This is an optimization exercise on Yosys and OpenROAD, whose aim is small area, a short achievable clock period and few clock cycles per item, not a production implementation. Function was checked by simulation only, so behaviour that the tests miss may differ from the original. The series may have gaps, and a smaller design here may also do less where the tests do not look.

### flow/run.sh
#!/bin/bash
# synth_recipe.tcl (not shown) runs the flow's synth.tcl, then flattens the netlist and writes it again
# the make line also repeats each setting of config.mk as NAME=value (left out here)
make -C /OpenROAD-flow-scripts/flow DESIGN_CONFIG=/design/flow/config.mk WORK_HOME=/design/flow/orfs CLKGATE_MAP_FILE= SYNTH_SCRIPT=/design/flow/synth_recipe.tcl finish
### flow/constraint.sdc
create_clock -name core_clock -period 20.0 [get_ports {CLK}]
set_input_delay 4.0000 -clock core_clock [delete_from_list [all_inputs] [get_ports {CLK}]]
set_output_delay 4.0000 -clock core_clock [all_outputs]
set_load 0.01 [all_outputs]
### flow/config.mk
export PLATFORM = sky130hd
export DESIGN_NAME = JAM
export DESIGN_NICKNAME = JAM
export VERILOG_FILES = /design/flow/design.v
export SDC_FILE = /design/flow/constraint.sdc
export NUM_CORES = 4
export LEC_CHECK = 0
export CAP_MARGIN = 20
export CORE_MARGIN = 2
export CORE_UTILIZATION = 40
export SLEW_MARGIN = 20
### flow/design.v
module JAM(
	input wire CLK,
	input wire RST,
	input wire [6:0] Cost,
	output reg [2:0] W,
	output reg [2:0] J,
	output reg [3:0] MatchCount,
	output reg [9:0] MinCost,
	output reg  Valid 
);
	localparam size = 8;
	reg [2:0] P 		[size-1:0];
	reg [7:0] READ_DATA;
	reg [2:0] REG_P	[size-1:0];
	reg [2:0] NEXT_P 	[size-1:0];
	reg [7:0] NEXT_READ_DATA;
	reg [2:0] swap_position1,swap_position2;
	reg [2:0] value;
	reg [2:0] NEXT_W; 
	reg Data_Finish;
	parameter 	Loading_Data 		= 0,
							Calculate_Cost	= 1,
							Refresh_Data		= 2,
							Data_Out				= 3;
	reg [9:0] Data_Cost;
	reg [6:0] Data [size-1:0];
	reg [1:0] state;
	integer j;
	always@(posedge CLK or posedge RST) begin : proc_state
		if(RST) begin
			state <= Loading_Data;
			for(j=0;j<size;j=j+1) P[j] <= $unsigned(j);
			W <= 0;
			MatchCount <= 1;
			MinCost <= 1023;
		end else begin
			case(state)
				Loading_Data 			:begin
					if(W==7)begin
						state <= Calculate_Cost;
					end
					else begin
						W <= W + 1;
					end
					Data[W] <= Cost;
				end
				Calculate_Cost 			:begin
					if( Data_Cost < MinCost)begin
						MinCost <= Data_Cost;
						MatchCount <= 1;
					end
					else if(Data_Cost==MinCost)begin
						MatchCount <= MatchCount+1;
					end
					if(P[0]==7&&P[1]==6&&P[2]==5&&P[3]==4&&P[4]==3&&P[5]==2&&P[6]==1) state <= Data_Out;
					else state <= Refresh_Data;
					for(j=0;j<size;j=j+1) P[j] <= NEXT_P[j];
					READ_DATA <= NEXT_READ_DATA;
					W <= 7;
				end
				Refresh_Data			:begin
					W <= NEXT_W;
					Data[W] <= Cost;
					if(Data_Finish) state <= Calculate_Cost;
					else state <= Refresh_Data;
				end
				default state <= Data_Out;
			endcase
		end
	end
	always@(*) begin
		Valid <= state==Data_Out?1:0;
	end
	always@(*)begin
		case(state)
			Loading_Data: J <= W;
			default J <= P[W];
		endcase
	end
	always@(*)  begin : proc_Data_Cost
		Data_Cost = Data[0]+Data[1]+Data[2]+Data[3]+Data[4]+Data[5]+Data[6]+Data[7];
	end
	integer i;
	always@(*)  begin : proc_NEXT_P 
		swap_position1 = 0;
		for(i=0;i<(size-1);i=i+1)begin
			if(P[i] < P[i+1])
				swap_position1 = $unsigned(i);
		end
		swap_position2 = (size-1);
		value = (size-1);
		for(i=0;i<size;i=i+1)begin
			if(i>swap_position1)begin
				if( P[i] > P[swap_position1] && P[i] <= value)begin
					swap_position2 = $unsigned(i);
					value = P[swap_position2];
				end
			end
		end
	end
	always @(*) begin
		for(i=0;i<size;i=i+1)begin
			if(i==swap_position1) REG_P[i] <= P[swap_position2];
			else if(i==swap_position2) REG_P[i] <= P[swap_position1];
			else REG_P[i] <= P[i];
		end
		for(i=0;i<size;i=i+1)begin 
			if(i>swap_position1)
				NEXT_P[i] <= REG_P[ size-i+swap_position1 ];
			else
				NEXT_P[i] <= REG_P[i];
		end
		for(i=0;i<size;i=i+1)	NEXT_READ_DATA[i] <= NEXT_P[i]==P[i]?0:1;
	end
	integer k;
	always@(*)  begin :proc_Next_Read
		Data_Finish = 1;
		NEXT_W = W;
		if(READ_DATA[7] && 7<W) begin
			NEXT_W = 7;
			Data_Finish = 0;
		end
		else if(READ_DATA[6] && 6<W) begin
			NEXT_W = 6;
			Data_Finish = 0;
		end
		else if(READ_DATA[5] && 5<W) begin
			NEXT_W = 5;
			Data_Finish = 0;
		end
		else if(READ_DATA[4] && 4<W) begin
			NEXT_W = 4;
			Data_Finish = 0;
		end
		else if(READ_DATA[3] && 3<W) begin
			NEXT_W = 3;
			Data_Finish = 0;
		end
		else if(READ_DATA[2] && 2<W) begin
			NEXT_W = 2;
			Data_Finish = 0;
		end
		else if(READ_DATA[1] && 1<W) begin
			NEXT_W = 1;
			Data_Finish = 0;
		end
		else if(READ_DATA[0] && 0<W) begin
			NEXT_W = 0;
			Data_Finish = 0;
		end
	end
endmodule 
==> metrics.cfg, run 1 <==
[run]
cap_violations=0

[critical_path]
rr_startpoint=P[5][1]$_DFFE_PP0P_
path_max_fanout=14
worst_path_largest_cell_delay_ps=760
cp_top_family=compound AO/OA/AOI/OAI gates
rr_endpoint=READ_DATA[5]$_DFFE_PP_
cp.required_ps=20090
cp-endpoint=READ_DATA[5]$_DFFE_PP_
r2r_slack_ps=1010

[global_routing]
grt_pass1_wl_um=72500
grt_antenna_before_repair=0
grt_max_degree=45
grt_overflow=0
use_met2=0.462

[sta]
fin_worst_skew_ps=25.1
hold_viol_final=0
fin_crit_sh=0.950
setup_viol=0
worst_pin_slew_ps=1000
max_freq_mhz=52.6
finalMaxSlewViolations=0
slew_headroom=0.333
period_needed_ps=18990
fin_ws_ps=1010
timing.hold.ws_ps=490

[min_path]
min_path_type=flop to flop

[finish]
multiInputGateArea_mm2=0.00770
largest_class=multi-input gates
n_sequential_cell=106
nMultiInputCombCells=1022
multi_input_area_share=0.605
drive_gt1_frac=0.134
clock_cell_area_share=0.0245
seq_share=0.236
fin_cells=1737
regMostFlops=Data
regArea_mm2=0.00300
antenna_cells=0
bufAreaShareNonClock=0.0618
n_fill_cell=2796
fin_nets=1492
largest_register_ffs=56

[logic_synthesis]
synth_xor_area_frac=0.0177
syn_area_mm2=0.0114
ys_ff_latch=106
synth_simple_gate_area_frac=0.151
yosysWarnings=5
syn_area_per_cell_um2=8.69
synth_top_family_by_area=compound AO/OA/AOI/OAI gates
postSynthCellCount=1310
synth_compound_area_frac=0.287
synthAdderAreaFrac=0.169
synthTopCellsByCount=114 x inv_1, 105 x a21oi_1, 92 x nand2_1
synth_ff_type=edfxtp_1
synth_most_common_cell=inv_1
synth-seq-area-share=0.263

[place]
dp.cells=1721
numPortBuffers=29
dp_slack_ps=1070

[clock_network]
htreeDepth=3
clk_pin_slew_ps=80
clock_path_buffers=2
cts_tree=built
root_buffer=clkbuf_16
ctsHoldBuffers=0
cts_setup_buffers=0

[routing]
ant_nets=0
topRoutingLayerUsed=met4
drt_iter0_markers=1812
wl_met3_um=5140
firstDrtPassIters=9
wl_met1_um=20800
dr_wl_met2_um=19800

[floorplan]
dieArea_mm2=0.0298
nWellTaps=378
die_h_um=173
fp.dieW_um=173
io_pins=30

[outcome]
status=finished clean

Testbench counts for the RTL of run 1, summed over its fixed seeds: cycles 3,511,920, items 24.
run_1/congestion.png
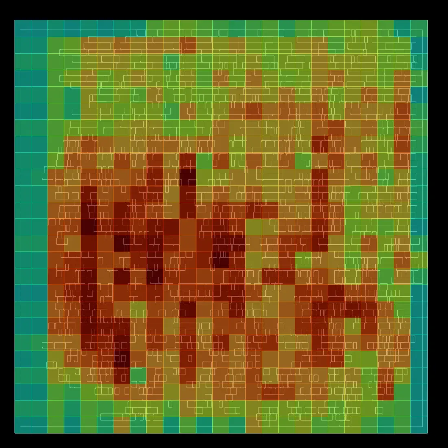
grt peak-use layer: met2
M3 GR Usage: 0.0701

run_1/metal_density.png
The die is cut into 35 by 35 equal tiles; black is low, pale yellow is high, scaled to the fullest tile. Values are wire area over tile area, all layers added.
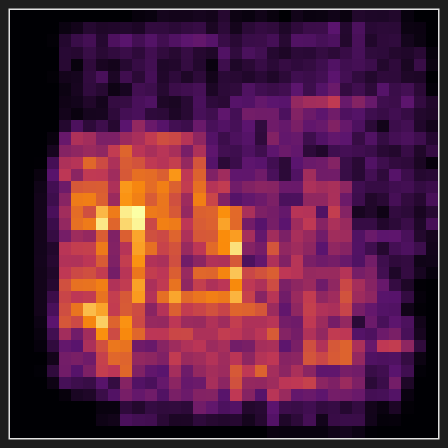
nearly empty tiles: 14%
densest ninth of the die: middle
mean over tiles: 0.29
fullest tile: 1.1
WL final: 49200 um
vias: 11500
total track usage: 0.323

run_1/cell_density.png
The die is cut into 17 by 17 equal tiles; black is low, pale yellow is high, 0 to 100% covered.
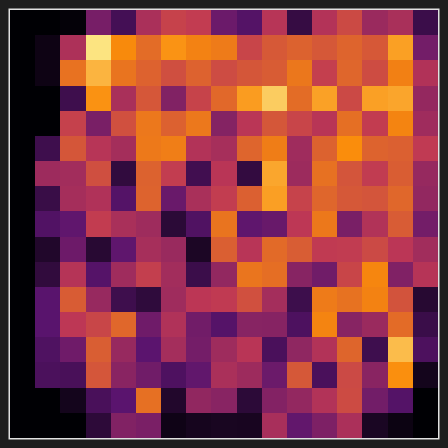
fullest tile: 94%
nearly empty tiles: 9.0%
tiles over 75% full: 5.2%
emptiest ninth of the die: bottom left
mean over tiles: 41%
Post-Route Utilization: 0.455
Core Box Area: 0.0279 mm2
Starting Density: 0.407

run_1/sizes.png
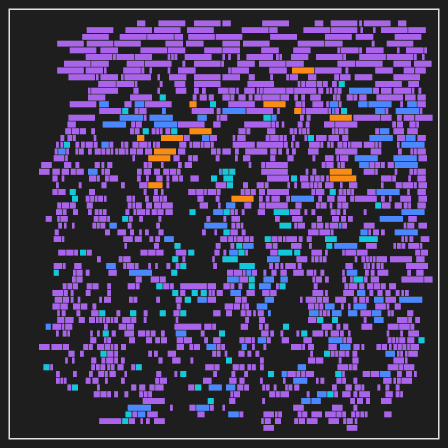
| colour | size | cells | share |
|---|---|---|---|
| blue | _2 cells | 91 | 6.7% |
| orange | _6 and larger | 14 | 1.0% |
| purple | _0 and _1 cells | 1177 | 87% |
| cyan | _3 and _4 cells | 77 | 5.7% |
final instance area: 0.0127 mm2
Non-CTS buffers: 95

## Run 2: files that changed since run 1, shown whole
==> flow/design.v <==
module JAM(
	input wire CLK,
	input wire RST,
	input wire [6:0] Cost,
	output reg [2:0] W,
	output reg [2:0] J,
	output reg [3:0] MatchCount,
	output reg [9:0] MinCost,
	output reg  Valid
);
	localparam [2:0] ST_P1 = 3'd0, ST_P2 = 3'd1, ST_X = 3'd2,
	                 ST_SRCH = 3'd3, ST_POP = 3'd4, ST_DONE = 3'd5;
	reg [2:0] st;
	reg [5:0] cnt;
	reg [6:0] v [0:7];      
	reg [6:0] u [0:7];      
	reg [2:0] s [0:7];      
	reg [4:0] key [0:7];    
	reg [2:0] id [0:7];     
	reg [2:0] jsel [0:6];   
	reg [6:0] mn, m2;
	reg [2:0] am;
	reg [2:0] d;
	reg [2:0] j;
	reg [7:0] mask;
	reg [9:0] S;
	integer k;
	wire [2:0] dm1 = d - 3'd1;
	wire       pop = (st == ST_POP);
	wire [2:0] lvl = pop ? dm1 : d;
	wire [2:0] row = id[lvl];
	wire [2:0] col = pop ? jsel[dm1] : j;
	always @(*) begin
		case (st)
			ST_P1:   begin W = cnt[2:0]; J = cnt[5:3]; end
			ST_P2:   begin W = cnt[5:3]; J = cnt[2:0]; end
			default: begin W = row;      J = col;      end
		endcase
	end
	always @(*) Valid = (st == ST_DONE);
	wire [6:0] x  = (st == ST_P1) ? Cost : (Cost - v[cnt[2:0]]);
	wire       first = (cnt[2:0] == 3'd0);
	wire       lt1 = x < mn;
	wire       lt2 = x < m2;
	wire [6:0] gap  = m2 - mn;
	wire [4:0] kn   = (gap > 7'd31) ? 5'd31 : gap[4:0];
	wire [2:0] rn   = (st == ST_X) ? 3'd7 : (cnt[5:3] - 3'd1);
	wire       ins  = (st == ST_X) || (st == ST_P2 && first && cnt[5:3] != 3'd0);
	wire       addm = (st == ST_X) || (st == ST_P2 && first) || (st == ST_P1 && first && cnt != 6'd0);
	reg [7:0] ge;
	reg [2:0] id_n [0:7];
	reg [4:0] key_n [0:7];
	always @(*) begin
		for (k = 0; k < 8; k = k + 1)
			ge[k] = (k < rn) && (key[k] >= kn);
		for (k = 0; k < 8; k = k + 1) begin
			if (ge[k]) begin
				id_n[k] = id[k]; key_n[k] = key[k];
			end else if (k == 0) begin
				id_n[k] = rn; key_n[k] = kn;
			end else if (ge[k-1]) begin
				id_n[k] = rn; key_n[k] = kn;
			end else begin
				id_n[k] = id[k-1]; key_n[k] = key[k-1];
			end
		end
	end
	function [3:0] nextcol;
		input [7:0] m;
		input [2:0] s0;
		input [2:0] c0;
		input       from0;
		reg [7:0] rm;
		reg [2:0] off;
		reg [2:0] q;
		reg       f;
		integer n;
		begin
			rm = (m >> s0) | (m << (4'd8 - s0));
			off = c0 - s0;
			f = 1'b0;
			q = 3'd0;
			for (n = 7; n >= 0; n = n - 1)
				if (!rm[n] && (from0 || n > off)) begin
					f = 1'b1;
					q = n;
				end
			nextcol = {f, q + s0};
		end
	endfunction
	wire [7:0] onej   = 8'd1 << col;
	wire [7:0] mask_l = pop ? (mask & ~onej) : mask;     
	wire [3:0] nx     = nextcol(mask_l, s[row], col, 1'b0);
	wire [2:0] dp1    = d + 3'd1;
	wire [3:0] fc     = nextcol(mask | onej, s[id[dp1]], 3'd0, 1'b1);
	wire [7:0] uv  = u[row] + v[col];
	wire [9:0] A   = pop ? (S + {2'b00, uv}) : (S - {2'b00, uv});
	wire [9:0] nw  = pop ? (A - {3'b000, Cost}) : (A + {3'b000, Cost});
	wire [10:0] thr = {1'b0, MinCost} - {1'b0, A};
	wire gt = thr[10] || ({3'b000, Cost} > thr[9:0]);
	wire eq = !thr[10] && ({3'b000, Cost} == thr[9:0]);
	wire leaf = (d == 3'd7);
	always @(posedge CLK or posedge RST) begin
		if (RST) begin
			st <= ST_P1;
			cnt <= 6'd0;
			d <= 3'd0;
			mask <= 8'd0;
			MinCost <= 10'h3ff;
			MatchCount <= 4'd0;
		end else begin
			case (st)
				ST_P1: begin
					cnt <= cnt + 6'd1;
					if (cnt == 6'd63) st <= ST_P2;
				end
				ST_P2: begin
					cnt <= cnt + 6'd1;
					if (cnt == 6'd63) st <= ST_X;
				end
				ST_X: begin
					st <= ST_SRCH;
				end
				ST_SRCH: begin
					if (!gt && !leaf) begin
						mask <= mask | onej;
						d <= dp1;
					end else if (!nx[3]) begin
						st <= ST_POP;
					end
					if (!gt && leaf) begin
						if (eq) MatchCount <= MatchCount + 4'd1;
						else begin
							MinCost <= nw;
							MatchCount <= 4'd1;
						end
					end
				end
				ST_POP: begin
					if (d == 3'd0) st <= ST_DONE;
					else begin
						d <= dm1;
						mask <= mask_l;
						if (nx[3]) st <= ST_SRCH;
					end
				end
				default: ;
			endcase
		end
	end
	always @(posedge CLK) begin
		if (st == ST_P1 || st == ST_P2) begin
			if (first) begin
				mn <= x; m2 <= 7'h7f; am <= 3'd0;
			end else if (lt1) begin
				mn <= x; m2 <= mn; am <= cnt[2:0];
			end else if (lt2) begin
				m2 <= x;
			end
		end
		if (st == ST_P1 && cnt[2:0] == 3'd7)
			v[cnt[5:3]] <= lt1 ? x : mn;
		if (st == ST_P1 && cnt == 6'd0)
			S <= 10'd0;
		else if (addm)
			S <= S + {3'b000, mn};
		if (ins) begin
			u[rn] <= mn;
			s[rn] <= am;
			for (k = 0; k < 8; k = k + 1) begin
				id[k] <= id_n[k];
				key[k] <= key_n[k];
			end
		end
		if (st == ST_X)
			j <= (id_n[0] == 3'd7) ? am : s[id_n[0]];
		if (st == ST_SRCH) begin
			if (!gt && !leaf) begin
				jsel[d] <= j;
				S <= nw;
				j <= fc[2:0];
			end else if (nx[3]) begin
				j <= nx[2:0];
			end
		end
		if (st == ST_POP && d != 3'd0) begin
			S <= nw;
			j <= nx[2:0];
		end
	end
endmodule
run_2/cell_density.png
The die is cut into 22 by 22 equal tiles; black is low, pale yellow is high, 0 to 100% covered.
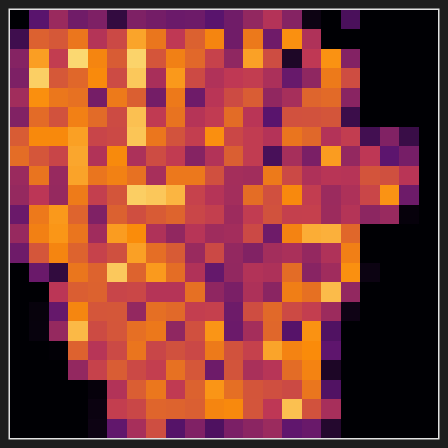
nearly empty tiles: 22%
fullest tile: 92%
mean over tiles: 41%
emptiest ninth of the die: bottom right
tiles over 75% full: 8.1%
Starting Density: 0.407
Post-Route Utilization: 0.449

run_2/sizes.png
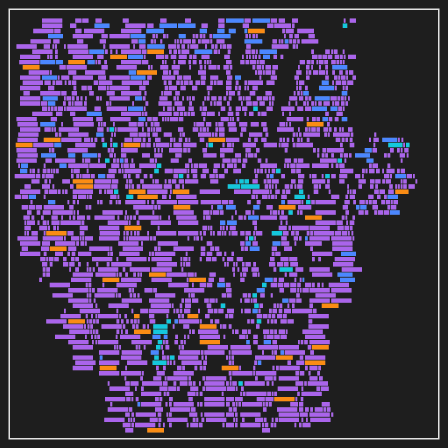
| colour | size | cells | share |
|---|---|---|---|
| blue | _2 cells | 100 | 5.0% |
| cyan | _3 and _4 cells | 42 | 2.1% |
| purple | _0 and _1 cells | 1820 | 91% |
| orange | _6 and larger | 40 | 2.0% |
setup ws final: 9510 ps
area grow syn2layout: 10.4%
Non-CTS buffers: 59
final instance area: 0.0215 mm2

==> run 2 against run 1 <==
  * Global-route usage down 12 points
  * First-iteration DRC count shrank 32%
  * Core utilization decreased by 0.66 points
  * Critical path depth down 48
  * Flip-flop and latch count up 174
  * Register-to-register slack better by 8500 ps
==> metrics.cfg, run 2 <==
[critical_path]
path_max_fanout=28

[logic_synthesis]
ys_ff_latch=280
syn_area_per_cell_um2=9.82
synth_top_family_by_area=compound AO/OA/AOI/OAI gates
synth_simple_gate_area_frac=0.161
yosysWarnings=5
syn_area_mm2=0.0195
synthTopCellsByCount=246 x nand2_1, 233 x edfxtp_1, 139 x nor2_1, 139 x o21ai_0, 126 x ha_1
synth_ff_type=edfxtp_1

[finish]
n_sequential_cell=280
antenna_cells=0
fin_nets=2123
nMultiInputCombCells=1503
multi_input_area_share=0.495
multiInputGateArea_mm2=0.0106
fin_cells=2617
largest_class=multi-input gates
n_fill_cell=4486

[sta]
worst_pin_slew_ps=1090
slew_headroom=0.265
fin_crit_sh=0.524
period_needed_ps=10490
max_freq_mhz=95.3

[routing]
firstDrtPassIters=8
wl_met3_um=2970

[clock_network]
clock_path_buffers=3
cts_setup_buffers=0

[floorplan]
io_pins=30
die_h_um=225
fp.dieW_um=225

[place]
dp_slack_ps=9650
dp.cells=2561

[global_routing]
grt_pass1_wl_um=82600
top_usage_layer=met2

[run]
cap_violations=0

[outcome]
status=finished clean

Testbench counts for the RTL of run 2, summed over its fixed seeds: cycles 5,747, items 24.
run_2/placement_by_type.png
Fill, decap, tap and diode cells in grey.
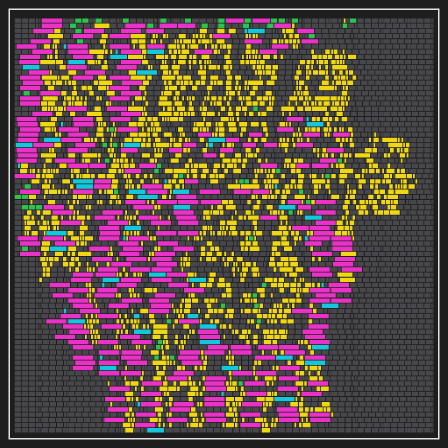
| colour | class | cells | share of their area |
|---|---|---|---|
| yellow | combinational and other logic | 1607 | 53% |
| magenta | sequential cells | 280 | 39% |
| green | remaining buffers and delay cells | 59 | 2.5% |
| cyan | clock drivers and dummy loads | 56 | 5.1% |
Seq/total area: 0.378
Core Box Area: 0.0478 mm2
site row count: 80

## Run 3: files that changed since run 2, shown whole
==> flow/design.v <==
module JAM(
	input wire CLK,
	input wire RST,
	input wire [6:0] Cost,
	output reg [2:0] W,
	output reg [2:0] J,
	output reg [3:0] MatchCount,
	output reg [9:0] MinCost,
	output reg  Valid
);
	localparam [2:0] ST_P1 = 3'd0, ST_P2 = 3'd1, ST_X = 3'd2,
	                 ST_SRCH = 3'd3, ST_POP = 3'd4, ST_DONE = 3'd5;
	reg [2:0] st;
	reg [5:0] cnt;
	reg [6:0] v [0:7];      
	reg [2:0] sid [0:7];
	reg [6:0] su  [0:7];
	reg [2:0] ss  [0:7];
	reg [2:0] sj  [0:7];
	reg [4:0] sk  [0:7];    
	reg [6:0] mn, m2;
	reg [2:0] am;
	reg [2:0] d;
	reg [2:0] j;
	reg [7:0] mask;
	reg [9:0] S;
	integer k;
	wire p1  = (st == ST_P1);
	wire p2  = (st == ST_P2);
	wire sx  = (st == ST_X);
	wire srch = (st == ST_SRCH);
	wire pop = (st == ST_POP);
	wire [2:0] col = pop ? sj[7] : j;
	always @(*) begin
		case (st)
			ST_P1:   begin W = cnt[2:0]; J = cnt[5:3]; end
			ST_P2:   begin W = cnt[5:3]; J = cnt[2:0]; end
			ST_POP:  begin W = sid[7];   J = col;      end
			default: begin W = sid[0];   J = col;      end
		endcase
	end
	always @(*) Valid = (st == ST_DONE);
	wire [6:0] vc  = v[p2 ? cnt[2:0] : col];
	wire [6:0] vp  = p2 ? vc : 7'd0;
	wire [6:0] x   = Cost - vp;
	wire [7:0] mnv = mn + vp;
	wire [7:0] m2v = m2 + vp;
	wire       first = (cnt[2:0] == 3'd0);
	wire       lt1 = {1'b0, Cost} < mnv;
	wire       lt2 = {1'b0, Cost} < m2v;
	wire [6:0] gap  = m2 - mn;
	wire [4:0] kn   = (gap > 7'd31) ? 5'd31 : gap[4:0];
	wire [2:0] rn   = sx ? 3'd7 : (cnt[5:3] - 3'd1);
	wire       ins  = sx || (p2 && first && cnt[5:3] != 3'd0);
	wire       addm = sx || (p2 && first) || (p1 && first && cnt != 6'd0);
	reg [7:0] ge;
	reg [7:0] put;    
	reg [7:0] shr;    
	always @(*) begin
		for (k = 0; k < 8; k = k + 1)
			ge[k] = (k < rn) && (sk[k] >= kn);
		for (k = 0; k < 8; k = k + 1) begin
			put[k] = !ge[k] && (k == 0 || ge[k-1]);
			shr[k] = !ge[k] && !put[k];
		end
	end
	function [3:0] nextcol;
		input [7:0] m;
		input [2:0] s0;
		input [2:0] c0;
		input       from0;
		reg [7:0] rm;
		reg [2:0] off;
		reg [2:0] q;
		reg       f;
		integer n;
		begin
			rm = (m >> s0) | (m << (4'd8 - s0));
			off = c0 - s0;
			f = 1'b0;
			q = 3'd0;
			for (n = 7; n >= 0; n = n - 1)
				if (!rm[n] && (from0 || n > off)) begin
					f = 1'b1;
					q = n;
				end
			nextcol = {f, q + s0};
		end
	endfunction
	wire [7:0] onej   = 8'd1 << col;
	wire [7:0] mask_l = pop ? (mask & ~onej) : mask;     
	wire [3:0] nx     = nextcol(mask_l, pop ? ss[7] : ss[0], col, 1'b0);
	wire [3:0] fc     = nextcol(mask | onej, ss[1], 3'd0, 1'b1);
	wire [7:0]  uvx = (pop ? su[7] : su[0]) + vc;
	wire [10:0] thr = {1'b0, MinCost} - {1'b0, S} + {3'b000, uvx};
	wire [9:0]  F   = pop ? (S + {2'b00, uvx}) : (S - {2'b00, uvx});
	wire [9:0]  nw  = pop ? (F - {3'b000, Cost}) : (F + {3'b000, Cost});
	wire gt   = {4'b0000, Cost} > thr;
	wire eq   = {4'b0000, Cost} == thr;
	wire leaf = (d == 3'd7);
	wire down = srch && !gt && !leaf;
	wire back = pop && (d != 3'd0);
	always @(posedge CLK or posedge RST) begin
		if (RST) begin
			st <= ST_P1;
			cnt <= 6'd0;
			d <= 3'd0;
			mask <= 8'd0;
			MinCost <= 10'h3ff;
			MatchCount <= 4'd0;
		end else begin
			case (st)
				ST_P1: begin
					cnt <= cnt + 6'd1;
					if (cnt == 6'd63) st <= ST_P2;
				end
				ST_P2: begin
					cnt <= cnt + 6'd1;
					if (cnt == 6'd63) st <= ST_X;
				end
				ST_X: begin
					st <= ST_SRCH;
				end
				ST_SRCH: begin
					if (down) begin
						mask <= mask | onej;
						d <= d + 3'd1;
					end else begin
						if (!nx[3]) st <= ST_POP;
						if (!gt) begin
							if (eq) MatchCount <= MatchCount + 4'd1;
							else begin
								MinCost <= nw;
								MatchCount <= 4'd1;
							end
						end
					end
				end
				ST_POP: begin
					if (d == 3'd0) st <= ST_DONE;
					else begin
						d <= d - 3'd1;
						mask <= mask_l;
						if (nx[3]) st <= ST_SRCH;
					end
				end
				default: ;
			endcase
		end
	end
	always @(posedge CLK) begin
		if (p1 || p2) begin
			if (first) begin
				mn <= x; m2 <= 7'h7f; am <= 3'd0;
			end else if (lt1) begin
				mn <= x; m2 <= mn; am <= cnt[2:0];
			end else if (lt2) begin
				m2 <= x;
			end
		end
		if (p1 && cnt[2:0] == 3'd7)
			v[cnt[5:3]] <= lt1 ? x : mn;
		if (p1 && cnt == 6'd0)
			S <= 10'd0;
		else if (addm)
			S <= S + {3'b000, mn};
		else if (down || back)
			S <= nw;
		for (k = 0; k < 8; k = k + 1) begin
			if (ins) begin
				if (put[k]) begin
					sid[k] <= rn; su[k] <= mn; ss[k] <= am; sk[k] <= kn;
				end else if (shr[k]) begin
					sid[k] <= sid[(k+7)%8]; su[k] <= su[(k+7)%8];
					ss[k] <= ss[(k+7)%8];   sk[k] <= sk[(k+7)%8];
				end
			end else if (down) begin
				sid[k] <= sid[(k+1)%8]; su[k] <= su[(k+1)%8];
				ss[k] <= ss[(k+1)%8];
				sj[k] <= (k == 7) ? j : sj[(k+1)%8];
			end else if (back) begin
				sid[k] <= sid[(k+7)%8]; su[k] <= su[(k+7)%8];
				ss[k] <= ss[(k+7)%8];   sj[k] <= sj[(k+7)%8];
			end
		end
		if (sx)
			j <= put[0] ? am : ss[0];
		else if (down)
			j <= fc[2:0];
		else if ((srch && nx[3]) || back)
			j <= nx[2:0];
	end
endmodule
run_3/sizes.png
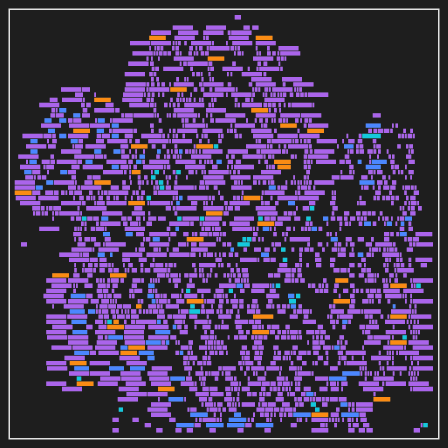
| colour | size | cells | share |
|---|---|---|---|
| orange | _6 and larger | 41 | 2.0% |
| blue | _2 cells | 100 | 4.9% |
| purple | _0 and _1 cells | 1862 | 91% |
| cyan | _3 and _4 cells | 34 | 1.7% |
area grow syn2layout: 9.82%
final instance area: 0.0216 mm2
setup ws final: 10510 ps
Non-CTS buffers: 54

run_3/cell_density.png
The die is cut into 23 by 23 equal tiles; black is low, pale yellow is high, 0 to 100% covered.
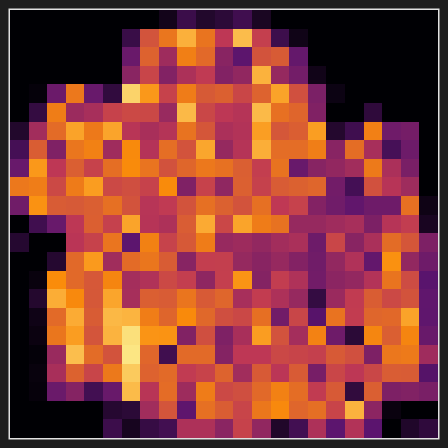
mean over tiles: 41%
nearly empty tiles: 19%
emptiest ninth of the die: top right
fullest tile: 95%
tiles over 75% full: 7.8%
Starting Density: 0.403
Core Box Area: 0.0486 mm2
Post-Route Utilization: 0.443

==> run 3 against run 2 <==
  * First-iteration DRC count rose by 26%
  * Worst setup slack improved by 1000 ps
  * Flip-flop and latch count rose by 3
  * Core utilization fell by 0.58 points
  * Synthesized cell count rose by 2.9%
  * Count of clock-buffer cells in the layout rose by 10
  * Die area rose by 0.89%
==> metrics.cfg, run 3 <==
[outcome]
status=finished clean

[finish]
n_fill_cell=4600
n_sequential_cell=283
bufAreaShareNonClock=0.0222
fin_nets=2181
multi_input_area_share=0.481
multiInputGateArea_mm2=0.0104
clock_cell_area_share=0.0497
drive_gt1_frac=0.0859
nMultiInputCombCells=1476
largest_class=multi-input gates
fin_cells=2659

[sta]
fin_worst_skew_ps=36.2
max_freq_mhz=105
fin_crit_sh=0.474
worst_pin_slew_ps=1050
finalMaxSlewViolations=0
period_needed_ps=9490
hold_viol_final=0
setup_viol=0

[clock_network]
ctsHoldBuffers=0
root_buffer=clkbuf_16
cts_setup_buffers=0
htreeDepth=2
cts_tree=built

[logic_synthesis]
synth_simple_gate_area_frac=0.137
syn_area_mm2=0.0196
synth_ff_type=edfxtp_1
postSynthCellCount=2038
syn_area_per_cell_um2=9.63
synthTopCellsByCount=239 x edfxtp_1, 194 x nand2_1, 183 x nor2_1
ys_ff_latch=283

[global_routing]
grt_overflow=0
grt_max_degree=82
top_usage_layer=met2
use_met2=0.362

[critical_path]
path_max_fanout=81
worst_path_largest_cell_delay_ps=810
rr_endpoint=j[0]$_DFFE_PP_
cp-endpoint=j[0]$_DFFE_PP_
r2r_slack_ps=10510

[run]
cap_violations=0

[place]
dp.cells=2598
numPortBuffers=29
dp_slack_ps=10230

[routing]
wirelength_um=56900
ant_nets=0

[min_path]
min_path_type=flop to flop

[floorplan]
die_h_um=226
fp.dieW_um=226
dieArea_mm2=0.0509

Testbench counts for the RTL of run 3, summed over its fixed seeds: cycles 5,747, items 24.
run_3/placement_by_type.png
Fill, decap, tap and diode cells in grey.
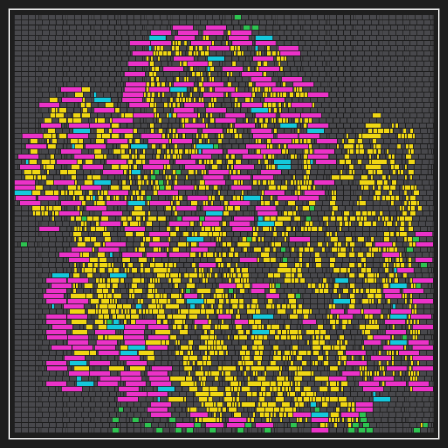
| colour | class | cells | share of their area |
|---|---|---|---|
| yellow | combinational and other logic | 1639 | 53% |
| cyan | clock drivers and dummy loads | 61 | 5.2% |
| magenta | sequential cells | 283 | 40% |
| green | remaining buffers and delay cells | 54 | 2.3% |
site row count: 81
Seq/total area: 0.382

--- run 4 (diff from run 3) ---
--- a/flow/design.v
+++ b/flow/design.v
@@ -23,7 +23,7 @@
 	reg [2:0] d;
 	reg [2:0] j;
 	reg [7:0] mask;
-	reg [9:0] S;
+	reg [9:0] D;        
 	integer k;
 	wire p1  = (st == ST_P1);
 	wire p2  = (st == ST_P2);
@@ -92,9 +92,8 @@
 	wire [3:0] nx     = nextcol(mask_l, pop ? ss[7] : ss[0], col, 1'b0);
 	wire [3:0] fc     = nextcol(mask | onej, ss[1], 3'd0, 1'b1);
 	wire [7:0]  uvx = (pop ? su[7] : su[0]) + vc;
-	wire [10:0] thr = {1'b0, MinCost} - {1'b0, S} + {3'b000, uvx};
-	wire [9:0]  F   = pop ? (S + {2'b00, uvx}) : (S - {2'b00, uvx});
-	wire [9:0]  nw  = pop ? (F - {3'b000, Cost}) : (F + {3'b000, Cost});
+	wire [10:0] thr = {1'b0, D} + {3'b000, uvx};
+	wire [9:0]  DmU = D - {2'b00, uvx};
 	wire gt   = {4'b0000, Cost} > thr;
 	wire eq   = {4'b0000, Cost} == thr;
 	wire leaf = (d == 3'd7);
@@ -106,7 +105,7 @@
 			cnt <= 6'd0;
 			d <= 3'd0;
 			mask <= 8'd0;
-			MinCost <= 10'h3ff;
+			D <= 10'h3ff;
 			MatchCount <= 4'd0;
 		end else begin
 			case (st)
@@ -123,6 +122,7 @@
 				end
 				ST_SRCH: begin
 					if (down) begin
+						D <= thr[9:0] - {3'b000, Cost};
 						mask <= mask | onej;
 						d <= d + 3'd1;
 					end else begin
@@ -130,7 +130,7 @@
 						if (!gt) begin
 							if (eq) MatchCount <= MatchCount + 4'd1;
 							else begin
-								MinCost <= nw;
+								D <= {3'b000, Cost} - {2'b00, uvx};
 								MatchCount <= 4'd1;
 							end
 						end
@@ -139,6 +139,7 @@
 				ST_POP: begin
 					if (d == 3'd0) st <= ST_DONE;
 					else begin
+						D <= DmU + {3'b000, Cost};
 						d <= d - 3'd1;
 						mask <= mask_l;
 						if (nx[3]) st <= ST_SRCH;
@@ -161,11 +162,11 @@
 		if (p1 && cnt[2:0] == 3'd7)
 			v[cnt[5:3]] <= lt1 ? x : mn;
 		if (p1 && cnt == 6'd0)
-			S <= 10'd0;
+			MinCost <= 10'd0;
 		else if (addm)
-			S <= S + {3'b000, mn};
-		else if (down || back)
-			S <= nw;
+			MinCost <= MinCost + {3'b000, mn};
+		else if (pop && d == 3'd0)
+			MinCost <= MinCost + D;
 		for (k = 0; k < 8; k = k + 1) begin
 			if (ins) begin
 				if (put[k]) begin
run_4/cell_density.png
The die is cut into 23 by 23 equal tiles; black is low, pale yellow is high, 0 to 100% covered.
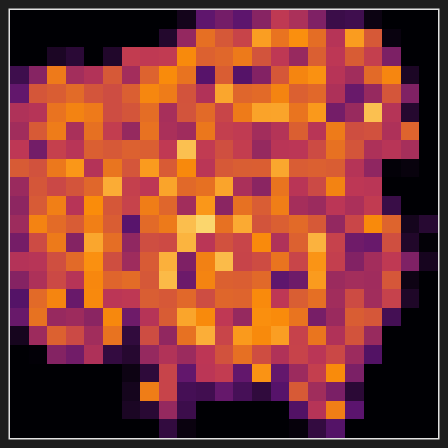
fullest tile: 91%
mean over tiles: 41%
emptiest ninth of the die: bottom left
nearly empty tiles: 20%
Starting Density: 0.403
Core Box Area: 0.0487 mm2
Post-Route Utilization: 0.447

run_4/placement_by_type.png
Fill, decap, tap and diode cells in grey.
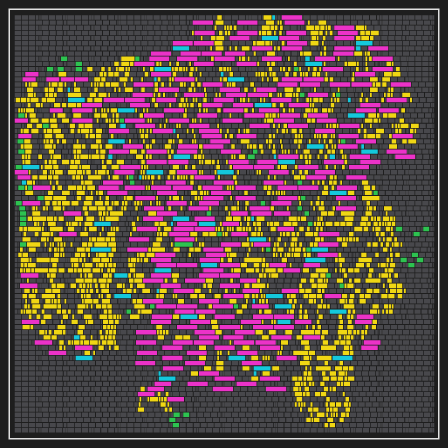
| colour | class | cells | share of their area |
|---|---|---|---|
| green | remaining buffers and delay cells | 57 | 2.5% |
| magenta | sequential cells | 283 | 39% |
| yellow | combinational and other logic | 1631 | 53% |
| cyan | clock drivers and dummy loads | 62 | 5.4% |
Seq/total area: 0.378
final instance area: 0.0218 mm2

==> run 4 against run 3 <==
  * Still clean
  * First-iteration DRC count fell by 8.2%
  * Count of clock-buffer cells in the layout down 6
  * Fmax up 11%
  * Non-clock buffer count grew 3
  * Synthesized cell count shrank 0.79%
  * Worst hold slack better by 14 ps
  * Largest cell class unchanged
  * Highest routed layer unchanged
==> metrics.cfg, run 4 <==
[outcome]
status=finished clean

[floorplan]
die_h_um=226
dieArea_mm2=0.0509
nWellTaps=664
fp.dieW_um=226
rows=81
io_pins=30

[clock_network]
ctsHoldBuffers=0
htreeDepth=2
root_buffer=clkbuf_16
cts_setup_buffers=0
clk_pin_slew_ps=60
clock_path_buffers=3
cts_tree=built

[logic_synthesis]
synthTopCellsByCount=239 x edfxtp_1, 239 x nor2_1, 177 x nand2_1
synth_ff_type=edfxtp_1
yosysWarnings=7
syn_area_mm2=0.0196
synth_compound_area_frac=0.178
synth_simple_gate_area_frac=0.129
ys_ff_latch=283
postSynthCellCount=2022
synth_top_family_by_area=compound AO/OA/AOI/OAI gates
syn_area_per_cell_um2=9.72

[routing]
wl_met1_um=24700
wirelength_um=56400
topRoutingLayerUsed=met4
vias=15700
dr_wl_met2_um=27000
firstDrtPassIters=5
drt_iter0_markers=1419
wl_met3_um=3020
ant_nets=0

[sta]
setup_viol=0
fin_worst_skew_ps=36.6
hold_viol_final=0
timing.hold.ws_ps=503
period_needed_ps=8550
fin_crit_sh=0.427
slew_headroom=0.255
worst_pin_slew_ps=1090
finalMaxSlewViolations=0
max_freq_mhz=117

[finish]
fin_nets=2180
nMultiInputCombCells=1504
largest_class=multi-input gates
bufAreaShareNonClock=0.0241
fin_cells=2697
regArea_mm2=0.00824
multiInputGateArea_mm2=0.0106
n_sequential_cell=283
antenna_cells=0
multi_input_area_share=0.486
clock_cell_area_share=0.0517
n_fill_cell=4643

[critical_path]
endpoint_kind=flop
rr_endpoint=sid[2][1]$_DFFE_PP_
path_max_fanout=70
cp-endpoint=sid[2][1]$_DFFE_PP_
worst_path_largest_cell_delay_ps=970
worst_setup_path_start_kind=flop
r2r_slack_ps=11450
rr_startpoint=st[0]$_DFFE_PP0P_
cp_top_family=compound AO/OA/AOI/OAI gates

[global_routing]
top_usage_layer=met2
grt_overflow=0
grt_max_degree=71
grt_use_total=0.222
grt_antenna_before_repair=0
grt_pass1_wl_um=88100
gr-usage-met3=0.0258
use_met2=0.371

[place]
dp.cells=2634
gp_congestion=0.885
dp_slack_ps=11230
numPortBuffers=29

[min_path]
min_path_type=flop to flop

Testbench counts for the RTL of run 4, summed over its fixed seeds: cycles 5,747, items 24.
run_4/sizes.png
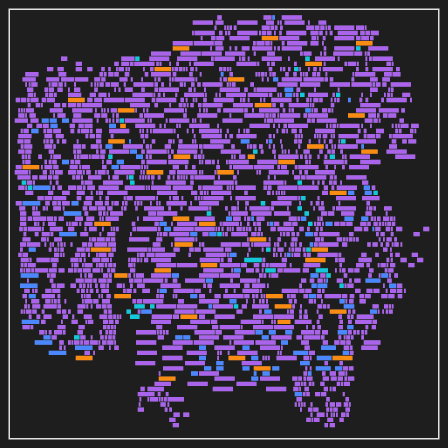
| colour | size | cells | share |
|---|---|---|---|
| cyan | _3 and _4 cells | 37 | 1.8% |
| purple | _0 and _1 cells | 1846 | 91% |
| blue | _2 cells | 107 | 5.3% |
| orange | _6 and larger | 43 | 2.1% |
Non-CTS buffers: 57
area grow syn2layout: 10.9%
setup ws final: 11450 ps

## Run 5: files that changed since run 4, shown whole
==> flow/design.v <==
module JAM(
	input wire CLK,
	input wire RST,
	input wire [6:0] Cost,
	output reg [2:0] W,
	output reg [2:0] J,
	output reg [3:0] MatchCount,
	output reg [9:0] MinCost,
	output reg  Valid
);
	localparam [2:0] ST_P1 = 3'd0, ST_P2 = 3'd1, ST_X = 3'd2,
	                 ST_SRCH = 3'd3, ST_POP = 3'd4, ST_FIN = 3'd5,
	                 ST_DONE = 3'd6;
	reg [2:0] st;
	reg [5:0] cnt;
	reg [6:0] v [0:7];      
	reg [2:0] sid [0:7];
	reg [6:0] su  [0:7];
	reg [2:0] ss  [0:7];
	reg [2:0] sj  [0:7];
	reg [4:0] sk  [0:7];    
	reg [6:0] mn, m2;
	reg [2:0] am;
	reg [2:0] d;
	reg [2:0] j;
	reg [7:0] mask;
	reg [9:0] D;        
	reg rl, rr;         
	integer k;
	wire p1  = (st == ST_P1);
	wire p2  = (st == ST_P2);
	wire sx  = (st == ST_X);
	wire srch = (st == ST_SRCH);
	wire pop = (st == ST_POP);
	wire [2:0] sid0 = rl ? sid[1] : rr ? sid[7] : sid[0];
	wire [6:0] su0  = rl ? su[1]  : rr ? su[7]  : su[0];
	wire [2:0] ss0  = rl ? ss[1]  : rr ? ss[7]  : ss[0];
	wire [2:0] ss1  = rl ? ss[2]  : rr ? ss[0]  : ss[1];
	wire [2:0] sj7  = rl ? sj[0]  : rr ? sj[6]  : sj[7];
	always @(*) begin
		case (st)
			ST_P1:   begin W = cnt[2:0]; J = cnt[5:3]; end
			ST_P2:   begin W = cnt[5:3]; J = cnt[2:0]; end
			default: begin W = sid0;     J = j;        end
		endcase
	end
	always @(*) Valid = (st == ST_DONE);
	wire [6:0] vc  = v[j];
	wire [6:0] vp  = p2 ? v[cnt[2:0]] : 7'd0;
	wire [6:0] x   = Cost - vp;
	wire [7:0] mnv = mn + vp;
	wire [7:0] m2v = m2 + vp;
	wire       first = (cnt[2:0] == 3'd0);
	wire       lt1 = {1'b0, Cost} < mnv;
	wire       lt2 = {1'b0, Cost} < m2v;
	wire [6:0] gap  = m2 - mn;
	wire [4:0] kn   = (gap > 7'd31) ? 5'd31 : gap[4:0];
	wire [2:0] rn   = sx ? 3'd7 : (cnt[5:3] - 3'd1);
	wire       ins  = sx || (p2 && first && cnt[5:3] != 3'd0);
	wire       addm = sx || (p2 && first) || (p1 && first && cnt != 6'd0);
	reg [7:0] ge;
	reg [7:0] put;    
	reg [7:0] shr;    
	always @(*) begin
		for (k = 0; k < 8; k = k + 1)
			ge[k] = (k < rn) && (sk[k] >= kn);
		for (k = 0; k < 8; k = k + 1) begin
			put[k] = !ge[k] && (k == 0 || ge[k-1]);
			shr[k] = !ge[k] && !put[k];
		end
	end
	function [3:0] nextcol;
		input [7:0] m;
		input [2:0] s0;
		input [2:0] c0;
		input       from0;
		reg [7:0] rm;
		reg [2:0] off;
		reg [2:0] q;
		reg       f;
		integer n;
		begin
			rm = (m >> s0) | (m << (4'd8 - s0));
			off = c0 - s0;
			f = 1'b0;
			q = 3'd0;
			for (n = 7; n >= 0; n = n - 1)
				if (!rm[n] && (from0 || n > off)) begin
					f = 1'b1;
					q = n;
				end
			nextcol = {f, q + s0};
		end
	endfunction
	wire [7:0] onej   = 8'd1 << j;
	wire [7:0] mask_l = pop ? (mask & ~onej) : mask;     
	wire [3:0] nx     = nextcol(mask_l, ss0, j, 1'b0);
	wire [3:0] fc     = nextcol(mask | onej, ss1, 3'd0, 1'b1);
	wire [7:0]  uvx = su0 + vc;
	wire [10:0] thr = {1'b0, D} + {3'b000, uvx};
	wire [9:0]  DmU = D - {2'b00, uvx};
	wire gt   = {4'b0000, Cost} > thr;
	wire eq   = {4'b0000, Cost} == thr;
	wire leaf = (d == 3'd7);
	wire down = srch && !gt && !leaf;
	wire top  = (d == 3'd0);
	wire back = !top && !nx[3] && ((srch && !down) || pop);
	always @(posedge CLK or posedge RST) begin
		if (RST) begin
			st <= ST_P1;
			cnt <= 6'd0;
			d <= 3'd0;
			mask <= 8'd0;
			D <= 10'h3ff;
			MatchCount <= 4'd0;
			rl <= 1'b0;
			rr <= 1'b0;
		end else begin
			rl <= down;
			rr <= back;
			case (st)
				ST_P1: begin
					cnt <= cnt + 6'd1;
					if (cnt == 6'd63) st <= ST_P2;
				end
				ST_P2: begin
					cnt <= cnt + 6'd1;
					if (cnt == 6'd63) st <= ST_X;
				end
				ST_X: begin
					st <= ST_SRCH;
				end
				ST_SRCH: begin
					if (down) begin
						D <= thr[9:0] - {3'b000, Cost};
						mask <= mask | onej;
						d <= d + 3'd1;
					end else begin
						if (!nx[3]) st <= top ? ST_FIN : ST_POP;
						if (back) d <= d - 3'd1;
						if (!gt) begin
							if (eq) MatchCount <= MatchCount + 4'd1;
							else begin
								D <= {3'b000, Cost} - {2'b00, uvx};
								MatchCount <= 4'd1;
							end
						end
					end
				end
				ST_POP: begin
					D <= DmU + {3'b000, Cost};
					mask <= mask_l;
					if (nx[3]) st <= ST_SRCH;
					else if (top) st <= ST_FIN;
					else d <= d - 3'd1;
				end
				ST_FIN: st <= ST_DONE;
				default: ;
			endcase
		end
	end
	always @(posedge CLK) begin
		if (p1 || p2) begin
			if (first) begin
				mn <= x; m2 <= 7'h7f; am <= 3'd0;
			end else if (lt1) begin
				mn <= x; m2 <= mn; am <= cnt[2:0];
			end else if (lt2) begin
				m2 <= x;
			end
		end
		if (p1 && cnt[2:0] == 3'd7)
			v[cnt[5:3]] <= lt1 ? x : mn;
		if (p1 && cnt == 6'd0)
			MinCost <= 10'd0;
		else if (addm)
			MinCost <= MinCost + {3'b000, mn};
		else if (st == ST_FIN)
			MinCost <= MinCost + D;
		for (k = 0; k < 8; k = k + 1) begin
			if (ins) begin
				if (put[k]) begin
					sid[k] <= rn; su[k] <= mn; ss[k] <= am; sk[k] <= kn;
				end else if (shr[k]) begin
					sid[k] <= sid[(k+7)%8]; su[k] <= su[(k+7)%8];
					ss[k] <= ss[(k+7)%8];   sk[k] <= sk[(k+7)%8];
				end
			end else if (rl) begin
				sid[k] <= sid[(k+1)%8]; su[k] <= su[(k+1)%8];
				ss[k] <= ss[(k+1)%8];   sj[k] <= sj[(k+1)%8];
			end else if (rr) begin
				sid[k] <= sid[(k+7)%8]; su[k] <= su[(k+7)%8];
				ss[k] <= ss[(k+7)%8];   sj[k] <= sj[(k+7)%8];
			end
		end
		if (down)
			sj[0] <= j;
		if (sx)
			j <= put[0] ? am : ss[0];
		else if (down)
			j <= fc[2:0];
		else if (back)
			j <= sj7;
		else if (srch || pop)
			j <= nx[2:0];
	end
endmodule
run_5/metal_density.png
The die is cut into 23 by 23 equal tiles; black is low, pale yellow is high, scaled to the fullest tile. Values are wire area over tile area, all layers added.
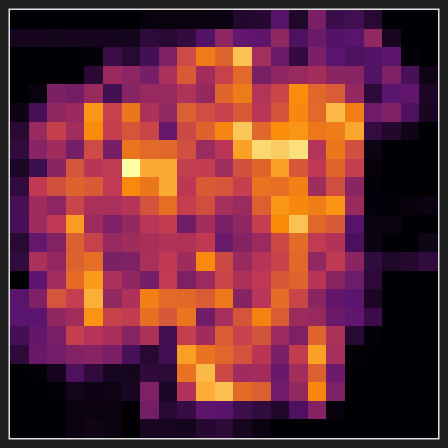
fullest tile: 0.53
densest ninth of the die: middle
mean over tiles: 0.18
emptiest ninth of the die: bottom right
WL final: 56500 um
total track usage: 0.214
vias: 15800

run_5/congestion.png
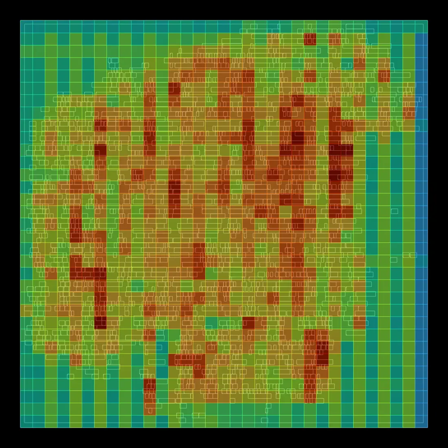
DR WL/cell: 20.8 um
M3 GR Usage: 0.0281

==> run 5 against run 4 <==
  * Still clean on timing, DRC and antenna
  * Non-clock buffer count fell by 5
  * Sequential share of layout area is essentially flat
  * Core utilization decreased by 0.53 points
  * First-iteration DRC count down 5.4%
  * Cell count grew 0.74%
  * Critical endpoint is now j[2]$_DFFE_PN_
==> metrics.cfg, run 5 <==
[outcome]
status=finished clean

[clock_network]
htreeDepth=2
clk_pin_slew_ps=60
root_buffer=clkbuf_16
cts_setup_buffers=0
cts_tree=built
ctsHoldBuffers=0

[global_routing]
grt_pass1_wl_um=88000
use_met2=0.351
grt_overflow=0

[finish]
antenna_cells=0
n_sequential_cell=288
regArea_mm2=0.00832
largest_class=multi-input gates

[routing]
topRoutingLayerUsed=met4
dr_wl_met2_um=26300
wl_met3_um=3840
drt_iter0_markers=1343

[logic_synthesis]
synthTopCellsByCount=271 x nor2_1, 236 x edfxtp_1, 154 x nand2_1
yosysWarnings=7
syn_area_mm2=0.0200
ys_ff_latch=288
synth_xor_area_frac=0.0319
postSynthCellCount=2038
synthAdderAreaFrac=0.110
synth_compound_area_frac=0.175
synth_top_family_by_area=compound AO/OA/AOI/OAI gates

[sta]
max_freq_mhz=126
hold_viol_final=0
setup_viol=0
fin_worst_skew_ps=30.2

[floorplan]
io_pins=30
dieArea_mm2=0.0519

[min_path]
min_path_type=flop to flop

[critical_path]
path_max_fanout=25
worst_setup_path_start_kind=primary input
r2r_slack_ps=12810

[run]
cap_violations=0

Testbench counts for the RTL of run 5, summed over its fixed seeds: cycles 5,747, items 24.
run_5/placement_by_type.png
Fill, decap, tap and diode cells in grey.
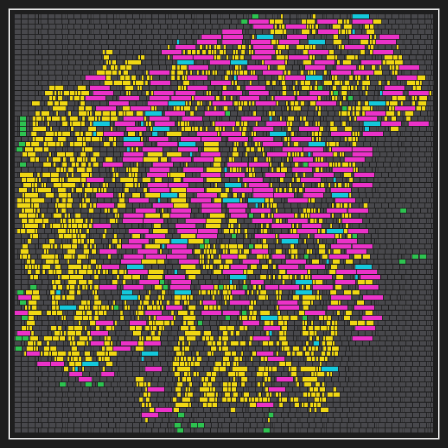
| colour | class | cells | share of their area |
|---|---|---|---|
| cyan | clock drivers and dummy loads | 63 | 4.9% |
| green | remaining buffers and delay cells | 52 | 2.2% |
| magenta | sequential cells | 288 | 39% |
| yellow | combinational and other logic | 1642 | 54% |
final instance area: 0.0220 mm2
site row count: 82
Core Box Area: 0.0498 mm2

==> run 6: a larger rewrite; changed files in full <==
==> flow/design.v <==
module JAM(
	input wire CLK,
	input wire RST,
	input wire [6:0] Cost,
	output reg [2:0] W,
	output reg [2:0] J,
	output reg [3:0] MatchCount,
	output reg [9:0] MinCost,
	output reg  Valid
);
	localparam [2:0] ST_PRE = 3'd0, ST_PRE2 = 3'd1, ST_X = 3'd2,
	                 ST_SRCH = 3'd3, ST_ENDW = 3'd4, ST_FIN = 3'd5,
	                 ST_DONE = 3'd6;
	reg [2:0] st;
	reg [6:0] cnt;          
	reg [6:0] pc;           
	reg       pv;           
	reg [6:0] Creg;
	reg [6:0] v [0:7];      
	reg [2:0] sid [0:7];
	reg [6:0] su  [0:7];
	reg [2:0] ss  [0:7];
	reg [4:0] sk  [0:7];
	reg [2:0] sj  [0:7];
	reg [6:0] mn, m2;
	reg [2:0] am;
	reg [2:0] d;            
	reg       fpop;         
	reg       sf;           
	reg [7:0] mask;         
	reg       rl, rr;       
	reg       bv, bpop, bleaf;
	reg [2:0] bj, bfc;
	reg [7:0] buv;
	reg [9:0] D;            
	integer k;
	always @(*) Valid = (st == ST_DONE);
	wire       p1v   = pv && !pc[6];
	wire       p2v   = pv && pc[6];
	wire       first = (pc[2:0] == 3'd0);
	wire [6:0] x     = p2v ? (Creg - v[pc[2:0]]) : Creg;
	wire       lt1   = x < mn;
	wire       lt2   = x < m2;
	wire       sx   = (st == ST_X);
	wire [6:0] gap  = m2 - mn;
	wire [4:0] kn   = (gap > 7'd31) ? 5'd31 : gap[4:0];
	wire [2:0] rn   = sx ? 3'd7 : (pc[5:3] - 3'd1);
	wire       ins  = sx || (p2v && first && pc[5:3] != 3'd0);
	wire       addm = sx || (p2v && first && pc[5:3] == 3'd0) || ins ||
	                  (p1v && first && pc != 7'd0);
	reg [7:0] ge;
	reg [7:0] put;    
	reg [7:0] shr;    
	always @(*) begin
		for (k = 0; k < 8; k = k + 1)
			ge[k] = (k < rn) && (sk[k] >= kn);
		for (k = 0; k < 8; k = k + 1) begin
			put[k] = !ge[k] && (k == 0 || ge[k-1]);
			shr[k] = !ge[k] && !put[k];
		end
	end
	wire [2:0] sid0 = rl ? sid[1] : rr ? sid[7] : sid[0];
	wire [2:0] sid1 = rl ? sid[2] : rr ? sid[0] : sid[1];
	wire [2:0] sid7 = rl ? sid[0] : rr ? sid[6] : sid[7];
	wire [6:0] su0  = rl ? su[1]  : rr ? su[7]  : su[0];
	wire [2:0] ss0  = rl ? ss[1]  : rr ? ss[7]  : ss[0];
	wire [2:0] ss1  = rl ? ss[2]  : rr ? ss[0]  : ss[1];
	wire [2:0] sj7  = rl ? sj[0]  : rr ? sj[6]  : sj[7];
	function [3:0] nextcol;
		input [7:0] m;
		input [2:0] s0;
		input [2:0] c0;
		input       from0;
		reg [7:0] rm;
		reg [2:0] off;
		reg [2:0] q;
		reg       f;
		integer n;
		begin
			rm = (m >> s0) | (m << (4'd8 - s0));
			off = c0 - s0;
			f = 1'b0;
			q = 3'd0;
			for (n = 7; n >= 0; n = n - 1)
				if (!rm[n] && (from0 || n > off)) begin
					f = 1'b1;
					q = n;
				end
			nextcol = {f, q + s0};
		end
	endfunction
	wire       srch   = (st == ST_SRCH);
	wire [7:0] onej   = 8'd1 << J;
	wire [7:0] mask_l = fpop ? (mask & ~onej) : mask;
	wire [3:0] nx     = nextcol(mask_l, ss0, J, 1'b0);
	wire [3:0] fc     = nextcol(mask | onej, ss1, 3'd0, 1'b1);
	wire       top    = (d == 3'd0);
	wire       fleaf  = (d == 3'd7);
	wire [10:0] thr  = {1'b0, D} + {3'b000, buv};
	wire        gt   = {4'b0000, Creg} > thr;
	wire        eq   = {4'b0000, Creg} == thr;
	wire        bs   = bv && !bpop;
	wire        down = srch && bs && !bleaf && !gt;     
	wire        issue = srch && !down && !sf;           
	wire        wait_ = issue && !fpop && !nx[3] && !fleaf;
	wire        goback = srch && !down && (sf || (issue && !nx[3] && (fleaf || fpop)));
	wire        finish = goback && top;
	wire        back   = goback && !top;
	always @(posedge CLK or posedge RST) begin
		if (RST) begin
			st <= ST_PRE;
			cnt <= 7'd0;
			pv <= 1'b0;
			W <= 3'd0;
			J <= 3'd0;
			d <= 3'd0;
			mask <= 8'd0;
			fpop <= 1'b0;
			sf <= 1'b0;
			bv <= 1'b0;
			rl <= 1'b0;
			rr <= 1'b0;
			D <= 10'h3ff;
			MatchCount <= 4'd0;
		end else begin
			rl <= down;
			rr <= back;
			pv <= (st == ST_PRE);
			bv <= issue;
			case (st)
				ST_PRE: begin
					cnt <= cnt + 7'd1;
					if (cnt[6] == 1'b0 && cnt[5:0] != 6'd63) begin
						W <= cnt[2:0] + 3'd1;
						J <= cnt[5:3] + {2'b00, cnt[2:0] == 3'd7};
					end else begin
						W <= cnt[5:3] + {2'b00, cnt[2:0] == 3'd7};
						J <= cnt[2:0] + 3'd1;
					end
					if (cnt == 7'd127) st <= ST_PRE2;
				end
				ST_PRE2: st <= ST_X;
				ST_X: begin
					W <= put[0] ? 3'd7 : sid[0];
					J <= put[0] ? am : ss[0];
					st <= ST_SRCH;
				end
				ST_SRCH: begin
					sf <= wait_;
					if (down) begin
						d <= d + 3'd1;
						mask <= mask | (8'd1 << bj);
						J <= bfc;
						W <= sid1;
						fpop <= 1'b0;
					end else if (goback) begin
						if (top) st <= ST_ENDW;
						else begin
							d <= d - 3'd1;
							J <= sj7;
							W <= sid7;
							fpop <= 1'b1;
						end
						if (issue) mask <= mask_l;
					end else if (issue) begin
						mask <= mask_l;
						if (nx[3]) begin
							J <= nx[2:0];
							fpop <= 1'b0;
						end
					end
				end
				ST_ENDW: st <= ST_FIN;
				ST_FIN: st <= ST_DONE;
				default: ;
			endcase
			if (bv && bpop)
				D <= D - {2'b00, buv} + {3'b000, Creg};
			else if (down)
				D <= thr[9:0] - {3'b000, Creg};
			else if (bs && bleaf && !gt) begin
				if (eq) MatchCount <= MatchCount + 4'd1;
				else begin
					D <= {3'b000, Creg} - {2'b00, buv};
					MatchCount <= 4'd1;
				end
			end
		end
	end
	always @(posedge CLK) begin
		Creg <= Cost;
		pc <= cnt;
		bpop <= fpop;
		bleaf <= fleaf && !fpop;
		bj <= J;
		bfc <= fc[2:0];
		buv <= su0 + v[J];
		if (p1v || p2v) begin
			if (first) begin
				mn <= x; m2 <= 7'h7f; am <= 3'd0;
			end else if (lt1) begin
				mn <= x; m2 <= mn; am <= pc[2:0];
			end else if (lt2) begin
				m2 <= x;
			end
		end
		if (p1v && pc[2:0] == 3'd7)
			v[pc[5:3]] <= lt1 ? x : mn;
		if (p1v && pc == 7'd0)
			MinCost <= 10'd0;
		else if (addm)
			MinCost <= MinCost + {3'b000, mn};
		else if (st == ST_FIN)
			MinCost <= MinCost + D;
		for (k = 0; k < 8; k = k + 1) begin
			if (ins) begin
				if (put[k]) begin
					sid[k] <= rn; su[k] <= mn; ss[k] <= am; sk[k] <= kn;
				end else if (shr[k]) begin
					sid[k] <= sid[(k+7)%8]; su[k] <= su[(k+7)%8];
					ss[k] <= ss[(k+7)%8];   sk[k] <= sk[(k+7)%8];
				end
			end else if (rl) begin
				sid[k] <= sid[(k+1)%8]; su[k] <= su[(k+1)%8];
				ss[k] <= ss[(k+1)%8];   sj[k] <= sj[(k+1)%8];
			end else if (rr) begin
				sid[k] <= sid[(k+7)%8]; su[k] <= su[(k+7)%8];
				ss[k] <= ss[(k+7)%8];   sj[k] <= sj[(k+7)%8];
			end
		end
		if (down)
			sj[0] <= bj;
	end
endmodule
run_6/sizes.png
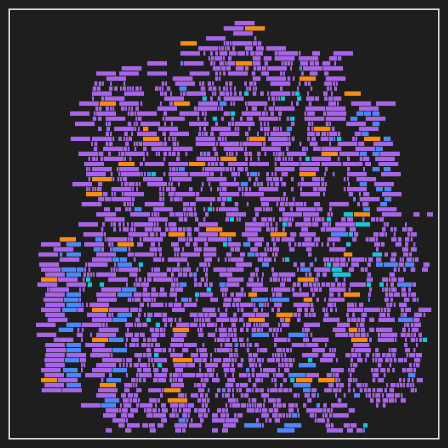
| colour | size | cells | share |
|---|---|---|---|
| orange | _6 and larger | 47 | 2.2% |
| purple | _0 and _1 cells | 1916 | 91% |
| blue | _2 cells | 103 | 4.9% |
| cyan | _3 and _4 cells | 42 | 2.0% |
area grow syn2layout: 10.5%
Non-CTS buffers: 65

run_6/cell_density.png
The die is cut into 23 by 23 equal tiles; black is low, pale yellow is high, 0 to 100% covered.
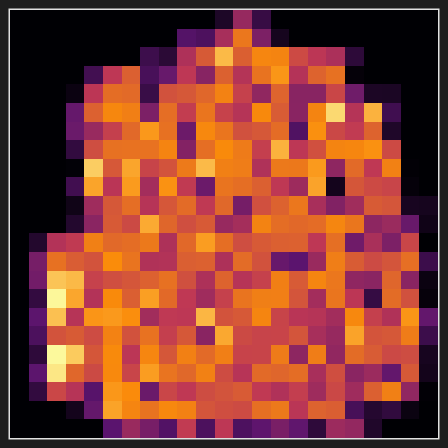
mean over tiles: 41%
nearly empty tiles: 22%
fullest tile: 99%
Core Box Area: 0.0513 mm2
Starting Density: 0.404

==> run 6 against run 5 <==
  * Still clean on timing, DRC and antenna
  * Clock skew fell by 6.2 ps
  * Synthesized cell count rose by 2.6%
  * Routed wire length rose by 1.0%
  * Via count rose by 0.97%
  * Largest cell class unchanged
==> metrics.cfg, run 6 <==
[logic_synthesis]
postSynthCellCount=2090
synth_xor_area_frac=0.0266
synthAdderAreaFrac=0.0977
yosysWarnings=7
synthTopCellsByCount=234 x nor2_1, 233 x edfxtp_1, 191 x nand2_1
ys_ff_latch=323
syn_area_per_cell_um2=9.91
synth_simple_gate_area_frac=0.135
synth_ff_type=edfxtp_1

[global_routing]
top_usage_layer=met2
gr-usage-met3=0.0333
grt_overflow=0
grt_max_degree=79
grt_pass1_wl_um=89400
grt_use_total=0.212
use_met2=0.344

[finish]
bufAreaShareNonClock=0.0245
post-route-util=0.446
largest_class=multi-input gates
clock_cell_area_share=0.0520
drive_gt1_frac=0.0911
nMultiInputCombCells=1521
fin_nets=2242
antenna_cells=0
regArea_mm2=0.00905

[critical_path]
rr_startpoint=mn[0]$_DFFE_PP_
cp_top_family=buffers and inverters
cp-endpoint=Valid
worst_setup_path_start_kind=flop
worst_path_largest_cell_delay_ps=660
r2r_slack_ps=14000
rr_endpoint=ss[6][0]$_DFFE_PP_
endpoint_kind=output port

[routing]
wl_met1_um=25800
avgRoutedWirePerCell_um=20.5
vias=16000
drt_iter0_markers=1648
topRoutingLayerUsed=met4
ant_nets=0
wl_met3_um=3510
dr_wl_met2_um=26400
wirelength_um=57000

[sta]
setup_viol=0
max_freq_mhz=164
period_needed_ps=6080
timing.hold.ws_ps=463
finalMaxSlewViolations=0
fin_crit_sh=0.304
slew_headroom=0.264
hold_viol_final=0
fin_worst_skew_ps=24.0

[floorplan]
io_pins=30
fp.dieW_um=232
die_h_um=232
nWellTaps=680

[clock_network]
cts_tree=built
ctsHoldBuffers=0
htreeDepth=2
root_buffer=clkbuf_16
cts_setup_buffers=0
clk_pin_slew_ps=60
clock_path_buffers=3

[place]
numPortBuffers=29
gp_congestion=0.900
dp.cells=2724

[min_path]
min_path_type=flop to flop

[outcome]
status=finished clean

Testbench counts for the RTL of run 6, summed over its fixed seeds: cycles 6,770, items 24.
run_6/placement_by_type.png
Fill, decap, tap and diode cells in grey.
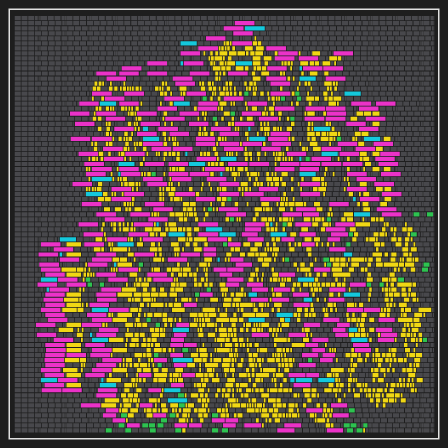
| colour | class | cells | share of their area |
|---|---|---|---|
| yellow | combinational and other logic | 1656 | 51% |
| cyan | clock drivers and dummy loads | 64 | 5.4% |
| magenta | sequential cells | 323 | 41% |
| green | remaining buffers and delay cells | 65 | 2.5% |
site row count: 83
Seq/total area: 0.395
final instance area: 0.0229 mm2

## Run 7: files that changed since run 6, shown whole
==> flow/design.v <==
module JAM(
	input wire CLK,
	input wire RST,
	input wire [6:0] Cost,
	output wire [2:0] W,
	output wire [2:0] J,
	output reg [3:0] MatchCount,
	output reg [9:0] MinCost,
	output reg  Valid
);
	localparam [2:0] ST_PRE = 3'd0, ST_PRE2 = 3'd1, ST_X = 3'd2,
	                 ST_X2 = 3'd7, ST_SRCH = 3'd3, ST_ENDW = 3'd4,
	                 ST_FIN = 3'd5, ST_DONE = 3'd6;
	reg [2:0] aw, aj;
	reg [2:0] won, jon;
	assign W = ~won;
	assign J = ~jon;
	reg [2:0] st;
	reg [6:0] cnt;          
	reg [6:0] pc;           
	reg       pv;           
	reg [6:0] Creg;
	reg [6:0] v [0:7];      
	reg [2:0] sid [0:7];
	reg [6:0] su  [0:7];
	reg [2:0] ss  [0:7];
	reg [4:0] sk  [0:7];
	reg [2:0] sj  [0:7];
	reg [6:0] mn, m2;
	reg [2:0] am;
	reg [2:0] d;            
	reg       fpop;         
	reg       sf;           
	reg [7:0] mask;         
	reg       rl, rr;       
	reg       rln, rrn;     
	reg       bv, bpop, bleaf;
	reg [2:0] bj, bfc;
	reg [7:0] buv;
	reg [9:0] D;            
	integer k;
	wire       p1v   = pv && !pc[6];
	wire       p2v   = pv && pc[6];
	wire       first = (pc[2:0] == 3'd0);
	wire [6:0] x     = p2v ? (Creg - v[pc[2:0]]) : Creg;
	wire       lt1   = x < mn;
	wire       lt2   = x < m2;
	wire       sx   = (st == ST_X);
	wire [6:0] gap  = m2 - mn;
	wire [4:0] kn   = (gap > 7'd31) ? 5'd31 : gap[4:0];
	wire [2:0] rn   = sx ? 3'd7 : (pc[5:3] - 3'd1);
	wire       tk   = sx || (p2v && first && pc[5:3] != 3'd0);
	wire       addm = sx || (p2v && first) || (p1v && first && pc != 7'd0);
	reg        iv;
	reg [4:0]  ik;
	reg [6:0]  iu;
	reg [2:0]  ia, ir;
	reg [7:0] ge;
	reg [7:0] put;    
	reg [7:0] shr;    
	always @(*) begin
		for (k = 0; k < 8; k = k + 1)
			ge[k] = (k < ir) && (sk[k] >= ik);
		for (k = 0; k < 8; k = k + 1) begin
			put[k] = !ge[k] && (k == 0 || ge[k-1]);
			shr[k] = !ge[k] && !put[k];
		end
	end
	wire [2:0] sid0 = rl ? sid[1] : rr ? sid[7] : sid[0];
	wire [2:0] sid1 = rl ? sid[2] : rr ? sid[0] : sid[1];
	wire [2:0] sid7 = rl ? sid[0] : rr ? sid[6] : sid[7];
	wire [6:0] su0  = rl ? su[1]  : rr ? su[7]  : su[0];
	wire [2:0] ss0  = rl ? ss[1]  : rr ? ss[7]  : ss[0];
	wire [2:0] ss1  = rl ? ss[2]  : rr ? ss[0]  : ss[1];
	wire [2:0] sj7  = rl ? sj[0]  : rr ? sj[6]  : sj[7];
	function [2:0] low8;    
		input [7:0] a;
		low8 = a[0] ? 3'd0 : a[1] ? 3'd1 : a[2] ? 3'd2 : a[3] ? 3'd3 :
		       a[4] ? 3'd4 : a[5] ? 3'd5 : a[6] ? 3'd6 : 3'd7;
	endfunction
	function [3:0] nextcol;
		input [7:0] m;
		input [2:0] s0;
		input [2:0] c0;
		input       from0;
		reg [7:0] fr, hi, lo, a;
		begin
			fr = ~m;
			lo = fr & ~(8'hff << s0);                  
			if (from0)
				hi = fr & (8'hff << s0);               
			else if (c0 >= s0)
				hi = fr & (8'hfe << c0);               
			else begin
				hi = 8'd0;
				lo = lo & (8'hfe << c0);               
			end
			a = (|hi) ? hi : lo;
			nextcol = {|a, low8(a)};
		end
	endfunction
	wire       srch   = (st == ST_SRCH);
	wire [7:0] onej   = 8'd1 << aj;
	wire [7:0] mask_l = fpop ? (mask & ~onej) : mask;
	wire [3:0] nx     = nextcol(mask_l, ss0, aj, 1'b0);
	wire [3:0] fc     = nextcol(mask | onej, ss1, 3'd0, 1'b1);
	wire       top    = (d == 3'd0);
	wire       fleaf  = (d == 3'd7);
	wire [10:0] thr  = {1'b0, D} + {3'b000, buv};
	wire        gt   = {4'b0000, Creg} > thr;
	wire        eq   = {4'b0000, Creg} == thr;
	wire        bs   = bv && !bpop;
	wire        down = srch && bs && !bleaf && !gt;     
	wire        issue = srch && !down && !sf;           
	wire        wait_ = issue && !fpop && !nx[3] && !fleaf;
	wire        goback = srch && !down && (sf || (issue && !nx[3] && (fleaf || fpop)));
	wire        finish = goback && top;
	wire        back   = goback && !top;
	reg [2:0] aw_n, aj_n;
	always @(*) begin
		aw_n = aw;
		aj_n = aj;
		case (st)
			ST_PRE:
				if (cnt[6] == 1'b0 && cnt[5:0] != 6'd63) begin
					aw_n = cnt[2:0] + 3'd1;
					aj_n = cnt[5:3] + {2'b00, cnt[2:0] == 3'd7};
				end else begin
					aw_n = cnt[5:3] + {2'b00, cnt[2:0] == 3'd7};
					aj_n = cnt[2:0] + 3'd1;
				end
			ST_X2: begin
				aw_n = put[0] ? ir : sid[0];
				aj_n = put[0] ? ia : ss[0];
			end
			ST_SRCH:
				if (down) begin
					aj_n = bfc;
					aw_n = sid1;
				end else if (back) begin
					aj_n = sj7;
					aw_n = sid7;
				end else if (issue && nx[3])
					aj_n = nx[2:0];
			default: ;
		endcase
	end
	always @(posedge CLK or posedge RST) begin
		if (RST) begin
			st <= ST_PRE;
			cnt <= 7'd0;
			pv <= 1'b0;
			aw <= 3'd0;
			aj <= 3'd0;
			won <= 3'b111;
			jon <= 3'b111;
			d <= 3'd0;
			mask <= 8'd0;
			fpop <= 1'b0;
			sf <= 1'b0;
			bv <= 1'b0;
			rl <= 1'b0;
			rr <= 1'b0;
			rln <= 1'b1;
			rrn <= 1'b1;
			iv <= 1'b0;
			Valid <= 1'b0;
			D <= 10'h3ff;
			MatchCount <= 4'd0;
		end else begin
			aw <= aw_n;
			aj <= aj_n;
			won <= ~aw_n;
			jon <= ~aj_n;
			rl <= down;
			rr <= back;
			rln <= !down;
			rrn <= !back;
			iv <= tk;
			Valid <= (st == ST_FIN) || (st == ST_DONE);
			pv <= (st == ST_PRE);
			bv <= issue;
			case (st)
				ST_PRE: begin
					cnt <= cnt + 7'd1;
					if (cnt == 7'd127) st <= ST_PRE2;
				end
				ST_PRE2: st <= ST_X;
				ST_X: st <= ST_X2;
				ST_X2: begin
					st <= ST_SRCH;
				end
				ST_SRCH: begin
					sf <= wait_;
					if (down) begin
						d <= d + 3'd1;
						mask <= mask | (8'd1 << bj);
						fpop <= 1'b0;
					end else if (goback) begin
						if (top) st <= ST_ENDW;
						else begin
							d <= d - 3'd1;
							fpop <= 1'b1;
						end
						if (issue) mask <= mask_l;
					end else if (issue) begin
						mask <= mask_l;
						if (nx[3]) begin
							fpop <= 1'b0;
						end
					end
				end
				ST_ENDW: st <= ST_FIN;
				ST_FIN: st <= ST_DONE;
				default: ;
			endcase
			if (bv && bpop)
				D <= D - {2'b00, buv} + {3'b000, Creg};
			else if (down)
				D <= thr[9:0] - {3'b000, Creg};
			else if (bs && bleaf && !gt) begin
				if (eq) MatchCount <= MatchCount + 4'd1;
				else begin
					D <= {3'b000, Creg} - {2'b00, buv};
					MatchCount <= 4'd1;
				end
			end
		end
	end
	always @(posedge CLK) begin
		Creg <= Cost;
		pc <= cnt;
		if (tk) begin
			ik <= kn; iu <= mn; ia <= am; ir <= rn;
		end
		bpop <= fpop;
		bleaf <= fleaf && !fpop;
		bj <= aj;
		bfc <= fc[2:0];
		buv <= su0 + v[aj];
		if (p1v || p2v) begin
			if (first) begin
				mn <= x; m2 <= 7'h7f; am <= 3'd0;
			end else if (lt1) begin
				mn <= x; m2 <= mn; am <= pc[2:0];
			end else if (lt2) begin
				m2 <= x;
			end
		end
		if (p1v && pc[2:0] == 3'd7)
			v[pc[5:3]] <= lt1 ? x : mn;
		if (p1v && pc == 7'd0)
			MinCost <= 10'd0;
		else if (addm)
			MinCost <= MinCost + {3'b000, mn};
		else if (st == ST_FIN)
			MinCost <= MinCost + D;
		for (k = 0; k < 8; k = k + 1) begin
			if (iv) begin
				if (put[k]) begin
					sid[k] <= ir; su[k] <= iu; ss[k] <= ia; sk[k] <= ik;
				end else if (shr[k]) begin
					sid[k] <= sid[(k+7)%8]; su[k] <= su[(k+7)%8];
					ss[k] <= ss[(k+7)%8];   sk[k] <= sk[(k+7)%8];
				end
			end else if (!rln) begin
				sid[k] <= sid[(k+1)%8]; su[k] <= su[(k+1)%8];
				ss[k] <= ss[(k+1)%8];   sj[k] <= sj[(k+1)%8];
			end else if (!rrn) begin
				sid[k] <= sid[(k+7)%8]; su[k] <= su[(k+7)%8];
				ss[k] <= ss[(k+7)%8];   sj[k] <= sj[(k+7)%8];
			end
		end
		if (down)
			sj[0] <= bj;
	end
endmodule
run_7/placement_by_type.png
Fill, decap, tap and diode cells in grey.
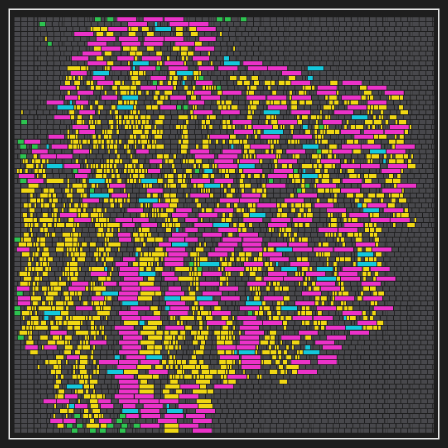
| colour | class | cells | share of their area |
|---|---|---|---|
| yellow | combinational and other logic | 1599 | 50% |
| magenta | sequential cells | 351 | 42% |
| cyan | clock drivers and dummy loads | 76 | 6.1% |
| green | remaining buffers and delay cells | 48 | 1.9% |
site row count: 85
Core Box Area: 0.0539 mm2
Post-Route Utilization: 0.448
final instance area: 0.0241 mm2
Seq/total area: 0.409

run_7/sizes.png
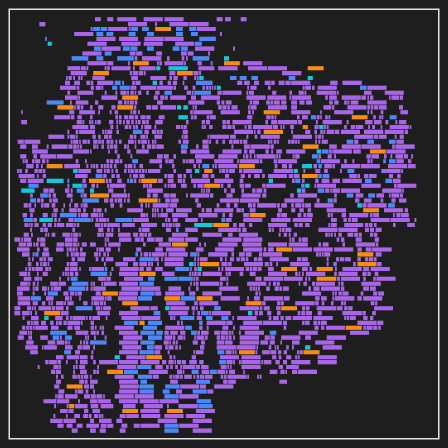
| colour | size | cells | share |
|---|---|---|---|
| purple | _0 and _1 cells | 1844 | 89% |
| cyan | _3 and _4 cells | 34 | 1.6% |
| orange | _6 and larger | 53 | 2.6% |
| blue | _2 cells | 143 | 6.9% |
area grow syn2layout: 10.5%
Non-CTS buffers: 48
setup ws final: 14270 ps

==> run 7 against run 6 <==
  * Still clean on timing, DRC and antenna
  * Fmax is 6.2% higher
  * Core utilization increased by 0.17 points
  * Die area up 5.4%
  * Critical endpoint is now m2[1]$_SDFFCE_PP1P_
==> metrics.cfg, run 7 <==
[global_routing]
use_met2=0.327
top_usage_layer=met2
grt_use_total=0.201
grt_antenna_before_repair=1

[finish]
n_sequential_cell=351
multi_input_area_share=0.456
bufAreaShareNonClock=0.0179
largest_class=multi-input gates
fin_nets=2196
antenna_cells=0
n_fill_cell=4992

[sta]
slew_headroom=0.271
timing.hold.ws_ps=438
period_needed_ps=5730
finalMaxSlewViolations=0
max_freq_mhz=175
worst_pin_slew_ps=1090
setup_viol=0
hold_viol_final=0
fin_worst_skew_ps=15.5

[logic_synthesis]
synthTopCellsByCount=254 x edfxtp_1, 156 x a21oi_1, 155 x nand2_1
synth_top_family_by_area=compound AO/OA/AOI/OAI gates
synth_most_common_cell=edfxtp_1
syn_area_per_cell_um2=10.6
ys_ff_latch=351
postSynthCellCount=2064
synth_compound_area_frac=0.163
synthAdderAreaFrac=0.0888
synth_simple_gate_area_frac=0.109
synth-seq-area-share=0.452
syn_area_mm2=0.0218

[critical_path]
cp_top_family=compound AO/OA/AOI/OAI gates
endpoint_kind=flop
r2r_slack_ps=14270
worst_setup_path_start_kind=flop

[routing]
firstDrtPassIters=6
drt_iter0_markers=1340
wl_met3_um=2860
wl_met1_um=25600
vias=15800
ant_nets=0
topRoutingLayerUsed=met5

[clock_network]
root_buffer=clkbuf_16
cts_setup_buffers=0
clk_pin_slew_ps=60
cts_tree=built
clock_path_buffers=3
htreeDepth=2

[place]
dp.cells=2694
numPortBuffers=29

[floorplan]
fp.dieW_um=238
dieArea_mm2=0.0565
die_h_um=238

[outcome]
status=finished clean

Testbench counts for the RTL of run 7, summed over its fixed seeds: cycles 6,794, items 24.
run_7/cell_density.png
The die is cut into 24 by 24 equal tiles; black is low, pale yellow is high, 0 to 100% covered.
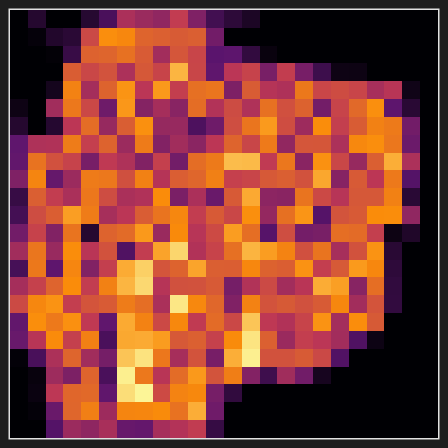
tiles over 75% full: 10%
emptiest ninth of the die: bottom right
mean over tiles: 41%
fullest tile: 98%
densest ninth of the die: middle
nearly empty tiles: 22%
Starting Density: 0.405

==> run 8: a larger rewrite; changed files in full <==
==> flow/design.v <==
module JAM(
	input wire CLK,
	input wire RST,
	input wire [6:0] Cost,
	output wire [2:0] W,
	output wire [2:0] J,
	output reg [3:0] MatchCount,
	output reg [9:0] MinCost,
	output reg  Valid
);
	localparam [2:0] ST_PRE = 3'd0, ST_PRE2 = 3'd1, ST_X = 3'd2,
	                 ST_X2 = 3'd7, ST_SRCH = 3'd3, ST_ENDW = 3'd4,
	                 ST_FIN = 3'd5, ST_DONE = 3'd6;
	reg [2:0] st;
	reg [6:0] cnt;          
	reg [6:0] pc;           
	reg       pv;           
	reg [6:0] Creg;
	reg [2:0] aw, aj;
	reg [2:0] won, jon;
	assign W = ~won;
	assign J = ~jon;
	reg [6:0] v [0:7];      
	reg [2:0] sid [0:7];
	reg [6:0] su  [0:7];
	reg [2:0] ss  [0:7];
	reg [3:0] sk  [0:7];
	reg [2:0] sj  [0:7];
	reg [6:0] mn, m2;
	reg [2:0] am;
	reg [2:0] d;            
	reg       fpop;         
	reg       ffirst;       
	reg [7:0] mask;         
	reg       bv, bpop, bleaf, bpd;
	reg [7:0] buv;
	reg [9:0] D;            
	reg [2:0] xd, xj, xw;
	reg [7:0] xmask;
	reg       xpop, xfirst, xfin;
	integer k;
	wire       p1v   = pv && !pc[6];
	wire       p2v   = pv && pc[6];
	wire       first = (pc[2:0] == 3'd0);
	wire [6:0] x     = p2v ? (Creg - v[pc[2:0]]) : Creg;
	wire       lt1   = x < mn;
	wire       lt2   = x < m2;
	wire       sx   = (st == ST_X);
	wire [6:0] gap  = m2 - mn;
	wire [3:0] kn   = (gap > 7'd15) ? 4'd15 : gap[3:0];
	wire [2:0] rn   = sx ? 3'd7 : (pc[5:3] - 3'd1);
	wire       tk   = sx || (p2v && first && pc[5:3] != 3'd0);
	wire       addm = sx || (p2v && first) || (p1v && first && pc != 7'd0);
	reg        iv;
	reg [3:0]  ik;
	reg [6:0]  iu;
	reg [2:0]  ia, ir;
	reg [7:0] ge;
	reg [7:0] put;    
	reg [7:0] shr;    
	always @(*) begin
		for (k = 0; k < 8; k = k + 1)
			ge[k] = (k < ir) && (sk[k] >= ik);
		for (k = 0; k < 8; k = k + 1) begin
			put[k] = !ge[k] && (k == 0 || ge[k-1]);
			shr[k] = !ge[k] && !put[k];
		end
	end
	function [2:0] low8;    
		input [7:0] a;
		low8 = a[0] ? 3'd0 : a[1] ? 3'd1 : a[2] ? 3'd2 : a[3] ? 3'd3 :
		       a[4] ? 3'd4 : a[5] ? 3'd5 : a[6] ? 3'd6 : 3'd7;
	endfunction
	function [3:0] nextcol;
		input [7:0] m;
		input [2:0] s0;
		input [2:0] c0;
		input       from0;
		reg [7:0] fr, hi, lo, a;
		begin
			fr = ~m;
			lo = fr & ~(8'hff << s0);                  
			if (from0)
				hi = fr & (8'hff << s0);               
			else if (c0 >= s0)
				hi = fr & (8'hfe << c0);               
			else begin
				hi = 8'd0;
				lo = lo & (8'hfe << c0);               
			end
			a = (|hi) ? hi : lo;
			nextcol = {|a, low8(a)};
		end
	endfunction
	wire       srch   = (st == ST_SRCH);
	wire [2:0] dp     = d + 3'd1;
	wire [2:0] dm     = d - 3'd1;
	wire [7:0] onej   = 8'd1 << aj;
	wire [7:0] mask_l = fpop ? (mask & ~onej) : mask;
	wire [3:0] nx     = nextcol(mask_l, ss[d], aj, 1'b0);
	wire [3:0] fc     = nextcol(mask | onej, ss[dp], 3'd0, 1'b1);
	wire       top    = (d == 3'd0);
	wire       fleaf  = (d == 3'd7) && !fpop;
	wire       c_fin  = !nx[3] && top;
	wire [2:0] c_d    = nx[3] ? d : dm;
	wire [2:0] c_j    = nx[3] ? nx[2:0] : sj[dm];
	wire [2:0] c_w    = nx[3] ? sid[d] : sid[dm];
	wire       c_pop  = !nx[3];
	wire [7:0] g_mask = mask | onej;
	wire [2:0] g_j    = fc[2:0];
	wire [2:0] g_w    = sid[dp];
	wire       pd     = ffirst && !fpop && !fleaf;
	wire [10:0] thr  = {1'b0, D} + {3'b000, buv};
	wire        gt   = {4'b0000, Creg} > thr;
	wire        eq   = {4'b0000, Creg} == thr;
	wire        bs   = bv && !bpop;
	wire        down = bs && !bleaf && !gt;
	wire        miss = bs && !bleaf && (down != bpd);
	wire        issue = srch && !miss;
	reg [2:0] d_n, aj_n, aw_n;
	reg [7:0] mask_n;
	reg       pop_n, first_n, fin_n;
	always @(*) begin
		d_n = d; aj_n = aj; aw_n = aw; mask_n = mask;
		pop_n = fpop; first_n = ffirst; fin_n = 1'b0;
		case (st)
			ST_PRE:
				if (cnt[6] == 1'b0 && cnt[5:0] != 6'd63) begin
					aw_n = cnt[2:0] + 3'd1;
					aj_n = cnt[5:3] + {2'b00, cnt[2:0] == 3'd7};
				end else begin
					aw_n = cnt[5:3] + {2'b00, cnt[2:0] == 3'd7};
					aj_n = cnt[2:0] + 3'd1;
				end
			ST_X2: begin
				aw_n = put[0] ? ir : sid[0];
				aj_n = put[0] ? ia : ss[0];
				first_n = 1'b1;
			end
			default:
				if ((srch || st == ST_ENDW) && miss) begin
					d_n = xd; aj_n = xj; aw_n = xw; mask_n = xmask;
					pop_n = xpop; first_n = xfirst; fin_n = xfin;
				end else if (issue) begin
					if (pd) begin
						d_n = dp; aj_n = g_j; aw_n = g_w; mask_n = g_mask;
						pop_n = 1'b0; first_n = 1'b1;
					end else begin
						d_n = c_d; aj_n = c_j; aw_n = c_w; mask_n = mask_l;
						pop_n = c_pop; first_n = 1'b0; fin_n = c_fin;
					end
				end
		endcase
	end
	always @(posedge CLK or posedge RST) begin
		if (RST) begin
			st <= ST_PRE;
			cnt <= 7'd0;
			pv <= 1'b0;
			aw <= 3'd0;
			aj <= 3'd0;
			won <= 3'b111;
			jon <= 3'b111;
			d <= 3'd0;
			mask <= 8'd0;
			fpop <= 1'b0;
			ffirst <= 1'b0;
			bv <= 1'b0;
			iv <= 1'b0;
			Valid <= 1'b0;
			D <= 10'h3ff;
			MatchCount <= 4'd0;
		end else begin
			aw <= aw_n;
			aj <= aj_n;
			won <= ~aw_n;
			jon <= ~aj_n;
			d <= d_n;
			mask <= mask_n;
			fpop <= pop_n;
			ffirst <= first_n;
			pv <= (st == ST_PRE);
			bv <= issue;
			iv <= tk;
			Valid <= (st == ST_FIN) || (st == ST_DONE);
			case (st)
				ST_PRE: begin
					cnt <= cnt + 7'd1;
					if (cnt == 7'd127) st <= ST_PRE2;
				end
				ST_PRE2: st <= ST_X;
				ST_X:    st <= ST_X2;
				ST_X2:   st <= ST_SRCH;
				ST_SRCH: if (fin_n) st <= ST_ENDW;
				ST_ENDW: st <= miss ? (fin_n ? ST_ENDW : ST_SRCH) : ST_FIN;
				ST_FIN:  st <= ST_DONE;
				default: ;
			endcase
			if (bv && bpop)
				D <= D - {2'b00, buv} + {3'b000, Creg};
			else if (down)
				D <= thr[9:0] - {3'b000, Creg};
			else if (bs && bleaf && !gt) begin
				if (eq) MatchCount <= MatchCount + 4'd1;
				else begin
					D <= {3'b000, Creg} - {2'b00, buv};
					MatchCount <= 4'd1;
				end
			end
		end
	end
	always @(posedge CLK) begin
		Creg <= Cost;
		pc <= cnt;
		if (tk) begin
			ik <= kn; iu <= mn; ia <= am; ir <= rn;
		end
		bpop <= fpop;
		bleaf <= fleaf;
		bpd <= pd;
		buv <= su[d] + v[aj];
		if (pd) begin
			xd <= c_d; xj <= c_j; xw <= c_w; xmask <= mask_l;
			xpop <= c_pop; xfirst <= 1'b0; xfin <= c_fin;
		end else begin
			xd <= dp; xj <= g_j; xw <= g_w; xmask <= g_mask;
			xpop <= 1'b0; xfirst <= 1'b1; xfin <= 1'b0;
		end
		if (issue && !fpop)
			sj[d] <= aj;
		if (p1v || p2v) begin
			if (first) begin
				mn <= x; m2 <= 7'h7f; am <= 3'd0;
			end else if (lt1) begin
				mn <= x; m2 <= mn; am <= pc[2:0];
			end else if (lt2) begin
				m2 <= x;
			end
		end
		if (p1v && pc[2:0] == 3'd7)
			v[pc[5:3]] <= lt1 ? x : mn;
		if (p1v && pc == 7'd0)
			MinCost <= 10'd0;
		else if (addm)
			MinCost <= MinCost + {3'b000, mn};
		else if (st == ST_FIN)
			MinCost <= MinCost + D;
		if (iv)
			for (k = 0; k < 8; k = k + 1) begin
				if (put[k]) begin
					sid[k] <= ir; su[k] <= iu; ss[k] <= ia; sk[k] <= ik;
				end else if (shr[k]) begin
					sid[k] <= sid[(k+7)%8]; su[k] <= su[(k+7)%8];
					ss[k] <= ss[(k+7)%8];   sk[k] <= sk[(k+7)%8];
				end
			end
	end
endmodule
run_8/cell_density.png
The die is cut into 23 by 23 equal tiles; black is low, pale yellow is high, 0 to 100% covered.
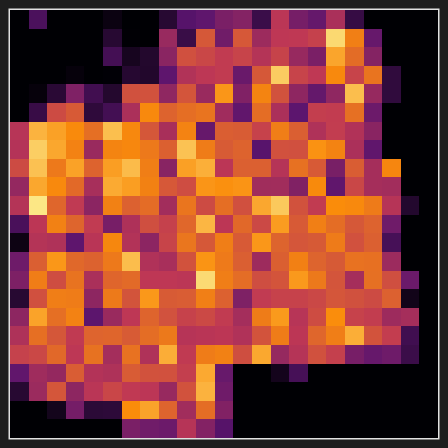
nearly empty tiles: 22%
fullest tile: 95%
tiles over 75% full: 8.7%
Core Box Area: 0.0514 mm2
Starting Density: 0.406
Post-Route Utilization: 0.451

run_8/placement_by_type.png
Fill, decap, tap and diode cells in grey.
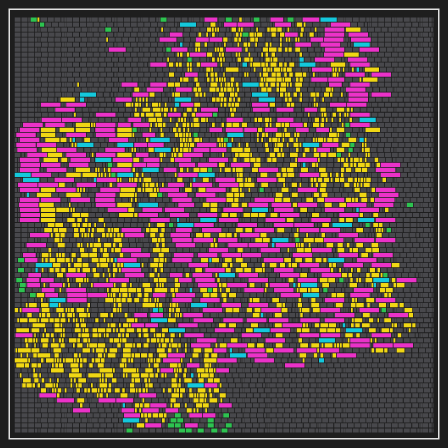
| colour | class | cells | share of their area |
|---|---|---|---|
| cyan | clock drivers and dummy loads | 76 | 5.9% |
| green | remaining buffers and delay cells | 56 | 2.2% |
| magenta | sequential cells | 354 | 44% |
| yellow | combinational and other logic | 1458 | 48% |
Seq/total area: 0.424
final instance area: 0.0232 mm2
site row count: 83

==> run 8 against run 7 <==
  * Register-to-register slack lost 440 ps
  * Critical endpoint is now m2[0]$_SDFFCE_PP1P_
  * Fmax is 7.1% lower
  * Final area shrank 4.0%
  * Sequential share of layout area is 1.5 points higher
  * Synthesized area shrank 4.6%
  * Worst hold slack worse by 12 ps
  * Core utilization increased by 0.31 points
  * Synthesized cell count is 7.8% lower
  * Critical path depth decreased by 2
  * Clock skew rose by 1.8 ps
  * Highest routed layer is now met4
==> metrics.cfg, run 8 <==
[finish]
fin_nets=2065
fin_cells=2624
clock_cell_area_share=0.0573
nMultiInputCombCells=1333
n_fill_cell=4761
multiInputGateArea_mm2=0.0102
antenna_cells=0
drive_gt1_frac=0.147
n_sequential_cell=354
largest_class=multi-input gates

[sta]
fin_worst_skew_ps=17.3
slew_headroom=0.285
period_needed_ps=6170
worst_pin_slew_ps=1070
hold_viol_final=0
fin_crit_sh=0.308
max_freq_mhz=162
timing.hold.ws_ps=427

[routing]
wirelength_um=54800
firstDrtPassIters=9
dr_wl_met2_um=26300
vias=14900
drt_iter0_markers=1523
wl_met3_um=3100
ant_nets=0
wl_met1_um=24400
avgRoutedWirePerCell_um=20.9
topRoutingLayerUsed=met4

[outcome]
status=finished clean

[clock_network]
root_buffer=clkbuf_16
clock_path_buffers=3
htreeDepth=2
clk_pin_slew_ps=60
ctsHoldBuffers=0
cts_setup_buffers=0
cts_tree=built

[logic_synthesis]
syn_area_mm2=0.0208
synthAdderAreaFrac=0.0921
postSynthCellCount=1902
ys_ff_latch=354
synth-seq-area-share=0.472
yosysWarnings=6
synth_compound_area_frac=0.145
synth_xor_area_frac=0.0260
synth_most_common_cell=edfxtp_1
synth_ff_type=edfxtp_1
synthTopCellsByCount=246 x edfxtp_1, 168 x nand2_1, 146 x nor2_1
synth_simple_gate_area_frac=0.109

[critical_path]
cp.required_ps=20170
rr_startpoint=pc[1]$_DFF_P_
r2r_slack_ps=13830
cp-endpoint=m2[0]$_SDFFCE_PP1P_
worst_setup_path_start_kind=flop
rr_endpoint=m2[0]$_SDFFCE_PP1P_
critPathLaunch=pc[1]$_DFF_P_
cp_top_family=compound AO/OA/AOI/OAI gates
worst_path_largest_cell_delay_ps=840
arrival_ps=6340
path_max_fanout=28
endpoint_kind=flop

[floorplan]
io_pins=30
dieArea_mm2=0.0540
fp.dieW_um=232
nWellTaps=680

[global_routing]
grt_pass1_wl_um=85700
grt_overflow=0
use_met2=0.342
top_usage_layer=met2
grt_use_total=0.205
grt_max_degree=54
grt_antenna_before_repair=0

[place]
gp_congestion=0.855
dp_slack_ps=13870
numPortBuffers=29
dp.cells=2548

[min_path]
hold_path_depth=0
min_path_type=flop to flop

[run]
cap_violations=0

Testbench counts for the RTL of run 8, summed over its fixed seeds: cycles 6,048, items 24.
run_8/sizes.png
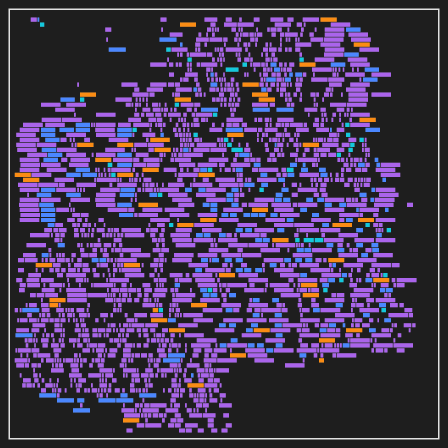
| colour | size | cells | share |
|---|---|---|---|
| blue | _2 cells | 198 | 10% |
| orange | _6 and larger | 49 | 2.5% |
| purple | _0 and _1 cells | 1659 | 85% |
| cyan | _3 and _4 cells | 38 | 2.0% |
area grow syn2layout: 11.2%
Non-CTS buffers: 56
setup ws final: 13830 ps

--- run 9 (diff from run 8) ---
--- a/flow/design.v
+++ b/flow/design.v
@@ -16,6 +16,7 @@
 	reg [6:0] pc;           
 	reg       pv;           
 	reg [6:0] Creg;
+	reg [6:0] vq;           
 	reg [2:0] aw, aj;
 	reg [2:0] won, jon;
 	assign W = ~won;
@@ -28,21 +29,22 @@
 	reg [2:0] sj  [0:7];
 	reg [6:0] mn, m2;
 	reg [2:0] am;
-	reg [2:0] d;            
+	reg [7:0] d;            
 	reg       fpop;         
 	reg       ffirst;       
 	reg [7:0] mask;         
 	reg       bv, bpop, bleaf, bpd;
 	reg [7:0] buv;
 	reg [9:0] D;            
-	reg [2:0] xd, xj, xw;
+	reg [7:0] xd;
+	reg [2:0] xj, xw;
 	reg [7:0] xmask;
 	reg       xpop, xfirst, xfin;
 	integer k;
 	wire       p1v   = pv && !pc[6];
 	wire       p2v   = pv && pc[6];
 	wire       first = (pc[2:0] == 3'd0);
-	wire [6:0] x     = p2v ? (Creg - v[pc[2:0]]) : Creg;
+	wire [6:0] x     = Creg - vq;
 	wire       lt1   = x < mn;
 	wire       lt2   = x < m2;
 	wire       sx   = (st == ST_X);
@@ -93,22 +95,37 @@
 		end
 	endfunction
 	wire       srch   = (st == ST_SRCH);
-	wire [2:0] dp     = d + 3'd1;
-	wire [2:0] dm     = d - 3'd1;
+	wire [7:0] dp     = {d[6:0], 1'b0};        
+	wire [7:0] dm     = {1'b0, d[7:1]};        
+	reg [2:0] ss_d, ss_p, sid_d, sid_p, sid_m, sj_m;
+	reg [6:0] su_d;
+	always @(*) begin
+		ss_d = 3'd0; ss_p = 3'd0; sid_d = 3'd0; sid_p = 3'd0; sid_m = 3'd0;
+		sj_m = 3'd0; su_d = 7'd0;
+		for (k = 0; k < 8; k = k + 1) begin
+			ss_d  = ss_d  | (ss[k]  & {3{d[k]}});
+			ss_p  = ss_p  | (ss[k]  & {3{dp[k]}});
+			sid_d = sid_d | (sid[k] & {3{d[k]}});
+			sid_p = sid_p | (sid[k] & {3{dp[k]}});
+			sid_m = sid_m | (sid[k] & {3{dm[k]}});
+			sj_m  = sj_m  | (sj[k]  & {3{dm[k]}});
+			su_d  = su_d  | (su[k]  & {7{d[k]}});
+		end
+	end
 	wire [7:0] onej   = 8'd1 << aj;
 	wire [7:0] mask_l = fpop ? (mask & ~onej) : mask;
-	wire [3:0] nx     = nextcol(mask_l, ss[d], aj, 1'b0);
-	wire [3:0] fc     = nextcol(mask | onej, ss[dp], 3'd0, 1'b1);
-	wire       top    = (d == 3'd0);
-	wire       fleaf  = (d == 3'd7) && !fpop;
+	wire [3:0] nx     = nextcol(mask_l, ss_d, aj, 1'b0);
+	wire [3:0] fc     = nextcol(mask | onej, ss_p, 3'd0, 1'b1);
+	wire       top    = d[0];
+	wire       fleaf  = d[7] && !fpop;
 	wire       c_fin  = !nx[3] && top;
-	wire [2:0] c_d    = nx[3] ? d : dm;
-	wire [2:0] c_j    = nx[3] ? nx[2:0] : sj[dm];
-	wire [2:0] c_w    = nx[3] ? sid[d] : sid[dm];
+	wire [7:0] c_d    = nx[3] ? d : dm;
+	wire [2:0] c_j    = nx[3] ? nx[2:0] : sj_m;
+	wire [2:0] c_w    = nx[3] ? sid_d : sid_m;
 	wire       c_pop  = !nx[3];
 	wire [7:0] g_mask = mask | onej;
 	wire [2:0] g_j    = fc[2:0];
-	wire [2:0] g_w    = sid[dp];
+	wire [2:0] g_w    = sid_p;
 	wire       pd     = ffirst && !fpop && !fleaf;
 	wire [10:0] thr  = {1'b0, D} + {3'b000, buv};
 	wire        gt   = {4'b0000, Creg} > thr;
@@ -117,7 +134,8 @@
 	wire        down = bs && !bleaf && !gt;
 	wire        miss = bs && !bleaf && (down != bpd);
 	wire        issue = srch && !miss;
-	reg [2:0] d_n, aj_n, aw_n;
+	reg [7:0] d_n;
+	reg [2:0] aj_n, aw_n;
 	reg [7:0] mask_n;
 	reg       pop_n, first_n, fin_n;
 	always @(*) begin
@@ -161,7 +179,7 @@
 			aj <= 3'd0;
 			won <= 3'b111;
 			jon <= 3'b111;
-			d <= 3'd0;
+			d <= 8'd1;
 			mask <= 8'd0;
 			fpop <= 1'b0;
 			ffirst <= 1'b0;
@@ -212,13 +230,14 @@
 	always @(posedge CLK) begin
 		Creg <= Cost;
 		pc <= cnt;
+		vq <= cnt[6] ? v[cnt[2:0]] : 7'd0;
 		if (tk) begin
 			ik <= kn; iu <= mn; ia <= am; ir <= rn;
 		end
 		bpop <= fpop;
 		bleaf <= fleaf;
 		bpd <= pd;
-		buv <= su[d] + v[aj];
+		buv <= su_d + v[aj];
 		if (pd) begin
 			xd <= c_d; xj <= c_j; xw <= c_w; xmask <= mask_l;
 			xpop <= c_pop; xfirst <= 1'b0; xfin <= c_fin;
@@ -226,8 +245,9 @@
 			xd <= dp; xj <= g_j; xw <= g_w; xmask <= g_mask;
 			xpop <= 1'b0; xfirst <= 1'b1; xfin <= 1'b0;
 		end
-		if (issue && !fpop)
-			sj[d] <= aj;
+		for (k = 0; k < 8; k = k + 1)
+			if (issue && !fpop && d[k])
+				sj[k] <= aj;
 		if (p1v || p2v) begin
 			if (first) begin
 				mn <= x; m2 <= 7'h7f; am <= 3'd0;
--- a/flow/config.mk
+++ b/flow/config.mk
@@ -5,6 +5,7 @@
 export SDC_FILE = /design/flow/constraint.sdc
 export NUM_CORES = 4
 export LEC_CHECK = 0
+export ABC_AREA = 1
 export CAP_MARGIN = 20
 export CORE_MARGIN = 2
 export CORE_UTILIZATION = 40
run_9/metal_density.png
The die is cut into 23 by 23 equal tiles; black is low, pale yellow is high, scaled to the fullest tile. Values are wire area over tile area, all layers added.
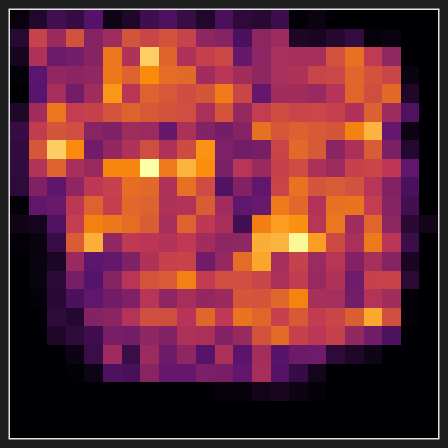
fullest tile: 0.53
mean over tiles: 0.17
emptiest ninth of the die: bottom left
densest ninth of the die: middle
WL final: 58400 um
DR WL/cell: 18.7 um
total track usage: 0.217
vias: 17000

run_9/placement_by_type.png
Fill, decap, tap and diode cells in grey.
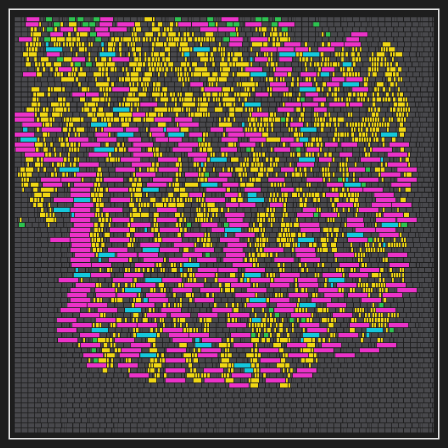
| colour | class | cells | share of their area |
|---|---|---|---|
| yellow | combinational and other logic | 1945 | 46% |
| green | remaining buffers and delay cells | 55 | 2.2% |
| cyan | clock drivers and dummy loads | 78 | 6.3% |
| magenta | sequential cells | 368 | 45% |
Post-Route Utilization: 0.451
final instance area: 0.0232 mm2
Seq/total area: 0.436

==> run 9 against run 8 <==
  * Still clean
  * Routed wire length is 6.4% higher
  * Non-clock buffer count down 1
  * Flip-flop and latch count is 14 higher
  * Die area down 0.13%
  * Cell count is 19% higher
  * Clock skew increased by 6.5 ps
  * Final area barely moved
  * Critical path type is now flop to output port
  * Critical endpoint is now J[2]
==> metrics.cfg, run 9 <==
[outcome]
status=finished clean

[critical_path]
arrival_ps=1620
worst_setup_path_start_kind=flop
rr_startpoint=D[0]$_DFFE_PP1P_
r2r_slack_ps=14950
cp.required_ps=16000
endpoint_kind=output port
cp-endpoint=J[2]
worst_path_largest_cell_delay_ps=550
path_max_fanout=1
rr_endpoint=jon[1]$_DFF_PP1_
critPathLaunch=jon[2]$_DFF_PP1_
cp_top_family=flip-flops

[finish]
multiInputGateArea_mm2=0.00927
drive_gt1_frac=0.0711
multi_input_area_share=0.400
fin_nets=2558
regArea_mm2=0.0101
area_growth_pct=11.4
fin_cells=3126
n_fill_cell=4929
nMultiInputCombCells=1663
largest_class=registers
bufAreaShareNonClock=0.0209
antenna_cells=0
n_sequential_cell=368
clock_cell_area_share=0.0611
non_clock_buffer_count=55

[run]
cap_violations=0

[place]
dp.cells=3048
dp_slack_ps=14760
gp_congestion=0.902

[global_routing]
grt_antenna_before_repair=0
grt_overflow=0
grt_pass1_wl_um=91500
grt_max_degree=59
top_usage_layer=met2
use_met2=0.353
gr-usage-met3=0.0312

[logic_synthesis]
syn_area_per_cell_um2=8.68
ys_ff_latch=368
synthTopCellsByCount=584 x nand2_1, 269 x o21ai_0, 264 x inv_1
synth-seq-area-share=0.486
syn_area_mm2=0.0208
postSynthCellCount=2399
synth_simple_gate_area_frac=0.185
synth_most_common_cell=nand2_1
synth_compound_area_frac=0.153
synth_ff_type=edfxtp_1
yosysWarnings=7
synth_top_family_by_area=simple AND/OR/NAND/NOR gates
synthAdderAreaFrac=0.0874
synth_xor_area_frac=0.0194

[sta]
timing.hold.ws_ps=433
fin_crit_sh=0.281
fin_worst_skew_ps=23.9
hold_viol_final=0
setup_viol=0
fin_ws_ps=14380
max_freq_mhz=178
slew_headroom=0.317
finalMaxSlewViolations=0
period_needed_ps=5620

[routing]
firstDrtPassIters=6
dr_wl_met2_um=27100
topRoutingLayerUsed=met4
ant_nets=0
wl_met3_um=3680
wl_met1_um=26200

[clock_network]
root_buffer=clkbuf_16
cts_setup_buffers=0
htreeDepth=2
cts_tree=built
clock_path_buffers=3

[floorplan]
core_area_mm2=0.0514
die_h_um=232
rows=83
fp.dieW_um=232
dieArea_mm2=0.0539
io_pins=30

[min_path]
min_to=pc[2]$_DFF_P_

Testbench counts for the RTL of run 9, summed over its fixed seeds: cycles 6,048, items 24.
run_9/cell_density.png
The die is cut into 23 by 23 equal tiles; black is low, pale yellow is high, 0 to 100% covered.
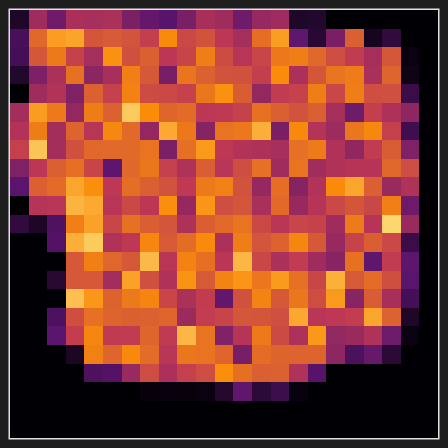
mean over tiles: 42%
fullest tile: 91%
tiles over 75% full: 7.2%
nearly empty tiles: 22%
Starting Density: 0.405

--- run 10 (diff from run 9) ---
--- a/flow/config.mk
+++ b/flow/config.mk
@@ -5,7 +5,6 @@
 export SDC_FILE = /design/flow/constraint.sdc
 export NUM_CORES = 4
 export LEC_CHECK = 0
-export ABC_AREA = 1
 export CAP_MARGIN = 20
 export CORE_MARGIN = 2
 export CORE_UTILIZATION = 40
run_10/placement_by_type.png
Fill, decap, tap and diode cells in grey.
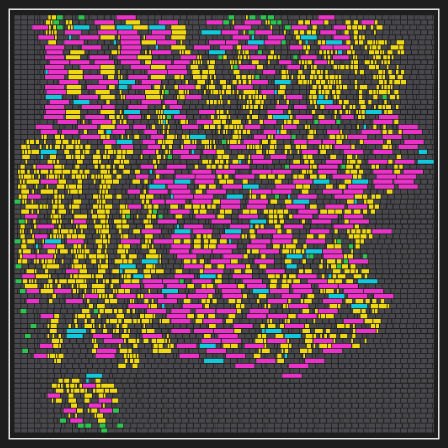
| colour | class | cells | share of their area |
|---|---|---|---|
| magenta | sequential cells | 368 | 44% |
| yellow | combinational and other logic | 1443 | 47% |
| cyan | clock drivers and dummy loads | 84 | 6.4% |
| green | remaining buffers and delay cells | 58 | 2.2% |
Post-Route Utilization: 0.450
final instance area: 0.0236 mm2
Seq/total area: 0.429

run_10/cell_density.png
The die is cut into 23 by 23 equal tiles; black is low, pale yellow is high, 0 to 100% covered.
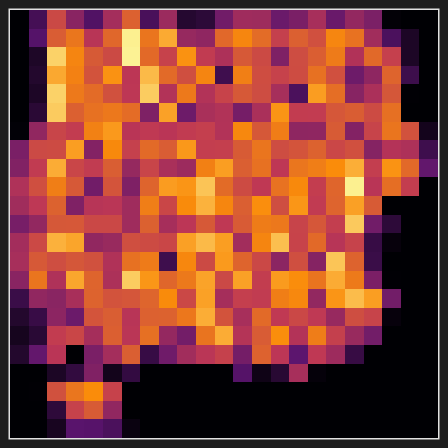
tiles over 75% full: 10%
mean over tiles: 42%
densest ninth of the die: middle
fullest tile: 97%
emptiest ninth of the die: bottom right
Starting Density: 0.403
Core Box Area: 0.0524 mm2

==> run 10 against run 9 <==
  * Critical endpoint is now W[0]
  * Worst hold slack lost 10 ps
  * Die area increased by 1.5%
  * Global-route usage fell by 0.89 points
  * Still clean
  * Cell count down 16%
  * Routed wire length shrank 3.1%
  * Clock skew grew 3.6 ps
  * Register-to-register slack lost 360 ps
  * First-iteration DRC count down 9.9%
  * Final area rose by 1.7%
==> metrics.cfg, run 10 <==
[clock_network]
cts_setup_buffers=0
htreeDepth=2
cts_tree=built
clk_pin_slew_ps=60
clock_path_buffers=3
root_buffer=clkbuf_16
ctsHoldBuffers=0

[sta]
period_needed_ps=5590
worst_pin_slew_ps=1130
max_freq_mhz=179
timing.hold.ws_ps=423
finalMaxSlewViolations=0
hold_viol_final=0
fin_crit_sh=0.279
fin_worst_skew_ps=27.4
setup_viol=0

[global_routing]
use_met2=0.359
grt_pass1_wl_um=88000
grt_overflow=0
grt_max_degree=59
grt_use_total=0.208
gr-usage-met3=0.0264

[logic_synthesis]
syn_area_mm2=0.0211
synth-seq-area-share=0.478
synth_ff_type=edfxtp_1
synth_top_family_by_area=compound AO/OA/AOI/OAI gates
yosysWarnings=7
synth_simple_gate_area_frac=0.112
synth_compound_area_frac=0.156
synth_most_common_cell=edfxtp_1
synth_xor_area_frac=0.0211
ys_ff_latch=368
syn_area_per_cell_um2=11.1
synthTopCellsByCount=243 x edfxtp_1, 153 x nand2_1, 123 x ha_1

[floorplan]
die_h_um=234
io_pins=30
rows=84
dieArea_mm2=0.0547
fp.dieW_um=234

[place]
dp.cells=2557
numPortBuffers=29

[finish]
largest_class=multi-input gates
fin_cells=2641
n_fill_cell=4783
multi_input_area_share=0.432
clock_cell_area_share=0.0614
antenna_cells=0
multiInputGateArea_mm2=0.0102
bufAreaShareNonClock=0.0215
fin_nets=2062
n_sequential_cell=368

[routing]
wl_met3_um=3360
wl_met1_um=24100
drt_iter0_markers=1481
ant_nets=0
avgRoutedWirePerCell_um=21.4
topRoutingLayerUsed=met4
dr_wl_met2_um=27700
wirelength_um=56500
firstDrtPassIters=9

[min_path]
min_to=ia[1]$_DFFE_PP_
hold_path_depth=0
min_path_type=flop to flop

[critical_path]
cp_top_family=flip-flops
arrival_ps=1590
worst_setup_path_start_kind=flop
r2r_slack_ps=14590
endpoint_kind=output port
critPathLaunch=won[0]$_DFF_PP1_
path_max_fanout=1
cp-endpoint=W[0]
worst_path_largest_cell_delay_ps=510

[run]
cap_violations=0

[outcome]
status=finished clean

run_10/sizes.png
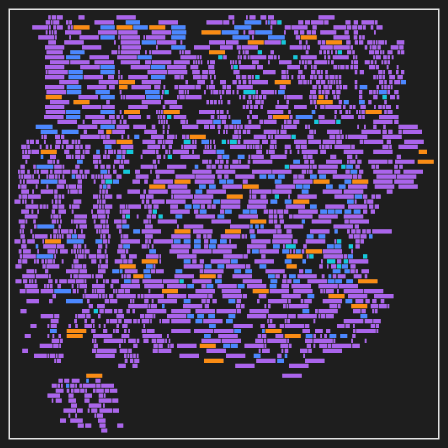
| colour | size | cells | share |
|---|---|---|---|
| orange | _6 and larger | 55 | 2.8% |
| blue | _2 cells | 200 | 10% |
| cyan | _3 and _4 cells | 38 | 1.9% |
| purple | _0 and _1 cells | 1660 | 85% |
area grow syn2layout: 11.6%
Non-CTS buffers: 58
setup ws final: 14410 ps

--- run 11 (diff from run 10) ---
--- a/flow/config.mk
+++ b/flow/config.mk
@@ -5,7 +5,8 @@
 export SDC_FILE = /design/flow/constraint.sdc
 export NUM_CORES = 4
 export LEC_CHECK = 0
+export ABC_AREA = 1
 export CAP_MARGIN = 20
 export CORE_MARGIN = 2
-export CORE_UTILIZATION = 40
+export CORE_UTILIZATION = 65
 export SLEW_MARGIN = 20
run_11/cell_density.png
The die is cut into 18 by 18 equal tiles; black is low, pale yellow is high, 0 to 100% covered.
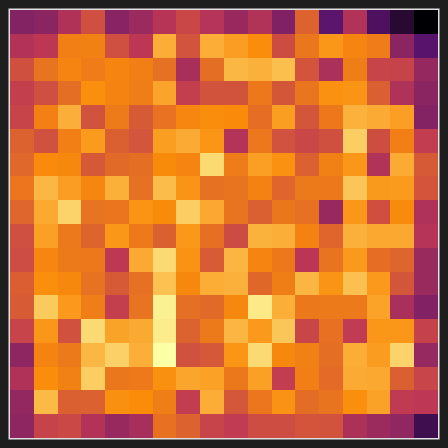
nearly empty tiles: 0.30%
tiles over 75% full: 32%
mean over tiles: 66%
Core Box Area: 0.0316 mm2
Starting Density: 0.660
Post-Route Utilization: 0.718

run_11/placement_by_type.png
Fill, decap, tap and diode cells in grey.
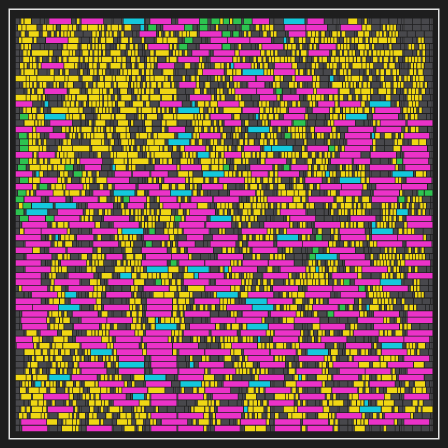
| colour | class | cells | share of their area |
|---|---|---|---|
| magenta | sequential cells | 368 | 46% |
| cyan | clock drivers and dummy loads | 72 | 5.6% |
| yellow | combinational and other logic | 1945 | 47% |
| green | remaining buffers and delay cells | 53 | 2.2% |
site row count: 65
final instance area: 0.0226 mm2

==> run 11 against run 10 <==
  * Global-route usage grew 14 points
  * Critical path type unchanged
  * Die area shrank 39%
==> metrics.cfg, run 11 <==
[outcome]
status=finished clean

[global_routing]
grt_max_degree=59
grt_antenna_before_repair=0
grt_pass1_wl_um=91100
grt_use_total=0.348
grt_overflow=0
gr-usage-met3=0.0471
top_usage_layer=met2
use_met2=0.576

[finish]
largest_class=registers
drive_gt1_frac=0.0664
regArea_mm2=0.0101
fin_cells=2840
fin_nets=2553
seq_share=0.446
final_common_cell=nand2_1
area_growth_pct=8.78
nMultiInputCombCells=1663
n_sequential_cell=368
clock_cell_area_share=0.0544
non_clock_buffer_count=53
multiInputGateArea_mm2=0.00927
n_fill_cell=2467

[critical_path]
cp.required_ps=16000
worst_path_largest_cell_delay_ps=520
worst_setup_path_start_kind=flop
r2r_slack_ps=15010
cp_top_family=flip-flops
critPathLaunch=won[0]$_DFF_PP1_
endpoint_kind=output port
cp-endpoint=W[0]
rr_startpoint=D[0]$_DFFE_PP1P_
arrival_ps=1570
rr_endpoint=aj[1]$_DFF_PP0_

[clock_network]
clock_path_buffers=3
ctsHoldBuffers=0
clk_pin_slew_ps=60
cts_setup_buffers=0
cts_tree=built

[routing]
drt_iter0_markers=1883
wl_met3_um=4610
firstDrtPassIters=5
wl_met1_um=23200
viasPerCell=6.14
ant_nets=0
dr_wl_met2_um=26800

[logic_synthesis]
synthAdderAreaFrac=0.0874
syn_area_mm2=0.0208
synth_ff_type=edfxtp_1
synth_top_family_by_area=simple AND/OR/NAND/NOR gates
syn_area_per_cell_um2=8.68
synth_most_common_cell=nand2_1
yosysWarnings=7
synth_compound_area_frac=0.153
synth_xor_area_frac=0.0194
synthTopCellsByCount=584 x nand2_1, 269 x o21ai_0, 264 x inv_1
ys_ff_latch=368
postSynthCellCount=2399
synth_simple_gate_area_frac=0.185

[floorplan]
nWellTaps=402
io_pins=30
fp.dieW_um=183
die_h_um=183

[place]
numPortBuffers=29
dp.cells=2767
dp_slack_ps=14850
gp_congestion=0.962

[sta]
period_needed_ps=5570
slew_headroom=0.263
worst_pin_slew_ps=1110
setup_viol=0
hold_viol_final=0
fin_crit_sh=0.278
fin_ws_ps=14430
fin_worst_skew_ps=17.0

[min_path]
hold_path_depth=0
min_path_type=flop to flop

[run]
cap_violations=0

run_11/metal_density.png
The die is cut into 37 by 37 equal tiles; black is low, pale yellow is high, scaled to the fullest tile. Values are wire area over tile area, all layers added.
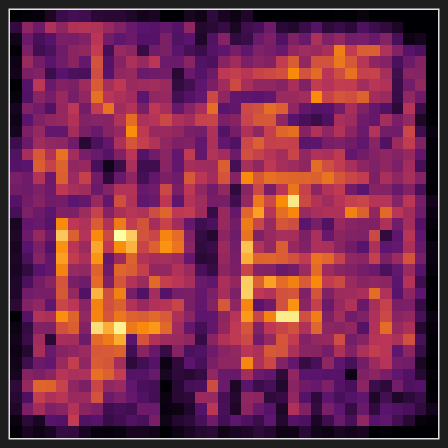
emptiest ninth of the die: bottom right
fullest tile: 0.81
nearly empty tiles: 4.6%
densest ninth of the die: middle
tiles over half the peak: 20%
mean over tiles: 0.28
WL final: 56900 um
vias: 17400
DR WL/cell: 20.0 um

--- run 12 (diff from run 11) ---
--- a/flow/design.v
+++ b/flow/design.v
@@ -25,7 +25,7 @@
 	reg [2:0] sid [0:7];
 	reg [6:0] su  [0:7];
 	reg [2:0] ss  [0:7];
-	reg [3:0] sk  [0:7];
+	reg       skh [0:7];    
 	reg [2:0] sj  [0:7];
 	reg [6:0] mn, m2;
 	reg [2:0] am;
@@ -62,7 +62,7 @@
 	reg [7:0] shr;    
 	always @(*) begin
 		for (k = 0; k < 8; k = k + 1)
-			ge[k] = (k < ir) && (sk[k] >= ik);
+			ge[k] = (k < ir) && ({skh[k], sj[k]} >= ik);
 		for (k = 0; k < 8; k = k + 1) begin
 			put[k] = !ge[k] && (k == 0 || ge[k-1]);
 			shr[k] = !ge[k] && !put[k];
@@ -268,10 +268,12 @@
 		if (iv)
 			for (k = 0; k < 8; k = k + 1) begin
 				if (put[k]) begin
-					sid[k] <= ir; su[k] <= iu; ss[k] <= ia; sk[k] <= ik;
+					sid[k] <= ir; su[k] <= iu; ss[k] <= ia;
+					{skh[k], sj[k]} <= ik;
 				end else if (shr[k]) begin
 					sid[k] <= sid[(k+7)%8]; su[k] <= su[(k+7)%8];
-					ss[k] <= ss[(k+7)%8];   sk[k] <= sk[(k+7)%8];
+					ss[k] <= ss[(k+7)%8];
+					skh[k] <= skh[(k+7)%8]; sj[k] <= sj[(k+7)%8];
 				end
 			end
 	end
--- a/flow/config.mk
+++ b/flow/config.mk
@@ -8,5 +8,5 @@
 export ABC_AREA = 1
 export CAP_MARGIN = 20
 export CORE_MARGIN = 2
-export CORE_UTILIZATION = 65
+export CORE_UTILIZATION = 75
 export SLEW_MARGIN = 20
run_12/sizes.png
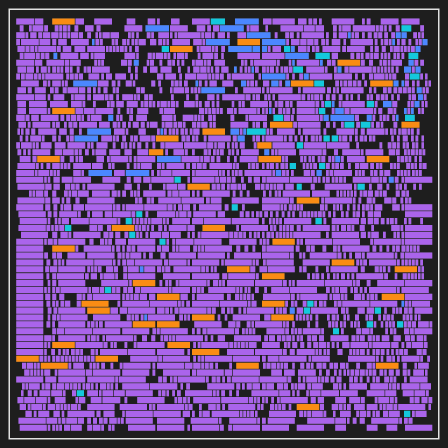
| colour | size | cells | share |
|---|---|---|---|
| cyan | _3 and _4 cells | 41 | 1.6% |
| purple | _0 and _1 cells | 2353 | 94% |
| orange | _6 and larger | 45 | 1.8% |
| blue | _2 cells | 70 | 2.8% |
area grow syn2layout: 8.49%
setup ws final: 14440 ps
final instance area: 0.0222 mm2
Non-CTS buffers: 52

run_12/cell_density.png
The die is cut into 17 by 17 equal tiles; black is low, pale yellow is high, 0 to 100% covered.
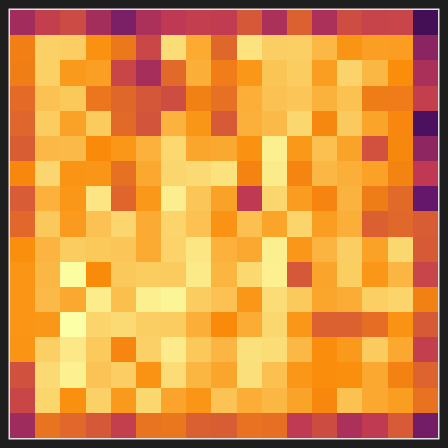
tiles over 75% full: 65%
fullest tile: 100%
mean over tiles: 76%
Post-Route Utilization: 0.825
Core Box Area: 0.0269 mm2
Starting Density: 0.761

==> run 12 against run 11 <==
  * Non-clock buffer count is 1 lower
  * Routed wire length up 4.9%
  * Fmax rose by 0.14%
  * Core utilization grew 11 points
  * First-iteration DRC count grew 43%
  * Sequential share of layout area fell by 2.8 points
  * Register-to-register slack worse by 390 ps
  * Critical path type unchanged
==> metrics.cfg, run 12 <==
[outcome]
status=finished clean

[routing]
viasPerCell=6.53
topRoutingLayerUsed=met4

[floorplan]
die_h_um=169
io_pins=30
fp.dieW_um=169
rows=60

[critical_path]
path_max_fanout=1
endpoint_kind=output port
arrival_ps=1560
rr_startpoint=D[0]$_DFFE_PP1P_
critPathLaunch=won[1]$_DFF_PP1_
rr_endpoint=aj[1]$_DFF_PP0_
cp.required_ps=16000
cp_top_family=flip-flops

[finish]
fin_nets=2625
clock_cell_area_share=0.0553
largest_class=multi-input gates
multi_input_area_share=0.432
final_common_cell=nand2_1
fin_cells=2850
regArea_mm2=0.00927
seq_share=0.418
multiInputGateArea_mm2=0.00958

[logic_synthesis]
syn_area_mm2=0.0204
synth_compound_area_frac=0.168
syn_area_per_cell_um2=8.26
synth_top_family_by_area=simple AND/OR/NAND/NOR gates
yosysWarnings=7

[clock_network]
ctsHoldBuffers=0
cts_tree=built
clock_path_buffers=3

[sta]
fin_worst_skew_ps=14.6
slew_headroom=0.244
finalMaxSlewViolations=0
timing.hold.ws_ps=419
setup_viol=0
worst_pin_slew_ps=1130

[global_routing]
grt_antenna_before_repair=0
grt_pass1_wl_um=92900
use_met2=0.692
top_usage_layer=met2

[place]
numPortBuffers=29

[min_path]
hold_path_depth=0

Testbench counts for the RTL of run 12, summed over its fixed seeds: cycles 6,048, items 24.
run_12/metal_density.png
The die is cut into 34 by 34 equal tiles; black is low, pale yellow is high, scaled to the fullest tile. Values are wire area over tile area, all layers added.
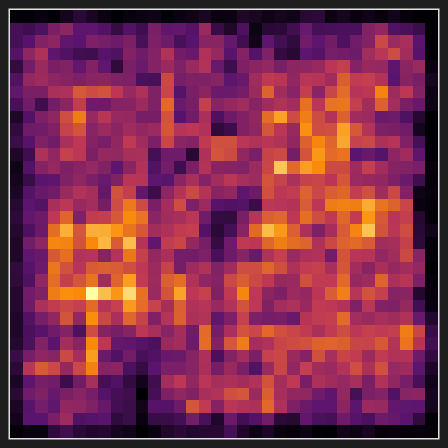
fullest tile: 0.98
tiles over half the peak: 25%
nearly empty tiles: 2.9%
mean over tiles: 0.37
WL final: 59700 um
vias: 18600
DR WL/cell: 20.9 um
total track usage: 0.417


==> layout pictures side by side <==
Track usage over the die.
(a)
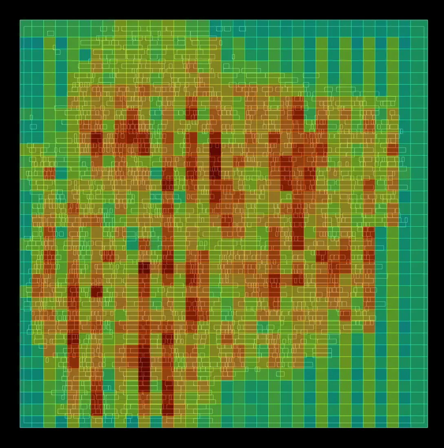
(b)
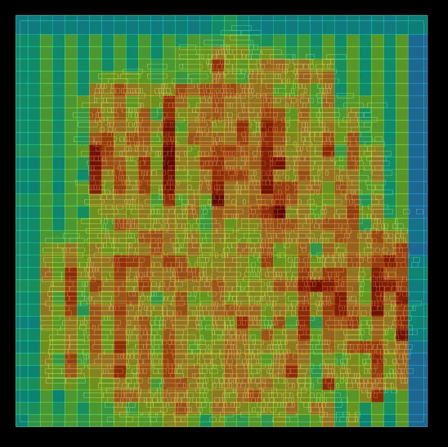
(c)
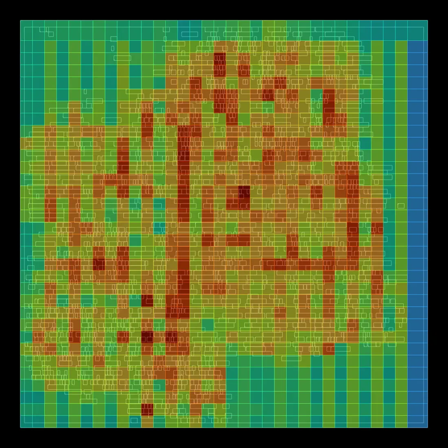
(d)
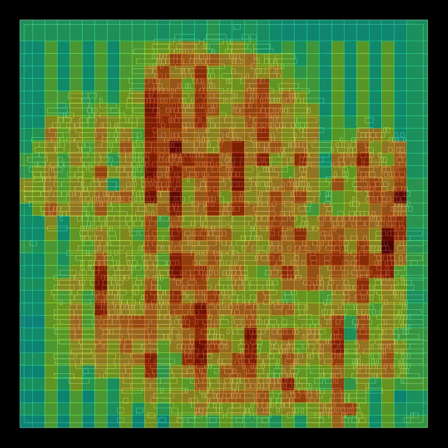
(e)
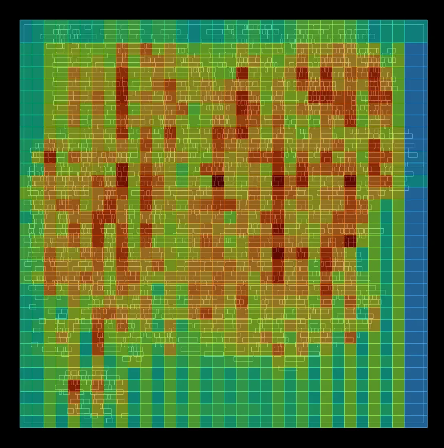
(f)
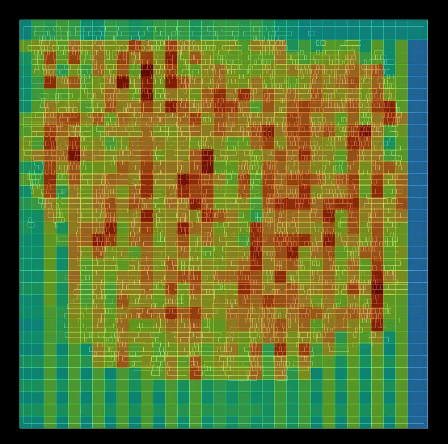
- run 9 = (f)
- run 8 = (c)
- run 6 = (b)
- run 10 = (e)
- run 3 = (d)
- run 7 = (a)


## Gallery

Drive-strength map.
picture 1
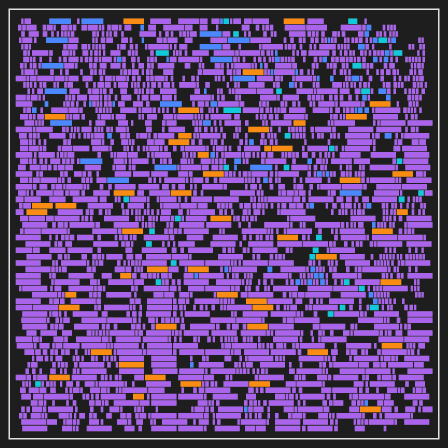
picture 2
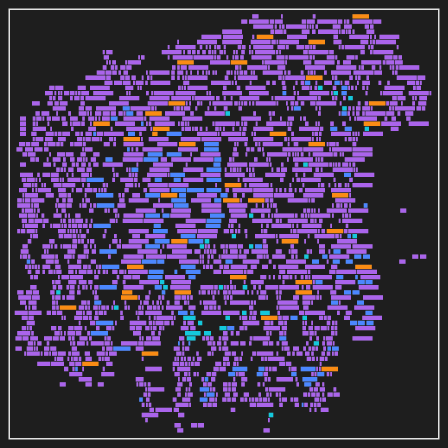
picture 3
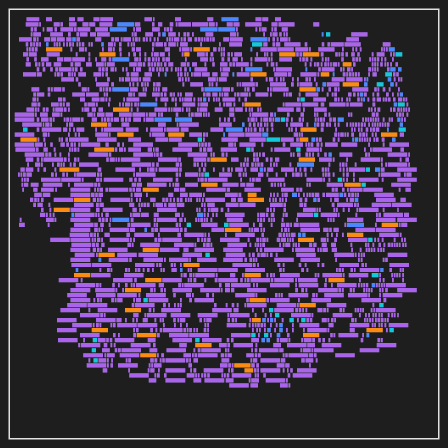
Run 5 is picture 2.
Run 11 is picture 1.
Run 9 is picture 3.

Key to picture 1:
| colour | size | cells | share |
|---|---|---|---|
| cyan | _3 and _4 cells | 32 | 1.3% |
| orange | _6 and larger | 49 | 2.0% |
| blue | _2 cells | 81 | 3.3% |
| purple | _0 and _1 cells | 2276 | 93% |

-- separate check: timing with driven ports --
In the flow no input, the clock included, has a driving cell. The finished layouts below were timed again as built, in two steps.
Step 1: set_driving_cell puts a clkbuf_16 on CLK and a buf_2 on each other input, an assumption about the parent block.
Step 2 times the ports against the registers' clock, not the clock port: input delays grow and output delays shrink by t, the midpoint of the rising clock arrivals with the driver on.
Slacks: ideal / step 1 / step 2; pairs: ideal / step 1.
| run | t (ns) | slack for setup (ns) | worst setup path after step 2 |
|---|---|---|---|
| run 1 | 0.405 | 1.005 / 1.005 / 1.005 | register to register |
| run 2 | 0.637 | 9.512 / 9.512 / 9.512 | register to register |
| run 3 | 0.610 | 10.513 / 10.513 / 10.513 | register to register |
| run 4 | 0.609 | 11.451 / 11.451 / 11.412 | input to register |
| run 5 | 0.599 | 12.033 / 12.066 / 11.468 | input to register |
| run 6 | 0.602 | 13.916 / 13.863 / 14.002 | register to register |
| run 7 | 0.617 | 14.270 / 14.270 / 14.270 | register to register |
| run 8 | 0.605 | 13.832 / 13.832 / 13.832 | register to register |
| run 9 | 0.619 | 14.380 / 14.324 / 14.839 | input, reset recovery |
| run 10 | 0.627 | 14.413 / 14.352 / 14.590 | register to register |
| run 11 | 0.589 | 14.433 / 14.378 / 14.901 | input, reset recovery |
| run 12 | 0.580 | 14.441 / 14.389 / 14.624 | register to register |
After both steps every run listed still meets setup and hold. For run 5, which loses most, drivers alone change the setup slack by +0.033 ns; drivers and shift together by -0.565 ns. The worst setup slack also covers recovery checks on asynchronous resets.
